This design comes from an exercise in tuning for small area and a short achievable clock period on the open sky130 flow, not from production work.
Not every run is shown, and edits may drop behaviour that the tests do not exercise.
No functional check of the RTL was part of any run shown here.

==> flow/config.mk <==
export PLATFORM = sky130hd
export DESIGN_NAME = alu
export DESIGN_NICKNAME = alu
export VERILOG_FILES = /design/flow/design.v
export SDC_FILE = /design/flow/constraint.sdc
export NUM_CORES = 4
export LEC_CHECK = 0
export CAP_MARGIN = 20
export CORE_MARGIN = 2
export CORE_UTILIZATION = 40
export SLEW_MARGIN = 20
==> flow/constraint.sdc <==
create_clock -name core_clock -period 8.5 [get_ports {i_clk}]
set_input_delay 1.7000 -clock core_clock [delete_from_list [all_inputs] [get_ports {i_clk}]]
set_output_delay 1.7000 -clock core_clock [all_outputs]
set_load 0.01 [all_outputs]
==> flow/design.v <==
module alu #(
    parameter INST_W = 4,
    parameter INT_W  = 6,
    parameter FRAC_W = 10,
    parameter DATA_W = INT_W + FRAC_W
)(
    input                      i_clk,
    input                      i_rst_n,
    input                      i_in_valid,
    output                     o_busy,
    input         [INST_W-1:0] i_inst,
    input  signed [DATA_W-1:0] i_data_a,
    input  signed [DATA_W-1:0] i_data_b,
    output                     o_out_valid,
    output        [DATA_W-1:0] o_data
);
    localparam ADD = 4'b0000,
	       	   SUB = 4'b0001,
	           MUL = 4'b0010,
	           ACC = 4'b0011,
	           SOFTPLUS = 4'b0100,
	       	   XOR = 4'b0101,
	       	   RS = 4'b0110,
	           LR = 4'b0111,
	           CNTZERO = 4'b1000,
	           RMATCH = 4'b1001,
			   DIV3 = 16'b0101_0101_0101_0101,  
			   DIV9 = 16'b0001_1100_0111_0001,
			   BUSY = 1;
	reg signed [DATA_W-1:0] i_data_a_R;
	reg signed [DATA_W-1:0] i_data_b_R;
	reg signed [DATA_W-1:0] o_data_R;
	reg		   [DATA_W-1:0] o_data_lock;
	reg	       [INST_W-1:0]	op;
	reg		   				o_busy_R;
	reg						valid_R;
	reg					    valid_lock;
	reg	signed [31:0]       mul_o;
	reg						mul_busy;
	reg						mul_valid;
	reg						mem_rst;
	reg						acc_valid;
	reg signed [DATA_W:0] add_ext1;
	reg signed [DATA_W:0] sub_ext1;
	reg signed [DATA_W*2-1:0] tmp;
	reg mul_cnt;
	reg 	   [3:0] idx;
	reg signed [DATA_W+3:0] acc_mem[15:0];
	reg signed [DATA_W+3:0] acc_tmp;
	reg 	   [DATA_W-1:0] tmp_lr;
	reg		   [4:0] zcnt;
	reg					fnd;
	reg 	   [DATA_W-4:0] match4;
	integer i;
	integer k;
	assign o_data = o_data_lock;
	assign o_busy = o_busy_R;
	assign o_out_valid = valid_lock;
	function automatic [DATA_W-1:0] rnd32_sat16;
		input [DATA_W*2-1:0] x;
		reg carry;
		reg [DATA_W*2-FRAC_W+1:0] round;		
		begin
			carry = x[FRAC_W-1];
			round = $signed({x[DATA_W*2-1], x[(DATA_W*2-1)-:22]}) + carry;
			rnd32_sat16 = (round[(DATA_W*2-FRAC_W)-:8] == {8{1'b0}} || round[(DATA_W*2-FRAC_W)-:8] == {8{1'b1}})? round[0+:16]: {round[DATA_W*2-FRAC_W], {15{!round[DATA_W*2-FRAC_W]}}};
		end	
	endfunction
	function automatic [DATA_W-1:0] rnd32_sat16_sh4;
		input [DATA_W*2-1:0] x;
		reg carry;
		reg [DATA_W*2-FRAC_W:0] round;
		reg [DATA_W*2-1:0] shift;		
		begin
			shift = x >> 6;
			carry = shift[FRAC_W-1];
			round = $signed({shift[DATA_W*2-1], shift[(DATA_W*2-1)-:22]}) + carry;
			rnd32_sat16_sh4 = (round[(DATA_W*2-FRAC_W)-:8] == {8{1'b0}} || round[(DATA_W*2-FRAC_W)-:8] == {8{1'b1}})? round[0+:16]: {round[DATA_W*2-FRAC_W], {15{!round[DATA_W*2-FRAC_W]}}};
		end	
	endfunction
	function automatic [DATA_W-1:0] sat_ext1;
		input [DATA_W:0] ext1;
		begin
			sat_ext1 = (ext1[DATA_W:DATA_W-1] == 2'b00 || ext1[DATA_W:DATA_W-1] == 2'b11)? ext1[DATA_W-1:0]: {ext1[DATA_W], {15{!ext1[DATA_W]}}};
		end
	endfunction
	function automatic [DATA_W-1:0] softplus;
		input signed [DATA_W-1:0] x;
		reg signed [DATA_W*2-1:0] sf_tmp;
		begin
			if(x >= 2048) begin
				softplus = x;
			end else if((x >= 0) && (x < 2048)) begin
				sf_tmp = $signed($signed({{x[DATA_W-1]}, x[0+:14], {1'b0}}) + 2048) * DIV3;
				softplus = rnd32_sat16_sh4(sf_tmp);
			end else if((x >= -1024) && (x < 0)) begin
				sf_tmp = $signed(x + 2048) * DIV3;
				softplus = rnd32_sat16_sh4(sf_tmp);
			end else if((x >= -2048) && (x < -1024)) begin
				sf_tmp = $signed($signed({{x[DATA_W-1]}, x[0+:14], {1'b0}}) + 5120) * DIV9;
				softplus = rnd32_sat16_sh4(sf_tmp);
			end else if((x >= -3072) && (x < -2048)) begin
				sf_tmp = $signed(x + 3072) * DIV9;
				softplus = rnd32_sat16_sh4(sf_tmp);
			end else if(x < -3072) begin
				softplus = 0;
			end else begin
				softplus = 0;
			end
		end
	endfunction
	always@(*) begin
		add_ext1 = 0;
		sub_ext1 = 0;
		mul_o = 0;
		acc_tmp = 0;
		zcnt = 0;
		match4 = 0;
		i = 0;
		case(op)
			ADD: begin
				add_ext1 = {i_data_a_R[DATA_W-1], i_data_a_R} + {i_data_b_R[DATA_W-1], i_data_b_R};
				o_data_R = sat_ext1(add_ext1);
			end
			SUB: begin
				sub_ext1 = {i_data_a_R[DATA_W-1], i_data_a_R} - {i_data_b_R[DATA_W-1], i_data_b_R};
				o_data_R = sat_ext1(sub_ext1);
			end
			MUL: begin
				mul_o = i_data_a_R * i_data_b_R;
				o_data_R = rnd32_sat16(mul_o);
			end
			ACC: begin 			
				acc_tmp = {{1'b0}, acc_mem[idx]} + {{4{i_data_b_R[DATA_W-1]}}, i_data_b_R};
				o_data_R = (acc_tmp[(DATA_W+3)-:5] == {5{1'b0}} || acc_tmp[(DATA_W+3)-:5] == {5{1'b1}})? acc_tmp[(DATA_W-1)-:16]: {acc_tmp[DATA_W+3], {15{!acc_tmp[DATA_W+3]}}};
			end
			SOFTPLUS: o_data_R = softplus(i_data_a_R);
			XOR: o_data_R = i_data_a_R ^ i_data_b_R;
			RS: o_data_R = i_data_a_R >>> i_data_b_R;
			LR: o_data_R = (i_data_a_R >> (DATA_W - i_data_b_R)) ^ (i_data_a_R << i_data_b_R);
			CNTZERO: begin
				zcnt = 0;
				for(i = 0; i < DATA_W; i = i + 1) begin
					if(i_data_a_R[i] && 1) zcnt = ((DATA_W-1) - i);
				end
				o_data_R = {{11{1'b0}}, zcnt};
			end
			RMATCH: begin
				for(i = 0; i <= DATA_W-4; i = i + 1) begin
					match4[i] = (i_data_a_R[i+:4] == i_data_b_R[(DATA_W-1-i)-:4]);
				end
				o_data_R = {{3{1'b0}}, match4};
			end
			default: o_data_R = 0;
		endcase
	end
	always@(*) begin
		idx = i_data_a_R[0+:4];
	end
    always@(posedge i_clk or negedge i_rst_n) begin
    	if(!i_rst_n) begin
			for(k = 0; k < 16; k = k + 1) begin
				acc_mem[k] <= 0;
			end
		end else if(op == ACC) begin
			acc_mem[idx] <= acc_mem[idx] + {{4{i_data_b_R[DATA_W-1]}}, i_data_b_R};
		end
	end
    always@(posedge i_clk or negedge i_rst_n) begin
    	if(!i_rst_n) begin
			i_data_a_R <= 0;
			i_data_b_R <= 0;
			op <= 0;		
		end else if(i_in_valid) begin
			i_data_a_R <= i_data_a;
			i_data_b_R <= i_data_b;
			op <= i_inst;
		end else begin
			i_data_a_R <= 0;
			i_data_b_R <= 0;
			op <= op;
		end           
    end
	always@(posedge i_clk or negedge i_rst_n) begin
    	if(!i_rst_n) begin
    		o_busy_R <= 0;
    	end else if(i_in_valid) begin
    		o_busy_R <= 1;
    	end else if(valid_R) begin
    		o_busy_R <= 0;
    	end else begin
    		o_busy_R <= 0;
    	end
    end
	always@(posedge i_clk or negedge i_rst_n) begin
    	if(!i_rst_n) begin
    		valid_R <= 0;
    	end else if(i_in_valid) begin
    		valid_R <= 1;
    	end else begin
    		valid_R <= 0;
    	end
    end
	always@(posedge i_clk or negedge i_rst_n) begin
    	if(!i_rst_n) begin
			o_data_lock <= 0;
		end else if(valid_R) begin
			o_data_lock <= o_data_R;
		end else begin
			o_data_lock <= 0;
		end           
    end
    always@(posedge i_clk or negedge i_rst_n) begin
    	if(!i_rst_n) begin
    		valid_lock <= 0;
    	end else if(valid_R) begin
    		valid_lock <= 1;
    	end else begin
    		valid_lock <= 0;
    	end
    end
endmodule
==> flow/run.sh <==
#!/bin/bash
# synth_recipe.tcl (not shown) runs the flow's synth.tcl, then flattens the netlist and writes it again
# the make line also repeats each setting of config.mk as NAME=value (left out here)
make -C /OpenROAD-flow-scripts/flow DESIGN_CONFIG=/design/flow/config.mk WORK_HOME=/design/flow/orfs CLKGATE_MAP_FILE= SYNTH_SCRIPT=/design/flow/synth_recipe.tcl finish
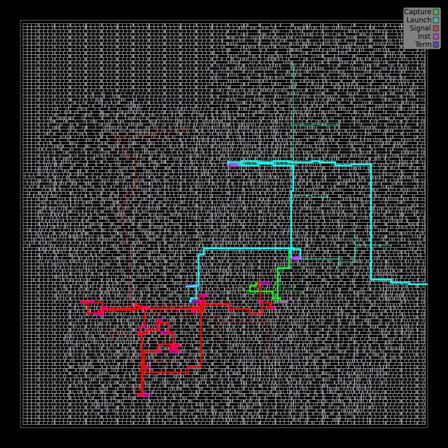
Fig. 1. The worst timing path (run 1).
Post-Layout Cell Count: 7,599
final period demand of the worst path: 8.257 ns
fin util: 44.79%
Setup TNS Final: 0 ns
setup slack after layout: 0.2433 ns

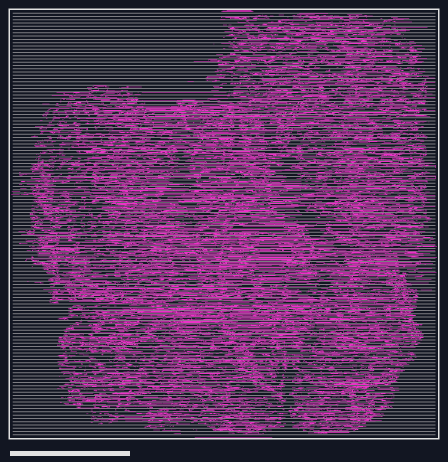
Fig. 2. Metal 1 (run 1).
The bar under the picture is 100 um long. Supply wires on this layer in grey.
The longest straight run is 232 um. The layer carries 81.4 mm of wire. The layer holds 45% of the routed length. The wires run mostly horizontal.

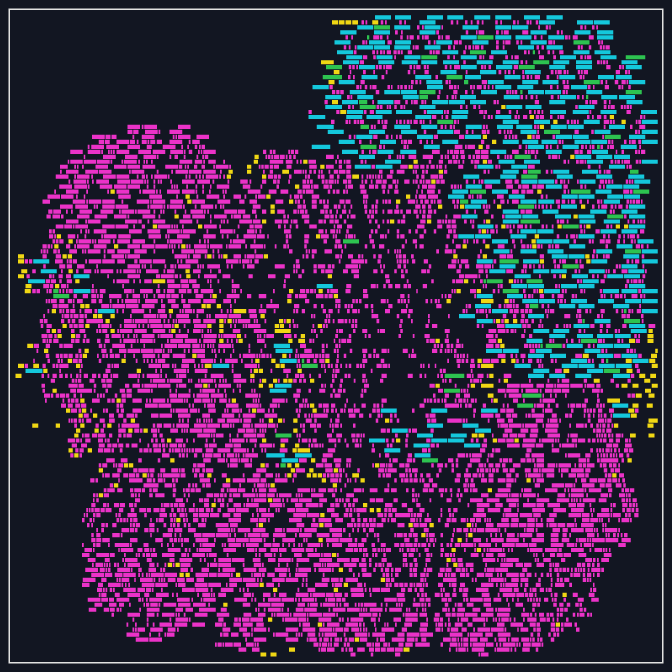
Fig. 3. Placed cells, one colour a class (run 1).
remaining buffers and delay cells: marked yellow, cells 345, share of their area 5.4%. clock drivers and dummy loads: marked green, cells 68, share of their area 2.6%. remaining logic cells: marked magenta, cells 5,173, share of their area 74%. registers: marked cyan, cells 374, share of their area 18%.

==> qor.csv, run 1 <==
metric,value,unit
largest_delay_contributor_family_on_the_critical_path,adder cells,
async_flop_share,100.0,%
clock_latency,0.62,ns
reg2reg_slack,0.24,ns
synthesis.instances,5820,
post-synth-top-area-fraction,21.29,%
final_cell_mix,"inv_1 (826), nand2_1 (679), fa_1 (528)",
tritoncts.num_buffers,40,
detail_route.vias_per_cell,5.697,
preCtsSetupSlack,-0.1920,ns
syn_area_per_cell,8.530,sq um
timing.critical_path.mode_cell,ha_1,
finish.net_count,7004,
postRouteWirelength,182500,um
setup_violations,0,
achievable-frequency,0.1211,GHz
worstPathRequired,8.93,ns
timing.hold.ws,0.4801,ns
synth_top_family_by_area,adder cells,
r2r.worst_path.cells,28,
grt_pass1_vias,43320,
reg2reg_from,i_data_a_R[11],
synth.ff_latch_count,374,
placer_s_final_routability_congestion_estimate,1.007,
final_max_slew_viol_count,0,
design.die.area,0.1270,sq mm
drive_gt1_share,9.279,%
grt_max_degree,149,
kind_of_critical_path,flop to flop,
post-route-drc-count,0,
clk_transition_reported_paths,0.06,ns
layout_commonest_cell,inv_1,
synth_seq_area_share,18.85,%
die_h,356.3,um
tritoncts_clock_tree,yes,
global_route_wire_length_before_repair,277100,um
crit_path_max_fanout,12,
rr_endpoint,o_data_lock[13],
initial_core_util,40.21,%
synth_xor_xnor_area_share,4.448,%
period_share,97.14,%
h-tree-depth,2,
grt_use_total,28.78,%
ys.warnings.count,2,
initial_antenna_violation_count,7,
route.antenna.remaining_nets,0,
place_inst,7511,
synth_largest_area_cell,fa_1,
grt_remaining_overflow,0,
routed-via-count,43290,
synth-adder-area-share,33.99,%
netlist_area,0.04965,sq mm
cts_root_buffer,clkbuf_16,
timing.critical_path.depth,28,
cts.sink_count,374,
synthTopCellsByArea,"fa_1 (21%), dfrtp_1 (19%), ha_1 (13%), inv_1 (6.3%), o21ai_0 (5.2%)",
first_iter_violations,4458,
critical_path_buf_inv_count,7,
max_cap_violations,0,
compound_gate_portion_of_the_synthesized_area,18.02,%
cp-endpoint,o_data_lock[13],
coreArea,0.1235,sq mm
holdPathStages,2,
hold_path.class,flop to flop,
num_io_pins,57,
critPathArrivalTime,8.69,ns
max_stage_delay,0.56,ns
slew_headroom,24.72,%
timing_worst_slew_pin_value,1.119,ns
postSynthNetCount,6890,
yosys.area_share.simple,14.87,%
numPortBuffers,56,
cp_slowest_cell,fa_1,
routedWlPerCell,24.02,um
post_cts.repair.setup_buffers,0,
holdBufCountCts,0,
endpoint_kind,flop,
cts-root-to-sink-buffers,3,
synth_top_flop_cell,dfrtp_1,
layout-area-overhead-vs-synth,11.40,%
detail_route.first_pass.iterations,6,
timing.critical_path.from_type,flop,
fp-row-count,129,
outcome,"complete, no violations",
die_w,356.3,um
cts_repair_resize_count,8,
timing.critical_path.from,i_data_a_R[11],
timing_hold_violations_final,0,
timing.clock.skew,0.03703,ns
dp_hpwl,145900,um
synthMuxAreaShare,1.278,%
synth_edf_count,0,
synth_cell_type_count,116,
run 1: flip-flops by register name (all words and copies together), names as in the netlist:
name	count
i_data_b_R	16
i_data_a_R	16
valid_R	1
acc_mem	320
op	4
o_data_lock	16
valid_lock	1
run 1: worst min-delay path by stage:
| stage | start | end |
|---|---|---|
| 2_1_floorplan | valid_R | valid_lock |
| 4_1_cts | acc_mem[9][3] | acc_mem[9][3] |
| 5_1_grt | acc_mem[5][19] | acc_mem[5][19] |
| 6_report | acc_mem[14][6] | acc_mem[14][6] |
| 3_3_place_gp | acc_mem[4][9] | acc_mem[4][9] |
| 3_5_place_dp | acc_mem[14][6] | acc_mem[14][6] |
run 1: synth_stat cells (21+ instances only):
master	number
nand3_1	127
inv_1	832
and2_1	91
a211oi_1	46
clkbuf_1	221
a21oi_1	268
nor3_1	77
xor2_1	83
o31ai_1	26
buf_1	27
o21ai_0	520
xnor2_1	164
or3_1	29
o21a_1	27
nand4_1	53
and3_1	31
o211ai_1	51
nor2b_1	21
mux2i_1	24
nand2b_1	34
a22oi_1	110
a21o_1	46
ha_1	503
dfrtp_1	374
nand2_1	681
a222oi_1	21
mux2_2	26
fa_1	528
a31oi_1	21
o22ai_1	24
nor2_1	344
run 1: layout make-up:
cell class,instances,area [sq um]
tap,1637,2048
inverter,845,3197
sequential,374,9389
antenna,2,5.005
timing repair buffer,345,2867
multi-input combinational,4328,36420
fill,12160,68170
clock buffer,53,1110
clock inverter,15,275.3
run 1: metal layers:
| metal | track usage, % | routed length, um | vias to the layer above |
|---|---|---|---|
| met5 | 0 | 27 | - |
| met4 | 8.498 | 5874 | 4 |
| met3 | 6.159 | 15860 | 306 |
| met2 | 43.84 | 79340 | 1621 |
| met1 | 40.96 | 81400 | 21510 |
| li1 | - | - | 19850 |
run 1: metrics by stage:
| step | setup TNS, ns | instance area [sq um] |
|---|---|---|
| floorplan | 0 | 49650 |
| global placement | -0.8218 | 53350 |
| detailed placement | -1.398 | 53370 |
| CTS | 0 | 54770 |
| global route | -0.09309 | 55300 |
| finish | 0 | 55310 |
run 1: worst min-delay path, delay by kind of cell (launching register included):
kind	cells	cell delay [ns]
compound gates	1	0.06
simple gates	1	0.05
flops	1	0.34
## Run 2: files that changed since run 1, shown whole
==> flow/design.v <==
module alu #(
    parameter INST_W = 4,
    parameter INT_W  = 6,
    parameter FRAC_W = 10,
    parameter DATA_W = INT_W + FRAC_W
)(
    input                      i_clk,
    input                      i_rst_n,
    input                      i_in_valid,
    output                     o_busy,
    input         [INST_W-1:0] i_inst,
    input  signed [DATA_W-1:0] i_data_a,
    input  signed [DATA_W-1:0] i_data_b,
    output                     o_out_valid,
    output        [DATA_W-1:0] o_data
);
    reg busy_r;      
    reg ovalid_r;
    always @(posedge i_clk or negedge i_rst_n) begin
        if (!i_rst_n) begin
            busy_r   <= 1'b0;
            ovalid_r <= 1'b0;
        end else begin
            busy_r   <= i_in_valid;
            ovalid_r <= busy_r;
        end
    end
    assign o_busy      = busy_r;
    assign o_out_valid = ovalid_r;
    wire [3:0]  op = i_inst;
    wire [15:0] a  = i_data_a;
    wire [15:0] b  = i_data_b;
    wire op_add = (op == 4'd0);
    wire op_sub = (op == 4'd1);
    wire op_mul = (op == 4'd2);
    wire op_acc = (op == 4'd3);
    wire op_sp  = (op == 4'd4);
    wire op_xor = (op == 4'd5);
    wire op_rs  = (op == 4'd6);
    wire op_lr  = (op == 4'd7);
    wire op_clz = (op == 4'd8);
    wire op_rm  = (op == 4'd9);
    wire a_neg   = a[15];
    wire a_hi    = ~a_neg & (|a[14:11]);           
    wire a_p0    = ~a_neg & ~(|a[14:11]);          
    wire a_top1  = &a[14:10];                      
    wire a_m1    = a_neg & a_top1;
    wire a_m2    = a_neg & (&a[14:11]) & ~a[10];   
    wire a_m3    = a_neg & (&a[14:12]) & ~a[11] & a[10];   
    wire [15:0] sp_v = a_p0 ? {3'b000, a[10], ~a[10], a[9:0], 1'b0} :       
                       a_m1 ? {5'b00000, a[10:0]} :                         
                       a_m2 ? {4'b0000, a[9], ~a[9], a[8:0], 1'b0} :       
                              {6'b000000, a[9:0]};                          
    wire sp_k3 = a_p0 | a_m1;
    wire sp_mid = a_p0 | a_m1 | a_m2 | a_m3;
    wire [15:0] sp_k = sp_k3 ? 16'd21845 : 16'd7281;
    wire [15:0] x_d = (op_sp & sp_mid) ? sp_v : a;
    wire [15:0] y_d = op_sub ? ~b :
                      op_lr  ? {b[15:4], 4'd0 - b[3:0]} :
                      op_sp  ? (sp_mid ? sp_k : 16'd0) :
                      b;
    reg [15:0] x_r, y_r;
    reg s_addsub_r, s_acc_r, s_sum_r, s_cin_r, s_mul_r, s_sp_r, s_xor_r;
    reg s_rs_r, s_lr_r, s_clz_r, s_rm_r;
    always @(posedge i_clk) begin
        x_r        <= x_d;
        y_r        <= y_d;
        s_addsub_r <= op_add | op_sub;
        s_acc_r    <= op_acc;
        s_sum_r    <= op_add | op_sub | op_acc;
        s_cin_r    <= op_sub;
        s_mul_r    <= op_mul;
        s_sp_r     <= op_sp & sp_mid;
        s_xor_r    <= op_xor | (op_sp & a_hi);
        s_rs_r     <= op_rs;
        s_lr_r     <= op_lr;
        s_clz_r    <= op_clz;
        s_rm_r     <= op_rm;
    end
    wire [16:0] ye = {y_r, 1'b0};
    wire [7:0]  m_one, m_two, m_neg;
    genvar gi;
    generate for (gi = 0; gi < 8; gi = gi + 1) begin : g_benc
        assign m_one[gi] = ye[2*gi+1] ^ ye[2*gi];
        assign m_two[gi] = (ye[2*gi+2] & ~ye[2*gi+1] & ~ye[2*gi]) | (~ye[2*gi+2] & ye[2*gi+1] & ye[2*gi]);
        assign m_neg[gi] = ye[2*gi+2];
    end endgenerate
    reg  [19:0] acc [0:15];
    reg  [15:0] acc_v;
    wire [15:0] idx_dec = 16'd1 << x_r[3:0];
    reg  [19:0] op1;
    integer k;
    always @(*) begin
        op1 = {20{s_addsub_r}} & {{4{x_r[15]}}, x_r};
        for (k = 0; k < 16; k = k + 1)
            op1 = op1 | ({20{s_acc_r & idx_dec[k] & acc_v[k]}} & acc[k]);
    end
    wire [19:0] sum = op1 + {{4{y_r[15]}}, y_r} + {19'd0, s_cin_r};
    wire        sum_ok = (sum[19:15] == 5'b00000) | (sum[19:15] == 5'b11111);
    wire [15:0] sum_sat = sum_ok ? sum[15:0] : {sum[19], {15{~sum[19]}}};
    wire acc_we = busy_r & s_acc_r;
    always @(posedge i_clk or negedge i_rst_n) begin
        if (!i_rst_n)
            acc_v <= 16'd0;
        else if (acc_we)
            acc_v <= acc_v | idx_dec;
    end
    always @(posedge i_clk) begin
        for (k = 0; k < 16; k = k + 1)
            if (acc_we & idx_dec[k])
                acc[k] <= sum;
    end
    wire [16:0] xe = {x_r[15], x_r};
    wire [17:0] xs = {x_r[15], x_r, 1'b0};
    wire [16:0] pp0 = ({17{m_one[0]}} & xe | {17{m_two[0]}} & xs[16:0]) ^ {17{m_neg[0]}};
    wire [16:0] pp1 = ({17{m_one[1]}} & xe | {17{m_two[1]}} & xs[16:0]) ^ {17{m_neg[1]}};
    wire [16:0] pp2 = ({17{m_one[2]}} & xe | {17{m_two[2]}} & xs[16:0]) ^ {17{m_neg[2]}};
    wire [16:0] pp3 = ({17{m_one[3]}} & xe | {17{m_two[3]}} & xs[16:0]) ^ {17{m_neg[3]}};
    wire [16:0] pp4 = ({17{m_one[4]}} & xe | {17{m_two[4]}} & xs[16:0]) ^ {17{m_neg[4]}};
    wire [16:0] pp5 = ({17{m_one[5]}} & xe | {17{m_two[5]}} & xs[16:0]) ^ {17{m_neg[5]}};
    wire [16:0] pp6 = ({17{m_one[6]}} & xe | {17{m_two[6]}} & xs[16:0]) ^ {17{m_neg[6]}};
    wire [16:0] pp7 = ({17{m_one[7]}} & xe | {17{m_two[7]}} & xs[16:0]) ^ {17{m_neg[7]}};
    wire hs1;
    wire hc2;
    wire hs3;
    wire hc4;
    wire fs5;
    wire fc6;
    wire hs7;
    wire hc8;
    wire fs9;
    wire fc10;
    wire hs11;
    wire hc12;
    wire fs13;
    wire fc14;
    wire fs15;
    wire fc16;
    wire hs17;
    wire hc18;
    wire fs19;
    wire fc20;
    wire fs21;
    wire fc22;
    wire fs23;
    wire fc24;
    wire fs25;
    wire fc26;
    wire fs27;
    wire fc28;
    wire fs29;
    wire fc30;
    wire fs31;
    wire fc32;
    wire fs33;
    wire fc34;
    wire hs35;
    wire hc36;
    wire fs37;
    wire fc38;
    wire fs39;
    wire fc40;
    wire fs41;
    wire fc42;
    wire hs43;
    wire hc44;
    wire fs45;
    wire fc46;
    wire hs47;
    wire hc48;
    wire hs49;
    wire hc50;
    wire hs51;
    wire hc52;
    wire fs53;
    wire fc54;
    wire hs55;
    wire hc56;
    wire fs57;
    wire fc58;
    wire fs59;
    wire fc60;
    wire fs61;
    wire fc62;
    wire fs63;
    wire fc64;
    wire fs65;
    wire fc66;
    wire fs67;
    wire fc68;
    wire fs69;
    wire fc70;
    wire fs71;
    wire fc72;
    wire fs73;
    wire fc74;
    wire fs75;
    wire fc76;
    wire fs77;
    wire fc78;
    wire fs79;
    wire fc80;
    wire fs81;
    wire fc82;
    wire fs83;
    wire fc84;
    wire fs85;
    wire fc86;
    wire fs87;
    wire fc88;
    wire fs89;
    wire fc90;
    wire fs91;
    wire fc92;
    wire fs93;
    wire fc94;
    wire fs95;
    wire fc96;
    wire fs97;
    wire fc98;
    wire fs99;
    wire fc100;
    wire fs101;
    wire fc102;
    wire fs103;
    wire fc104;
    wire fs105;
    wire fc106;
    wire fs107;
    wire fc108;
    wire fs109;
    wire fc110;
    wire fs111;
    wire fc112;
    wire fs113;
    wire fc114;
    wire hs115;
    wire hc116;
    wire fs117;
    wire fc118;
    wire hs119;
    wire hc120;
    wire hs121;
    wire hc122;
    wire hs123;
    wire hc124;
    wire fs125;
    wire fc126;
    wire fs127;
    wire fc128;
    wire fs129;
    wire fc130;
    wire fs131;
    wire fc132;
    wire fs133;
    wire fc134;
    wire fs135;
    wire fc136;
    wire fs137;
    wire fc138;
    wire fs139;
    wire fc140;
    wire fs141;
    wire fc142;
    wire fs143;
    wire fc144;
    wire fs145;
    wire fc146;
    wire fs147;
    wire fc148;
    wire fs149;
    wire fc150;
    wire fs151;
    wire fc152;
    wire fs153;
    wire fc154;
    wire fs155;
    wire fc156;
    wire fs157;
    wire fc158;
    wire fs159;
    wire fc160;
    wire fs161;
    wire fc162;
    wire fs163;
    wire fc164;
    wire fs165;
    wire fc166;
    wire hs167;
    wire hc168;
    wire hs169;
    wire hc170;
    wire hs171;
    wire hc172;
    wire fs173;
    wire fc174;
    wire fs175;
    wire fc176;
    wire fs177;
    wire fc178;
    wire fs179;
    wire fc180;
    wire fs181;
    wire fc182;
    wire fs183;
    wire fc184;
    wire fs185;
    wire fc186;
    wire fs187;
    wire fc188;
    wire fs189;
    wire fc190;
    wire fs191;
    wire fc192;
    wire fs193;
    wire fc194;
    wire fs195;
    wire fc196;
    wire fs197;
    wire fc198;
    wire fs199;
    wire fc200;
    wire fs201;
    wire fc202;
    wire fs203;
    wire fc204;
    wire fs205;
    wire fc206;
    wire fs207;
    wire fc208;
    wire fs209;
    wire fc210;
    wire fs211;
    wire fc212;
    wire fs213;
    wire fc214;
    wire fs215;
    wire fc216;
    wire fs217;
    wire fc218;
    wire fs219;
    wire fc220;
    wire fs221;
    wire fc222;
    wire hs223;
    wire hc224;
    assign hs1 = m_neg[5] ^ pp0[10];
    assign hc2 = m_neg[5] & pp0[10];
    assign hs3 = pp0[11] ^ pp1[9];
    assign hc4 = pp0[11] & pp1[9];
    assign fs5 = m_neg[6] ^ pp0[12] ^ pp1[10];
    assign fc6 = (m_neg[6] & pp0[12]) | (m_neg[6] & pp1[10]) | (pp0[12] & pp1[10]);
    assign hs7 = pp2[8] ^ pp3[6];
    assign hc8 = pp2[8] & pp3[6];
    assign fs9 = pp0[13] ^ pp1[11] ^ pp2[9];
    assign fc10 = (pp0[13] & pp1[11]) | (pp0[13] & pp2[9]) | (pp1[11] & pp2[9]);
    assign hs11 = pp3[7] ^ pp4[5];
    assign hc12 = pp3[7] & pp4[5];
    assign fs13 = m_neg[7] ^ pp0[14] ^ pp1[12];
    assign fc14 = (m_neg[7] & pp0[14]) | (m_neg[7] & pp1[12]) | (pp0[14] & pp1[12]);
    assign fs15 = pp2[10] ^ pp3[8] ^ pp4[6];
    assign fc16 = (pp2[10] & pp3[8]) | (pp2[10] & pp4[6]) | (pp3[8] & pp4[6]);
    assign hs17 = pp5[4] ^ pp6[2];
    assign hc18 = pp5[4] & pp6[2];
    assign fs19 = s_sp_r ^ pp0[15] ^ pp1[13];
    assign fc20 = (s_sp_r & pp0[15]) | (s_sp_r & pp1[13]) | (pp0[15] & pp1[13]);
    assign fs21 = pp2[11] ^ pp3[9] ^ pp4[7];
    assign fc22 = (pp2[11] & pp3[9]) | (pp2[11] & pp4[7]) | (pp3[9] & pp4[7]);
    assign fs23 = pp5[5] ^ pp6[3] ^ pp7[1];
    assign fc24 = (pp5[5] & pp6[3]) | (pp5[5] & pp7[1]) | (pp6[3] & pp7[1]);
    assign fs25 = 1'b1 ^ pp1[14] ^ pp2[12];
    assign fc26 = (1'b1 & pp1[14]) | (1'b1 & pp2[12]) | (pp1[14] & pp2[12]);
    assign fs27 = pp3[10] ^ pp4[8] ^ pp5[6];
    assign fc28 = (pp3[10] & pp4[8]) | (pp3[10] & pp5[6]) | (pp4[8] & pp5[6]);
    assign fs29 = pp6[4] ^ pp7[2] ^ ~pp0[16];
    assign fc30 = (pp6[4] & pp7[2]) | (pp6[4] & ~pp0[16]) | (pp7[2] & ~pp0[16]);
    assign fs31 = 1'b1 ^ pp1[15] ^ pp2[13];
    assign fc32 = (1'b1 & pp1[15]) | (1'b1 & pp2[13]) | (pp1[15] & pp2[13]);
    assign fs33 = pp3[11] ^ pp4[9] ^ pp5[7];
    assign fc34 = (pp3[11] & pp4[9]) | (pp3[11] & pp5[7]) | (pp4[9] & pp5[7]);
    assign hs35 = pp6[5] ^ pp7[3];
    assign hc36 = pp6[5] & pp7[3];
    assign fs37 = pp2[14] ^ pp3[12] ^ pp4[10];
    assign fc38 = (pp2[14] & pp3[12]) | (pp2[14] & pp4[10]) | (pp3[12] & pp4[10]);
    assign fs39 = pp5[8] ^ pp6[6] ^ pp7[4];
    assign fc40 = (pp5[8] & pp6[6]) | (pp5[8] & pp7[4]) | (pp6[6] & pp7[4]);
    assign fs41 = 1'b1 ^ pp2[15] ^ pp3[13];
    assign fc42 = (1'b1 & pp2[15]) | (1'b1 & pp3[13]) | (pp2[15] & pp3[13]);
    assign hs43 = pp4[11] ^ pp5[9];
    assign hc44 = pp4[11] & pp5[9];
    assign fs45 = pp3[14] ^ pp4[12] ^ pp5[10];
    assign fc46 = (pp3[14] & pp4[12]) | (pp3[14] & pp5[10]) | (pp4[12] & pp5[10]);
    assign hs47 = 1'b1 ^ pp3[15];
    assign hc48 = 1'b1 & pp3[15];
    assign hs49 = m_neg[3] ^ pp0[6];
    assign hc50 = m_neg[3] & pp0[6];
    assign hs51 = pp0[7] ^ pp1[5];
    assign hc52 = pp0[7] & pp1[5];
    assign fs53 = m_neg[4] ^ pp0[8] ^ pp1[6];
    assign fc54 = (m_neg[4] & pp0[8]) | (m_neg[4] & pp1[6]) | (pp0[8] & pp1[6]);
    assign hs55 = pp2[4] ^ pp3[2];
    assign hc56 = pp2[4] & pp3[2];
    assign fs57 = s_mul_r ^ pp0[9] ^ pp1[7];
    assign fc58 = (s_mul_r & pp0[9]) | (s_mul_r & pp1[7]) | (pp0[9] & pp1[7]);
    assign fs59 = pp2[5] ^ pp3[3] ^ pp4[1];
    assign fc60 = (pp2[5] & pp3[3]) | (pp2[5] & pp4[1]) | (pp3[3] & pp4[1]);
    assign fs61 = pp1[8] ^ pp2[6] ^ pp3[4];
    assign fc62 = (pp1[8] & pp2[6]) | (pp1[8] & pp3[4]) | (pp2[6] & pp3[4]);
    assign fs63 = pp4[2] ^ pp5[0] ^ hs1;
    assign fc64 = (pp4[2] & pp5[0]) | (pp4[2] & hs1) | (pp5[0] & hs1);
    assign fs65 = pp2[7] ^ pp3[5] ^ pp4[3];
    assign fc66 = (pp2[7] & pp3[5]) | (pp2[7] & pp4[3]) | (pp3[5] & pp4[3]);
    assign fs67 = pp5[1] ^ hc2 ^ hs3;
    assign fc68 = (pp5[1] & hc2) | (pp5[1] & hs3) | (hc2 & hs3);
    assign fs69 = pp4[4] ^ pp5[2] ^ pp6[0];
    assign fc70 = (pp4[4] & pp5[2]) | (pp4[4] & pp6[0]) | (pp5[2] & pp6[0]);
    assign fs71 = hc4 ^ hs7 ^ fs5;
    assign fc72 = (hc4 & hs7) | (hc4 & fs5) | (hs7 & fs5);
    assign fs73 = pp5[3] ^ pp6[1] ^ hc8;
    assign fc74 = (pp5[3] & pp6[1]) | (pp5[3] & hc8) | (pp6[1] & hc8);
    assign fs75 = hs11 ^ fc6 ^ fs9;
    assign fc76 = (hs11 & fc6) | (hs11 & fs9) | (fc6 & fs9);
    assign fs77 = pp7[0] ^ hc12 ^ hs17;
    assign fc78 = (pp7[0] & hc12) | (pp7[0] & hs17) | (hc12 & hs17);
    assign fs79 = fc10 ^ fs13 ^ fs15;
    assign fc80 = (fc10 & fs13) | (fc10 & fs15) | (fs13 & fs15);
    assign fs81 = hc18 ^ fc14 ^ fc16;
    assign fc82 = (hc18 & fc14) | (hc18 & fc16) | (fc14 & fc16);
    assign fs83 = fs19 ^ fs21 ^ fs23;
    assign fc84 = (fs19 & fs21) | (fs19 & fs23) | (fs21 & fs23);
    assign fs85 = fc20 ^ fc22 ^ fc24;
    assign fc86 = (fc20 & fc22) | (fc20 & fc24) | (fc22 & fc24);
    assign fs87 = fs25 ^ fs27 ^ fs29;
    assign fc88 = (fs25 & fs27) | (fs25 & fs29) | (fs27 & fs29);
    assign fs89 = hs35 ^ fc26 ^ fc28;
    assign fc90 = (hs35 & fc26) | (hs35 & fc28) | (fc26 & fc28);
    assign fs91 = fc30 ^ fs31 ^ fs33;
    assign fc92 = (fc30 & fs31) | (fc30 & fs33) | (fs31 & fs33);
    assign fs93 = ~pp1[16] ^ hc36 ^ fc32;
    assign fc94 = (~pp1[16] & hc36) | (~pp1[16] & fc32) | (hc36 & fc32);
    assign fs95 = fc34 ^ fs37 ^ fs39;
    assign fc96 = (fc34 & fs37) | (fc34 & fs39) | (fs37 & fs39);
    assign fs97 = pp6[7] ^ pp7[5] ^ hs43;
    assign fc98 = (pp6[7] & pp7[5]) | (pp6[7] & hs43) | (pp7[5] & hs43);
    assign fs99 = fc38 ^ fc40 ^ fs41;
    assign fc100 = (fc38 & fc40) | (fc38 & fs41) | (fc40 & fs41);
    assign fs101 = pp6[8] ^ pp7[6] ^ ~pp2[16];
    assign fc102 = (pp6[8] & pp7[6]) | (pp6[8] & ~pp2[16]) | (pp7[6] & ~pp2[16]);
    assign fs103 = hc44 ^ fc42 ^ fs45;
    assign fc104 = (hc44 & fc42) | (hc44 & fs45) | (fc42 & fs45);
    assign fs105 = pp4[13] ^ pp5[11] ^ pp6[9];
    assign fc106 = (pp4[13] & pp5[11]) | (pp4[13] & pp6[9]) | (pp5[11] & pp6[9]);
    assign fs107 = pp7[7] ^ hs47 ^ fc46;
    assign fc108 = (pp7[7] & hs47) | (pp7[7] & fc46) | (hs47 & fc46);
    assign fs109 = pp4[14] ^ pp5[12] ^ pp6[10];
    assign fc110 = (pp4[14] & pp5[12]) | (pp4[14] & pp6[10]) | (pp5[12] & pp6[10]);
    assign fs111 = pp7[8] ^ ~pp3[16] ^ hc48;
    assign fc112 = (pp7[8] & ~pp3[16]) | (pp7[8] & hc48) | (~pp3[16] & hc48);
    assign fs113 = 1'b1 ^ pp4[15] ^ pp5[13];
    assign fc114 = (1'b1 & pp4[15]) | (1'b1 & pp5[13]) | (pp4[15] & pp5[13]);
    assign hs115 = pp6[11] ^ pp7[9];
    assign hc116 = pp6[11] & pp7[9];
    assign fs117 = pp5[14] ^ pp6[12] ^ pp7[10];
    assign fc118 = (pp5[14] & pp6[12]) | (pp5[14] & pp7[10]) | (pp6[12] & pp7[10]);
    assign hs119 = 1'b1 ^ pp5[15];
    assign hc120 = 1'b1 & pp5[15];
    assign hs121 = m_neg[2] ^ pp0[4];
    assign hc122 = m_neg[2] & pp0[4];
    assign hs123 = pp0[5] ^ pp1[3];
    assign hc124 = pp0[5] & pp1[3];
    assign fs125 = pp1[4] ^ pp2[2] ^ pp3[0];
    assign fc126 = (pp1[4] & pp2[2]) | (pp1[4] & pp3[0]) | (pp2[2] & pp3[0]);
    assign fs127 = pp2[3] ^ pp3[1] ^ hc50;
    assign fc128 = (pp2[3] & pp3[1]) | (pp2[3] & hc50) | (pp3[1] & hc50);
    assign fs129 = pp4[0] ^ hc52 ^ hs55;
    assign fc130 = (pp4[0] & hc52) | (pp4[0] & hs55) | (hc52 & hs55);
    assign fs131 = hc56 ^ fc54 ^ fs57;
    assign fc132 = (hc56 & fc54) | (hc56 & fs57) | (fc54 & fs57);
    assign fs133 = fc58 ^ fc60 ^ fs61;
    assign fc134 = (fc58 & fc60) | (fc58 & fs61) | (fc60 & fs61);
    assign fs135 = fc62 ^ fs65 ^ fc64;
    assign fc136 = (fc62 & fs65) | (fc62 & fc64) | (fs65 & fc64);
    assign fs137 = fc66 ^ fs69 ^ fc68;
    assign fc138 = (fc66 & fs69) | (fc66 & fc68) | (fs69 & fc68);
    assign fs139 = fc70 ^ fs73 ^ fc72;
    assign fc140 = (fc70 & fs73) | (fc70 & fc72) | (fs73 & fc72);
    assign fs141 = fc74 ^ fs77 ^ fc76;
    assign fc142 = (fc74 & fs77) | (fc74 & fc76) | (fs77 & fc76);
    assign fs143 = fc78 ^ fs81 ^ fc80;
    assign fc144 = (fc78 & fs81) | (fc78 & fc80) | (fs81 & fc80);
    assign fs145 = fc82 ^ fs85 ^ fc84;
    assign fc146 = (fc82 & fs85) | (fc82 & fc84) | (fs85 & fc84);
    assign fs147 = fc86 ^ fs89 ^ fc88;
    assign fc148 = (fc86 & fs89) | (fc86 & fc88) | (fs89 & fc88);
    assign fs149 = fc90 ^ fs93 ^ fc92;
    assign fc150 = (fc90 & fs93) | (fc90 & fc92) | (fs93 & fc92);
    assign fs151 = fs97 ^ fc94 ^ fc96;
    assign fc152 = (fs97 & fc94) | (fs97 & fc96) | (fc94 & fc96);
    assign fs153 = fs101 ^ fc98 ^ fc100;
    assign fc154 = (fs101 & fc98) | (fs101 & fc100) | (fc98 & fc100);
    assign fs155 = fc102 ^ fs105 ^ fs107;
    assign fc156 = (fc102 & fs105) | (fc102 & fs107) | (fs105 & fs107);
    assign fs157 = fc106 ^ fs109 ^ fs111;
    assign fc158 = (fc106 & fs109) | (fc106 & fs111) | (fs109 & fs111);
    assign fs159 = hs115 ^ fc110 ^ fs113;
    assign fc160 = (hs115 & fc110) | (hs115 & fs113) | (fc110 & fs113);
    assign fs161 = ~pp4[16] ^ hc116 ^ fc114;
    assign fc162 = (~pp4[16] & hc116) | (~pp4[16] & fc114) | (hc116 & fc114);
    assign fs163 = pp6[13] ^ pp7[11] ^ hs119;
    assign fc164 = (pp6[13] & pp7[11]) | (pp6[13] & hs119) | (pp7[11] & hs119);
    assign fs165 = pp6[14] ^ pp7[12] ^ ~pp5[16];
    assign fc166 = (pp6[14] & pp7[12]) | (pp6[14] & ~pp5[16]) | (pp7[12] & ~pp5[16]);
    assign hs167 = 1'b1 ^ pp6[15];
    assign hc168 = 1'b1 & pp6[15];
    assign hs169 = m_neg[1] ^ pp0[2];
    assign hc170 = m_neg[1] & pp0[2];
    assign hs171 = pp0[3] ^ pp1[1];
    assign hc172 = pp0[3] & pp1[1];
    assign fs173 = pp1[2] ^ pp2[0] ^ hs121;
    assign fc174 = (pp1[2] & pp2[0]) | (pp1[2] & hs121) | (pp2[0] & hs121);
    assign fs175 = pp2[1] ^ hc122 ^ hs123;
    assign fc176 = (pp2[1] & hc122) | (pp2[1] & hs123) | (hc122 & hs123);
    assign fs177 = hc124 ^ hs49 ^ fs125;
    assign fc178 = (hc124 & hs49) | (hc124 & fs125) | (hs49 & fs125);
    assign fs179 = hs51 ^ fc126 ^ fs127;
    assign fc180 = (hs51 & fc126) | (hs51 & fs127) | (fc126 & fs127);
    assign fs181 = fs53 ^ fc128 ^ fs129;
    assign fc182 = (fs53 & fc128) | (fs53 & fs129) | (fc128 & fs129);
    assign fs183 = fs59 ^ fc130 ^ fs131;
    assign fc184 = (fs59 & fc130) | (fs59 & fs131) | (fc130 & fs131);
    assign fs185 = fs63 ^ fc132 ^ fs133;
    assign fc186 = (fs63 & fc132) | (fs63 & fs133) | (fc132 & fs133);
    assign fs187 = fs67 ^ fc134 ^ fs135;
    assign fc188 = (fs67 & fc134) | (fs67 & fs135) | (fc134 & fs135);
    assign fs189 = fs71 ^ fc136 ^ fs137;
    assign fc190 = (fs71 & fc136) | (fs71 & fs137) | (fc136 & fs137);
    assign fs191 = fs75 ^ fc138 ^ fs139;
    assign fc192 = (fs75 & fc138) | (fs75 & fs139) | (fc138 & fs139);
    assign fs193 = fs79 ^ fc140 ^ fs141;
    assign fc194 = (fs79 & fc140) | (fs79 & fs141) | (fc140 & fs141);
    assign fs195 = fs83 ^ fc142 ^ fs143;
    assign fc196 = (fs83 & fc142) | (fs83 & fs143) | (fc142 & fs143);
    assign fs197 = fs87 ^ fc144 ^ fs145;
    assign fc198 = (fs87 & fc144) | (fs87 & fs145) | (fc144 & fs145);
    assign fs199 = fs91 ^ fc146 ^ fs147;
    assign fc200 = (fs91 & fc146) | (fs91 & fs147) | (fc146 & fs147);
    assign fs201 = fs95 ^ fc148 ^ fs149;
    assign fc202 = (fs95 & fc148) | (fs95 & fs149) | (fc148 & fs149);
    assign fs203 = fs99 ^ fc150 ^ fs151;
    assign fc204 = (fs99 & fc150) | (fs99 & fs151) | (fc150 & fs151);
    assign fs205 = fs103 ^ fc152 ^ fs153;
    assign fc206 = (fs103 & fc152) | (fs103 & fs153) | (fc152 & fs153);
    assign fs207 = fc104 ^ fc154 ^ fs155;
    assign fc208 = (fc104 & fc154) | (fc104 & fs155) | (fc154 & fs155);
    assign fs209 = fc108 ^ fs157 ^ fc156;
    assign fc210 = (fc108 & fs157) | (fc108 & fc156) | (fs157 & fc156);
    assign fs211 = fc112 ^ fs159 ^ fc158;
    assign fc212 = (fc112 & fs159) | (fc112 & fc158) | (fs159 & fc158);
    assign fs213 = fs117 ^ fs161 ^ fc160;
    assign fc214 = (fs117 & fs161) | (fs117 & fc160) | (fs161 & fc160);
    assign fs215 = fc118 ^ fs163 ^ fc162;
    assign fc216 = (fc118 & fs163) | (fc118 & fc162) | (fs163 & fc162);
    assign fs217 = hc120 ^ fs165 ^ fc164;
    assign fc218 = (hc120 & fs165) | (hc120 & fc164) | (fs165 & fc164);
    assign fs219 = pp7[13] ^ hs167 ^ fc166;
    assign fc220 = (pp7[13] & hs167) | (pp7[13] & fc166) | (hs167 & fc166);
    assign fs221 = pp7[14] ^ ~pp6[16] ^ hc168;
    assign fc222 = (pp7[14] & ~pp6[16]) | (pp7[14] & hc168) | (~pp6[16] & hc168);
    assign hs223 = 1'b1 ^ pp7[15];
    assign hc224 = 1'b1 & pp7[15];
    wire [31:0] pr_a = {1'b1, ~pp7[16], hs223, fs221, fs219, fs217, fs215, fs213, fs211, fs209, fs207, fs205, fs203, fs201, fs199, fs197, fs195, fs193, fs191, fs189, fs187, fs185, fs183, fs181, fs179, fs177, fs175, fs173, hs171, pp1[0], pp0[1], m_neg[0]};
    wire [31:0] pr_b = {1'b0, hc224, fc222, fc220, fc218, fc216, fc214, fc212, fc210, fc208, fc206, fc204, fc202, fc200, fc198, fc196, fc194, fc192, fc190, fc188, fc186, fc184, fc182, fc180, fc178, fc176, fc174, hc172, hc170, hs169, 1'b0, pp0[0]};
    wire [31:0] prod = pr_a + pr_b;    
    wire        mul_ok = (prod[31:25] == 7'b0000000) | (prod[31:25] == 7'b1111111);
    wire [15:0] mul_res = mul_ok ? prod[25:10] : {prod[31], {15{~prod[31]}}};
    wire [15:0] sp_res  = prod[31:16];
    wire [31:0] rot2 = {x_r, x_r} >> y_r[3:0];
    wire [15:0] rot  = rot2[15:0];
    reg  [15:0] rs_res;
    integer j;
    always @(*) begin
        for (j = 0; j < 16; j = j + 1)
            rs_res[j] = (y_r[4] | (j + y_r[3:0] > 15)) ? x_r[15] : rot[j];
    end
    reg [4:0] zcnt;
    always @(*) begin
        zcnt = 5'd0;
        for (j = 0; j < 16; j = j + 1)
            if (x_r[j]) zcnt = 15 - j;
    end
    reg [12:0] match4;
    always @(*) begin
        for (j = 0; j < 13; j = j + 1)
            match4[j] = (x_r[j+:4] == y_r[(15-j)-:4]);
    end
    wire [15:0] res = ({16{s_sum_r}} & sum_sat)
                    | ({16{s_mul_r}} & mul_res)
                    | ({16{s_sp_r }} & sp_res)
                    | ({16{s_xor_r}} & (x_r ^ y_r))
                    | ({16{s_rs_r }} & rs_res)
                    | ({16{s_lr_r }} & rot)
                    | ({16{s_clz_r}} & {11'd0, zcnt})
                    | ({16{s_rm_r }} & {3'd0, match4});
    reg [15:0] odata_r;
    always @(posedge i_clk)
        odata_r <= res;
    assign o_data = odata_r;
endmodule
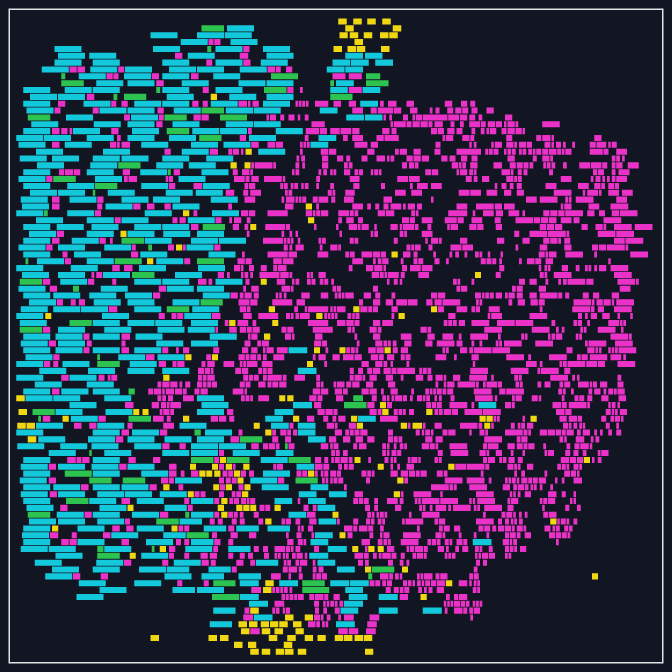
Fig. 4. Placed cells, one colour a class (run 2).
registers: marked cyan, cells 397, share of their area 40%. remaining buffers and delay cells: marked yellow, cells 153, share of their area 4.6%. clock drivers and dummy loads: marked green, cells 71, share of their area 4.9%. remaining logic cells: marked magenta, cells 1,919, share of their area 50%.

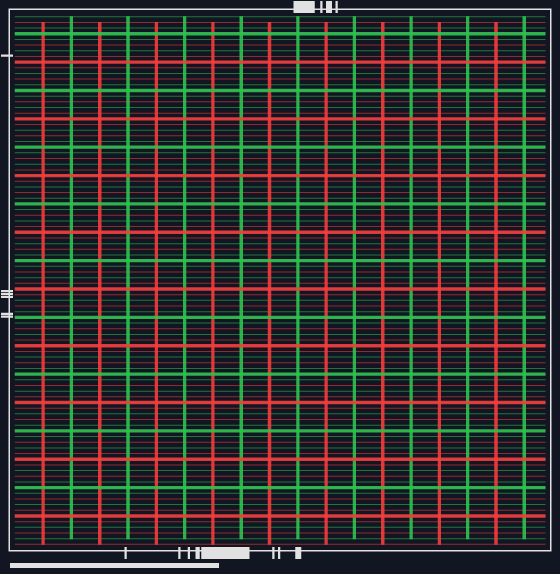
Fig. 5. PDN straps and rails (run 2).
The bar under the picture is 100 um long. Pins as bars on the die edge.
VDD: marked green. VSS: marked red.
18 straps on met5. 57 signal pins sit on the boundary. The core has 93 rows.
Core Region: 0.06435 sq mm
horizontal extent of the die: 258.9 um
chip height: 258.9 um

==> qor.csv, run 2 <==
metric,value,unit,change
outcome,"complete, no violations",,
gr-usage-met1,35.31,%,-5.6 points
setup_tns,0,ns,unchanged
number_of_flip_flops_in_the_largest_register,320,,unchanged
h-tree-depth,2,,unchanged
syn_area_per_cell,10.20,sq um,+20%
endpoint_kind,flop,,
timing.critical_path.from_type,flop,,
ys.warnings.count,2,,unchanged
use_met2,47.04,%,+3.2 points
post-route-drc-count,0,,unchanged
largest_delay_contributor_family_on_the_critical_path,compound AO/OA/AOI/OAI gates,,
synth_seq_area_share,43.25,%,+24 points
rsz_0062_raised_after_global_routing,false,,
timing.clock.skew,0.01202,ns,-0.02501 ns
period_share,92.05,%,-5.1 points
setup_violations,0,,unchanged
critical_path_buf_inv_count,1,,-6
grt_max_degree,47,,-68%
clk_transition_reported_paths,0.06,ns,about the same
cp_slowest_cell,dfxtp_1,,
r2r.worst_path.cells,20,,-29%
max_cap_violations,0,,unchanged
synth.ff_latch_count,397,,+6.1%
hold_path.class,flop to flop,,
timing_hold_violations_final,0,,unchanged
crit_path_max_fanout,16,,+4
grt.met3_usage,3.144,%,-3.0 points
cts_root_buffer,clkbuf_16,,
worstPathRequired,8.87,ns,-0.06 ns
crit_chain,"nand2_1, nand2_1, a21oi_1, o21ai_0, fa_1, fa_1, inv_1, fa_1, fa_1, ha_1, nand4_1, nor3_1, nand2_1, a211o_1, a31oi_2, a21oi_1, or3_1, o41ai_2, a21boi_2, o2111ai_1",,
grt_remaining_overflow,0,,unchanged
detail_route.first_pass.iterations,6,,unchanged
synthTopCellsByArea,"edfxtp_1 (37%), fa_1 (7.0%), dfxtp_1 (4.5%), ha_1 (4.1%), a22oi_1 (3.9%)",,
num_io_pins,57,,unchanged
synthMostInstantiatedCell,edfxtp_1,,
finish.net_count,2726,,-61%
rr_endpoint,odata_r[12],,
reg2reg_slack,0.68,ns,+0.43 ns
clock_latency,0.54,ns,-0.08 ns
timing.critical_path.mode_cell,fa_1,,
initial_antenna_violation_count,0,,-7
initial_core_util,40.39,%,+0.18 points
area.sequential,0.01127,sq mm,+20%
cts_repair_resize_count,0,,-8
insertedDiodeCount,0,,-2
global_route.peak_usage_layer,met2,,
reg2reg_from,y_r[10],,
fp-row-count,93,,-28%
preCtsSetupSlack,0.8735,ns,+1.066 ns
timing.critical_path.depth,20,,-29%
postSynthNetCount,2762,,-60%
max_flop_register,acc,,
tritoncts_clock_tree,yes,,
grt_use_total,27.86,%,-0.92 points
post-synth-top-area-fraction,36.97,%,+16 points
holdBufCountCts,0,,unchanged
cts-root-to-sink-buffers,3,,unchanged
kind_of_critical_path,flop to flop,,
place_inst,3324,,-56%
nFillCells,5971,,-51%
synth_top_flop_cell,edfxtp_1,,
cts.sink_count,397,,+6.1%
critPathArrivalTime,8.19,ns,-0.50 ns
netlist_area,0.02599,sq mm,-48%
timing.critical_path.from,y_r[10],,
dp_hpwl,66020,um,-55%
final_cell_mix,"edfxtp_1 (320), nand2_1 (210), o21ai_0 (152)",,
synth.cells.most_frequent,"edfxtp_1 (320), nand2_1 (210), clkbuf_1 (173)",,
global_route_wire_length_before_repair,138900,um,-50%
post_cts.repair.setup_buffers,0,,unchanged
synthesis.instances,2547,,-56%
numPortBuffers,56,,unchanged
postRouteWirelength,94810,um,-48%
detail_route.vias_per_cell,6.296,,+11%
final_max_slew_viol_count,0,,unchanged
achievable-frequency,0.1278,GHz,+5.5%
tritoncts.num_buffers,40,,unchanged
multi_input_area,0.01345,sq mm,-63%
design.die.area,0.06703,sq mm,-47%
slew_headroom,27.78,%,+3.1 points
layout-area-overhead-vs-synth,11.22,%,
async_flop_share,4.534,%,-95 points
first_iter_violations,2124,,-52%
routed-via-count,21370,,-51%
routedWlPerCell,27.93,um,+16%
route.antenna.remaining_nets,0,,unchanged
max_stage_delay,0.97,ns,+0.41 ns
synth_largest_area_cell,edfxtp_1,,
synth_edf_count,320,,+320
finalCriticalPeriod,7.825,ns,-0.4321 ns
grt_pass1_vias,20830,,-52%
cp-endpoint,odata_r[12],,
synth_cell_type_count,90,,-22%
layout_commonest_cell,edfxtp_1,,
timing_worst_slew_pin_value,1.083,ns,-0.03550 ns
drive_gt1_share,10.87,%,+1.6 points
placer_s_final_routability_congestion_estimate,0.9597,,-4.7%
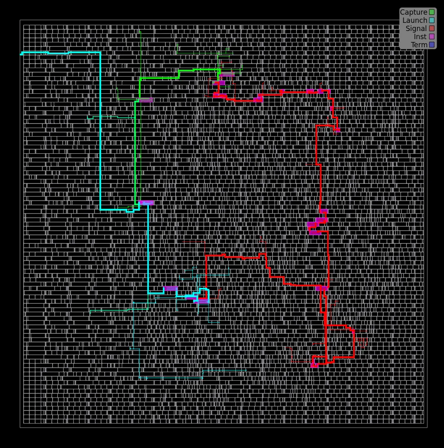
Fig. 6. The worst timing path (run 2).
setup slack after layout: 0.6753 ns
Post-Layout Cell Count: 3,395

[run 2: metrics by stage]
step | hold slack (ns) | utilization [%] | area [sq um]
3_5_place_dp | 0.4437 | 42.79 | 27540
4_1_cts | 0.4592 | 44.92 | 28910
3_3_place_gp | 0.4419 | 42.76 | 27520
5_1_grt | 0.4760 | 44.92 | 28910
6_report | 0.4580 | 44.92 | 28910
2_1_floorplan | 0.4302 | - | 25990
[run 2: cell type report]
cell class | instances | share of cell area (%)
inverter | 121 | 1.571
multi-input combinational | 1798 | 46.55
tap | 855 | 3.701
sequential | 397 | 38.97
clock buffer | 46 | 3.627
clock inverter | 25 | 1.108
timing repair buffer | 153 | 4.471
[run 2: layer usage]
layer  vias up  share of wire (%)
li1       9427                  -
met1     10650                 39
met2      1059                 48
met3       243                7.0
met4         0                5.8
met5         -                  0
[run 2: worst min-delay path by stage]
| stage | startpoint | end | cells after the start |
|---|---|---|---|
| floorplan | acc_v[0] | acc_v[0] | 1 |
| global placement | acc_v[0] | acc_v[0] | 1 |
| detailed placement | acc_v[0] | acc_v[0] | 1 |
| CTS | acc_v[12] | acc_v[12] | 1 |
| global route | acc_v[9] | acc_v[9] | 1 |
| finish | acc_v[14] | acc_v[14] | 1 |
[run 2: kinds of logic (layout without fill, tap and decap cells)]
logic type	after synthesis	after routing	share of synthesized area, %
simple gates	627	627	11.38
flops	397	397	43.25
mux	40	40	2.089
buf+inv	352	345	5.166
compound gates	799	799	21.66
fa+ha+maj	196	196	11.87
xor+xnor	136	136	4.583
==> run 2 -> run 3 <==
--- a/flow/design.v
+++ b/flow/design.v
@@ -78,11 +78,14 @@
         s_rm_r     <= op_rm;
     end
-    wire [16:0] ye = {y_r, 1'b0};
-    wire [7:0]  m_one, m_two, m_neg;
+    wire [16:0] ye_d = {y_d, 1'b0};
+    reg  [7:0]  m_one, m_two;
+    wire [7:0]  m_neg;
     genvar gi;
     generate for (gi = 0; gi < 8; gi = gi + 1) begin : g_benc
-        assign m_one[gi] = ye[2*gi+1] ^ ye[2*gi];
-        assign m_two[gi] = (ye[2*gi+2] & ~ye[2*gi+1] & ~ye[2*gi]) | (~ye[2*gi+2] & ye[2*gi+1] & ye[2*gi]);
-        assign m_neg[gi] = ye[2*gi+2];
+        always @(posedge i_clk) begin
+            m_one[gi] <= ye_d[2*gi+1] ^ ye_d[2*gi];
+            m_two[gi] <= (ye_d[2*gi+2] & ~ye_d[2*gi+1] & ~ye_d[2*gi]) | (~ye_d[2*gi+2] & ye_d[2*gi+1] & ye_d[2*gi]);
+        end
+        assign m_neg[gi] = y_r[2*gi+1];
     end endgenerate
     reg  [19:0] acc [0:15];
--- a/flow/config.mk
+++ b/flow/config.mk
@@ -6,6 +6,8 @@
 export NUM_CORES = 4
 export LEC_CHECK = 0
+export ABC_CLOCK_PERIOD_IN_PS = 3500
 export CAP_MARGIN = 20
 export CORE_MARGIN = 2
-export CORE_UTILIZATION = 40
+export CORE_UTILIZATION = 60
+export SETUP_SLACK_MARGIN = 5
 export SLEW_MARGIN = 20
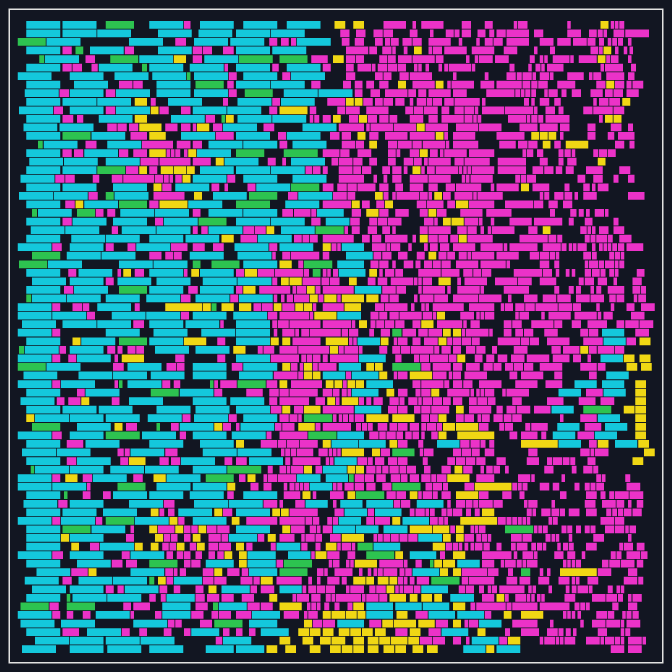
Fig. 7. Placed cells, one colour a class (run 3).
clock drivers and dummy loads: marked green, cells 76, share of their area 4.6%. remaining buffers and delay cells: marked yellow, cells 283, share of their area 9.6%. registers: marked cyan, cells 412, share of their area 38%. remaining logic cells: marked magenta, cells 1,644, share of their area 47%.
Core Region: 0.04083 sq mm
floorplan row count: 74
sequential cell area share: 37.66%

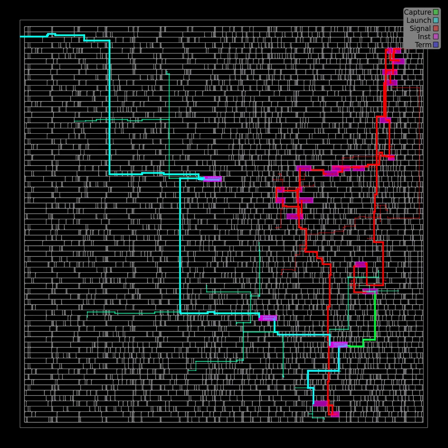
Fig. 8. The worst timing path (run 3).
Post-Layout Cell Count: 2,947
fin util: 75.85%
setup slack after layout: 2.713 ns
final period demand of the worst path: 5.787 ns

==> qor.csv, run 3 <==
metric,value,unit,change
outcome,"complete, no violations",,
async_flop_share,4.369,%,-0.17 points
fin_area,0.03097,sq mm,+7.1%
clk_transition_reported_paths,0.07,ns,about the same
grt_use_total,40.14,%,+12 points
timing.clock.skew,0.04262,ns,+0.03060 ns
rsz_0062_raised_after_global_routing,true,,
netlist_area,0.02481,sq mm,-4.5%
clock_latency,0.60,ns,+0.06 ns
drive_gt1_share,26.71,%,+16 points
endpoint_kind,flop,,
timing.critical_path.depth,19,,-5.0%
synth_seq_area_share,46.52,%,+3.3 points
syn_area_per_cell,11.17,sq um,+9.4%
slew_headroom,20.27,%,-7.5 points
critical_path_buf_inv_count,3,,+2
initial_antenna_violation_count,0,,unchanged
achievable-frequency,0.1728,GHz,+35%
largest_delay_contributor_family_on_the_critical_path,adder cells,,
max_stage_delay,0.60,ns,-0.37 ns
kind_of_critical_path,flop to flop,,
die_h,207.3,um,-20%
tritoncts_clock_tree,yes,,
max_cap_violations,0,,unchanged
route.antenna.remaining_nets,0,,unchanged
timing_worst_slew_pin_value,1.194,ns,+0.1109 ns
design.die.area,0.04299,sq mm,-36%
postRouteWirelength,88560,um,-6.6%
detail_route.first_pass.iterations,9,,+3
postSynthNetCount,2438,,-12%
number_of_flip_flops_in_the_largest_register,320,,unchanged
grt_remaining_overflow,0,,unchanged
synth.cells.most_frequent,"edfxtp_1 (320), a22oi_1 (195), xnor2_1 (183)",,
tritoncts.num_buffers,41,,+2.5%
crit_path_max_fanout,17,,+1
h-tree-depth,2,,unchanged
worstPathRequired,9.02,ns,+0.15 ns
routedWlPerCell,30.05,um,+7.6%
gr-usage-met1,50.20,%,+15 points
place_inst,2702,,-19%
setup_violations,0,,unchanged
post-synth-top-area-fraction,38.73,%,+1.8 points
synth_edf_count,320,,unchanged
synth.ff_latch_count,412,,+3.8%
timing_hold_violations_final,0,,unchanged
layout_commonest_cell,edfxtp_1,,
placed_cell_area,0.02626,sq mm,-4.6%
period_share,68.08,%,-24 points
timing.hold.ws,0.4668,ns,+0.008772 ns
numPortBuffers,56,,unchanged
r2r.worst_path.cells,19,,-5.0%
finish.net_count,2598,,-4.7%
num_io_pins,57,,unchanged
synth_top_flop_cell,edfxtp_1,,
global_route.peak_usage_layer,met2,,
cts.sink_count,412,,+3.8%
routed-via-count,20550,,-3.9%
hold_path.class,flop to flop,,
insertedDiodeCount,0,,unchanged
final_max_slew_viol_count,0,,unchanged
cp_slowest_cell,fa_1,,
synthTopCellsByArea,"edfxtp_1 (39%), fa_1 (7.3%), xnor2_1 (6.5%), dfxtp_1 (6.0%), a22oi_1 (5.9%)",,
synth_largest_area_cell,edfxtp_1,,
grt_pass1_vias,20030,,-3.8%
ys.warnings.count,2,,unchanged
die_w,207.3,um,-20%
max_flop_register,acc,,
synthesis.instances,2222,,-13%
placer_s_final_routability_congestion_estimate,0.9773,,+1.8%
cts_root_buffer,clkbuf_16,,
first_iter_violations,3097,,+46%
global_route_wire_length_before_repair,128900,um,-7.2%
holdPathStages,1,,unchanged
post-route-drc-count,0,,unchanged
critPathArrivalTime,6.31,ns,-1.88 ns
grt.met3_usage,8.094,%,+4.9 points
synthMostInstantiatedCell,edfxtp_1,,
grt_max_degree,43,,-8.5%
crit_chain,"buf_6, a22oi_2, xnor2_1, fa_2, fa_2, inv_2, fa_1, fa_1, ha_4, a21oi_4, o21ai_2, a311oi_2, buf_4, a21oi_4, a21o_1, or4_1, or4_4, o31a_4, o2111ai_2",,
synth_cell_type_count,81,,-10%
cts-root-to-sink-buffers,3,,unchanged
setup_tns,0,ns,unchanged
dp_hpwl,54660,um,-17%
layout-area-overhead-vs-synth,24.83,%,
initial_core_util,60.76,%,+20 points
final_cell_mix,"edfxtp_1 (320), a22oi_1 (179), xnor2_1 (165)",,
use_met2,62.98,%,+16 points
timing.critical_path.from_type,flop,,
detail_route.vias_per_cell,6.974,,+11%
holdBufCountCts,0,,unchanged
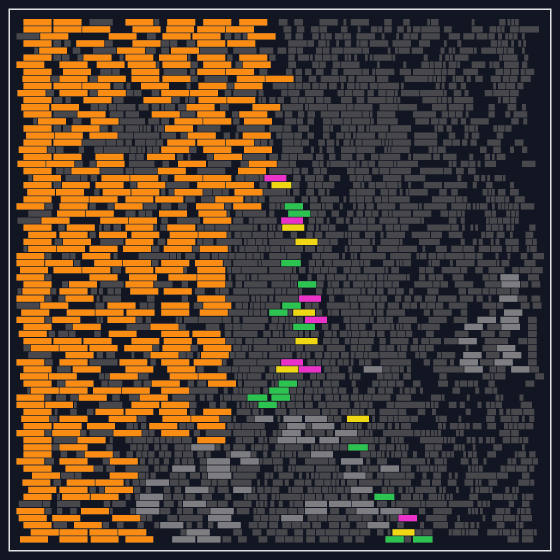
Fig. 9. Where the registers sit (run 3).
Other sequential cells in the stronger grey, the rest of the logic in the fainter grey.
y_r: marked green, flops 16. m_one: marked magenta, flops 7. m_two: marked yellow, flops 8. acc: marked orange, flops 320.
Sequential Area: 0.01166 sq mm

## run 3: final timing paths
| kind | end | from | slack (ns) |
|---|---|---|---|
| max | odata_r[0] | m_one[1] | 2.71 |
| min | acc_v[15] | acc_v[15] | 0.47 |
| max reg2reg | odata_r[0] | m_one[1] | 2.71 |
| min reg2reg | acc_v[15] | acc_v[15] | 0.47 |
| max in group asynchronous | acc_v[3] | i_rst_n | 6.43 |
| min in group asynchronous | acc_v[5] | i_rst_n | 1.57 |
## run 3: cell type report
| class | instances | area, sq um |
|---|---|---|
| inverters | 137 | 566.8 |
| fillers | 2535 | 9861 |
| clock inverters | 27 | 299.0 |
| repair buffers | 283 | 2908 |
| flip-flops and latches | 412 | 11660 |
| clock buffers | 49 | 1109 |
| well taps | 532 | 665.6 |
| multi-input cells | 1507 | 13760 |
## run 3: what timing repair did
item                       CTS  global route
gates cloned                10             3
setup endpoints to repair  368           284
hold endpoints to repair     0             0
pin swaps                   83            72
resized for setup          319            99
buffers inserted           100            56
## run 3: worst reg2reg max path, delay by kind of cell, from the launching register on
family,cells,cell delay (ns)
adders and majority gates,5,2.16
AOI/OAI and AO/OA,8,1.39
and+or+nand+nor,2,1.10
buffers and inverters,3,0.47
DFF,1,0.33
xor gates and xnor gates,1,0.26
## run 3: per-layer routing
metal  wire, um  vias up  share of wire, %
li1           -     8620                 -
met1      31130     9950                35
met2      39850     1521                45
met3       9421      460                11
met4       8153        0               9.2
met5          0        -                 0
## run 3: kinds of logic after synthesis
kind of cell | count (synthesis) | synth area share [%]
simple gates | 454 | 8.921
xor+xnor | 234 | 8.261
mux | 43 | 2.244
compound gates | 595 | 17.65
flops | 412 | 46.52
buf+inv | 307 | 4.730
fa+ha+maj | 177 | 11.68
## run 3: per-stage QoR
stage / setup WS, ns
2_1_floorplan: 2.754
3_3_place_gp: 1.661
3_5_place_dp: 1.381
6_report: 2.713
5_1_grt: 2.578
4_1_cts: 2.923
## Run 4: large edit since run 3, in outline
flow/design.v: 611 -> 656 lines; modules unchanged: 0
  alu: edited, 611 -> 656 lines
--- a/flow/config.mk
+++ b/flow/config.mk
@@ -9,5 +9,5 @@
 export CAP_MARGIN = 20
 export CORE_MARGIN = 2
-export CORE_UTILIZATION = 60
+export CORE_UTILIZATION = 50
 export SETUP_SLACK_MARGIN = 5
 export SLEW_MARGIN = 20
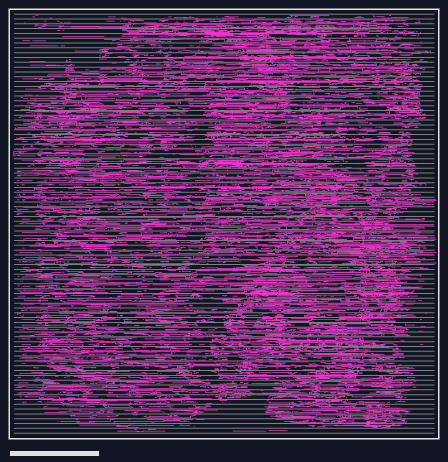
Fig. 10. Metal 1 (run 4).
The bar under the picture is 50 um long. Supply wires on this layer in grey.
The wires run mostly horizontal. The layer holds 42% of the routed length. 2,708 nets have wire on it. The longest straight run is 71.1 um.

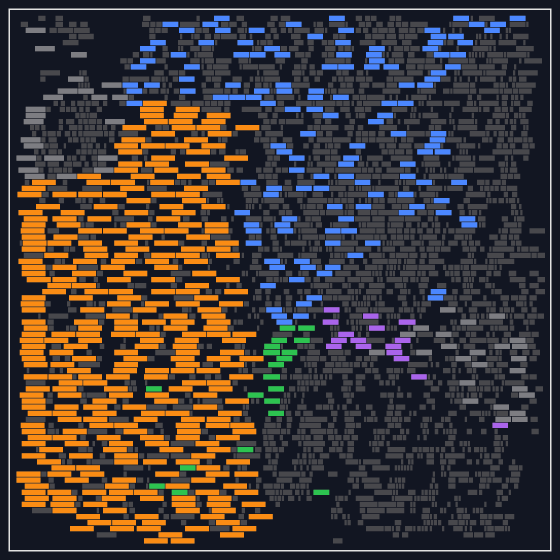
Fig. 11. Where the registers sit (run 4).
Other sequential cells in the stronger grey, the rest of the logic in the fainter grey.
y_r: marked purple, flops 16. acc: marked orange, flops 320. mr: marked blue, flops 138. x_r: marked green, flops 20.
Another 48 sequential cells are not coloured.
Sequential Area: 0.01415 sq mm
sequential cell area share: 41.41%

==> qor.csv, run 4 <==
metric,value,unit,change
synth_cell_type_count,83,,+2.5%
finalCriticalPeriod,4.725,ns,-1.061 ns
setup_tns,0,ns,unchanged
max_cap_violations,0,,unchanged
max_flop_register,acc,,
cts.sink_count,542,,+32%
outcome,"complete, no violations",,
numPortBuffers,56,,unchanged
slew_headroom,23.18,%,+2.9 points
detail_route.first_pass.iterations,8,,-1
routedWlPerCell,26.90,um,-10%
cts-root-to-sink-buffers,3,,unchanged
rr_endpoint,odata_r[14],,
async_flop_share,3.321,%,-1.0 points
netlist_area,0.02825,sq mm,+14%
timing.critical_path.from_type,flop,,
tritoncts.num_buffers,57,,+39%
synthTopCellsByArea,"edfxtp_1 (34%), dfxtp_1 (14%), fa_1 (7.2%), a22oi_1 (5.6%), xnor2_1 (4.4%)",,
period_share,55.59,%,-12 points
first_iter_violations,2209,,-29%
initial_core_util,50.30,%,-10 points
post-route-drc-count,0,,unchanged
reg2reg_slack,3.77,ns,+1.06 ns
setup_violations,0,,unchanged
synth_edf_count,320,,unchanged
placed_cell_area,0.03034,sq mm,+16%
routed-via-count,21290,,+3.6%
design.die.area,0.05842,sq mm,+36%
layout_commonest_cell,edfxtp_1,,
detail_route.vias_per_cell,6.175,,-11%
cts_root_buffer,clkbuf_16,,
placer_s_final_routability_congestion_estimate,0.9547,,-2.3%
timing_hold_violations_final,0,,unchanged
route.antenna.remaining_nets,0,,unchanged
timing.clock.skew,0.02843,ns,-0.01419 ns
nFillCells,4485,,+77%
global_route_wire_length_before_repair,136000,um,+5.5%
syn_area_per_cell,11.16,sq um,about the same
die_w,241.7,um,+17%
die_h,241.7,um,+17%
final_max_slew_viol_count,0,,unchanged
post-synth-top-area-fraction,34.01,%,-4.7 points
postRouteWirelength,92740,um,+4.7%
grt_pass1_vias,20560,,+2.6%
drive_gt1_share,20.40,%,-6.3 points
synthesis.instances,2532,,+14%
holdBufCountCts,0,,unchanged
synth_top_flop_cell,edfxtp_1,,
reg2reg_from,mr[60],,
ys.warnings.count,2,,unchanged
grt_max_degree,39,,-9.3%
reg.largest.list,"acc x320, mr x138, x_r x20",,
achievable-frequency,0.2116,GHz,+22%
hold_path.class,flop to flop,,
rsz_0062_raised_after_global_routing,true,,
synth.cells.most_frequent,"edfxtp_1 (320), inv_1 (234), a22oi_1 (211)",,
crit_path_max_fanout,5,,-12
tritoncts_clock_tree,yes,,
initial_antenna_violation_count,2,,+2
timing_worst_slew_pin_value,1.149,ns,-0.04549 ns
dp_hpwl,58340,um,+6.7%
grt_remaining_overflow,0,,unchanged
number_of_flip_flops_in_the_largest_register,320,,unchanged
synth_seq_area_share,50.06,%,+3.5 points
finish.net_count,2867,,+10%
postSynthNetCount,2755,,+13%
grt_use_total,31.05,%,-9.1 points
final_cell_mix,"edfxtp_1 (320), inv_1 (227), dfxtp_1 (199)",,
critPathArrivalTime,5.21,ns,-1.10 ns
clock_latency,0.63,ns,+0.03 ns
h-tree-depth,2,,unchanged
r2r.worst_path.cells,16,,-3
num_io_pins,57,,unchanged
endpoint_kind,flop,,
layout-area-overhead-vs-synth,20.96,%,
kind_of_critical_path,flop to flop,,
synth.ff_latch_count,542,,+32%
worstPathRequired,8.99,ns,-0.03 ns
synth_largest_area_cell,edfxtp_1,,
clk_transition_reported_paths,0.06,ns,about the same
timing.critical_path.from,mr[60],,
synthMostInstantiatedCell,edfxtp_1,,
cp-endpoint,odata_r[14],,
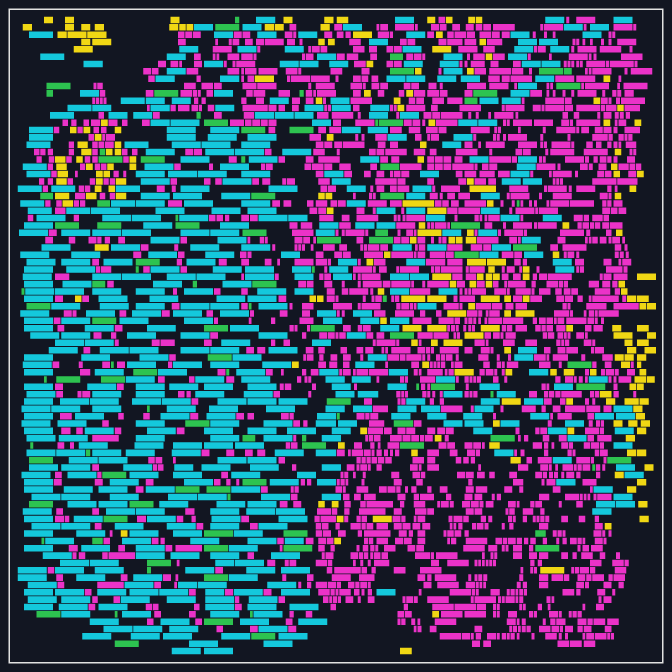
Fig. 12. Placed cells, one colour a class (run 4).
clock drivers and dummy loads: marked green, cells 106, share of their area 5.7%. registers: marked cyan, cells 542, share of their area 43%. remaining logic cells: marked magenta, cells 1,830, share of their area 45%. remaining buffers and delay cells: marked yellow, cells 213, share of their area 6.7%.
Core Region: 0.05617 sq mm
post-layout instance area: 0.03417 sq mm
floorplan row count: 87
fin util: 60.84%

run 4: metal layers:
layer  vias up  global-route usage (%)  routed length (um)
met2      1076                   49.65               43070
li1       9348                       -                   -
met4         0                   9.895                2875
met5         -                       0                   0
met1     10700                   43.74               38940
met3       165                   4.628                7859
run 4: how the worst min path moves through the flow:
stage	cells past startpoint	startpoint	slack [ns]	to
2_1_floorplan	1	acc_v[0]	0.43	acc_v[0]
3_3_place_gp	1	acc_v[13]	0.44	acc_v[13]
3_5_place_dp	1	acc_v[6]	0.45	acc_v[6]
4_1_cts	1	acc_v[6]	0.46	acc_v[6]
5_1_grt	1	acc_v[9]	0.48	acc_v[9]
6_report	1	acc_v[0]	0.46	acc_v[0]
run 4: timing repair:
item / CTS / global route
gates cloned: 7 / 3
resized for setup: 151 / 65
buffers inserted: 73 / 23
pin swaps: 39 / 31
endpoints found under the setup margin: 243 / 166
run 4: cell families after synthesis:
| kind of cell | synth area share (%) |
|---|---|
| AOI/OAI and AO/OA | 16.29 |
| xor gates and xnor gates | 6.913 |
| adders and majority gates | 10.83 |
| buffers and inverters | 5.496 |
| DFF | 50.06 |
| muxes | 1.949 |
| and+or+nand+nor | 8.459 |
run 4: final cells by class:
| cell class | count | area (sq um) | area share, % |
|---|---|---|---|
| well taps | 756 | 945.9 | 2.768 |
| flip-flops and latches | 542 | 14150 | 41.41 |
| clock inverters | 26 | 299.0 | 0.8750 |
| multi-input cells | 1588 | 14010 | 41.00 |
| repair buffers | 213 | 2228 | 6.521 |
| diodes | 1 | 2.502 | 0.007323 |
| inverters | 242 | 933.4 | 2.731 |
| clock buffers | 80 | 1604 | 4.694 |
run 4: through the flow:
stage          util [%]  hold slack [ns]  instances  setup slack, ns
2_1_floorplan         -           0.4302       2532            4.092
3_3_place_gp      54.00           0.4449       3235            3.111
3_5_place_dp      54.02           0.4453       3235            3.034
4_1_cts           59.80           0.4606       3421            3.829
5_1_grt           60.84           0.4791       3447            3.680
6_report          60.84           0.4582       3448            3.775
run 4: critical path, stage by stage (launching register included):
cell      delay, ns
dfxtp_2        0.32
inv_2          0.04
fa_1           0.58
inv_1          0.07
fa_1           0.50
fa_1           0.46
ha_4           0.35
nand2_4        0.07
o21ai_4        0.16
a31oi_4        0.11
or4b_4         0.52
o211a_4        0.30
buf_4          0.14
xnor2_1        0.47
nand3_1        0.15
o21ai_1        0.21
o221ai_1       0.14

## static timing again, ports no longer ideal
How much do the figures lean on ideal ports? The routed layouts below were timed once more, with nothing changed but the port constraints.
Step 1: set_driving_cell puts a clkbuf_16 on i_clk and a buf_2 on each other input, an assumption about the parent block.
Step 2, shift: input delay + t, output delay - t, t = (earliest + latest rising clock arrival at the registers) / 2. This alone moves slack from input paths to output paths.
Slacks: ideal / step 1 / step 2; pairs: ideal / step 1.
| run | t (ns) | setup slack, ns | worst setup path at the end |
|---|---|---|---|
| run 1 | 0.667 | 0.243 / 0.243 / 0.243 | register to register |
| run 2 | 0.589 | 0.675 / 0.675 / 0.675 | register to register |
| run 3 | 0.635 | 2.713 / 2.713 / 2.713 | register to register |
| run 4 | 0.677 | 3.775 / 3.775 / 3.775 | register to register |
After both steps every run listed still meets setup and hold.
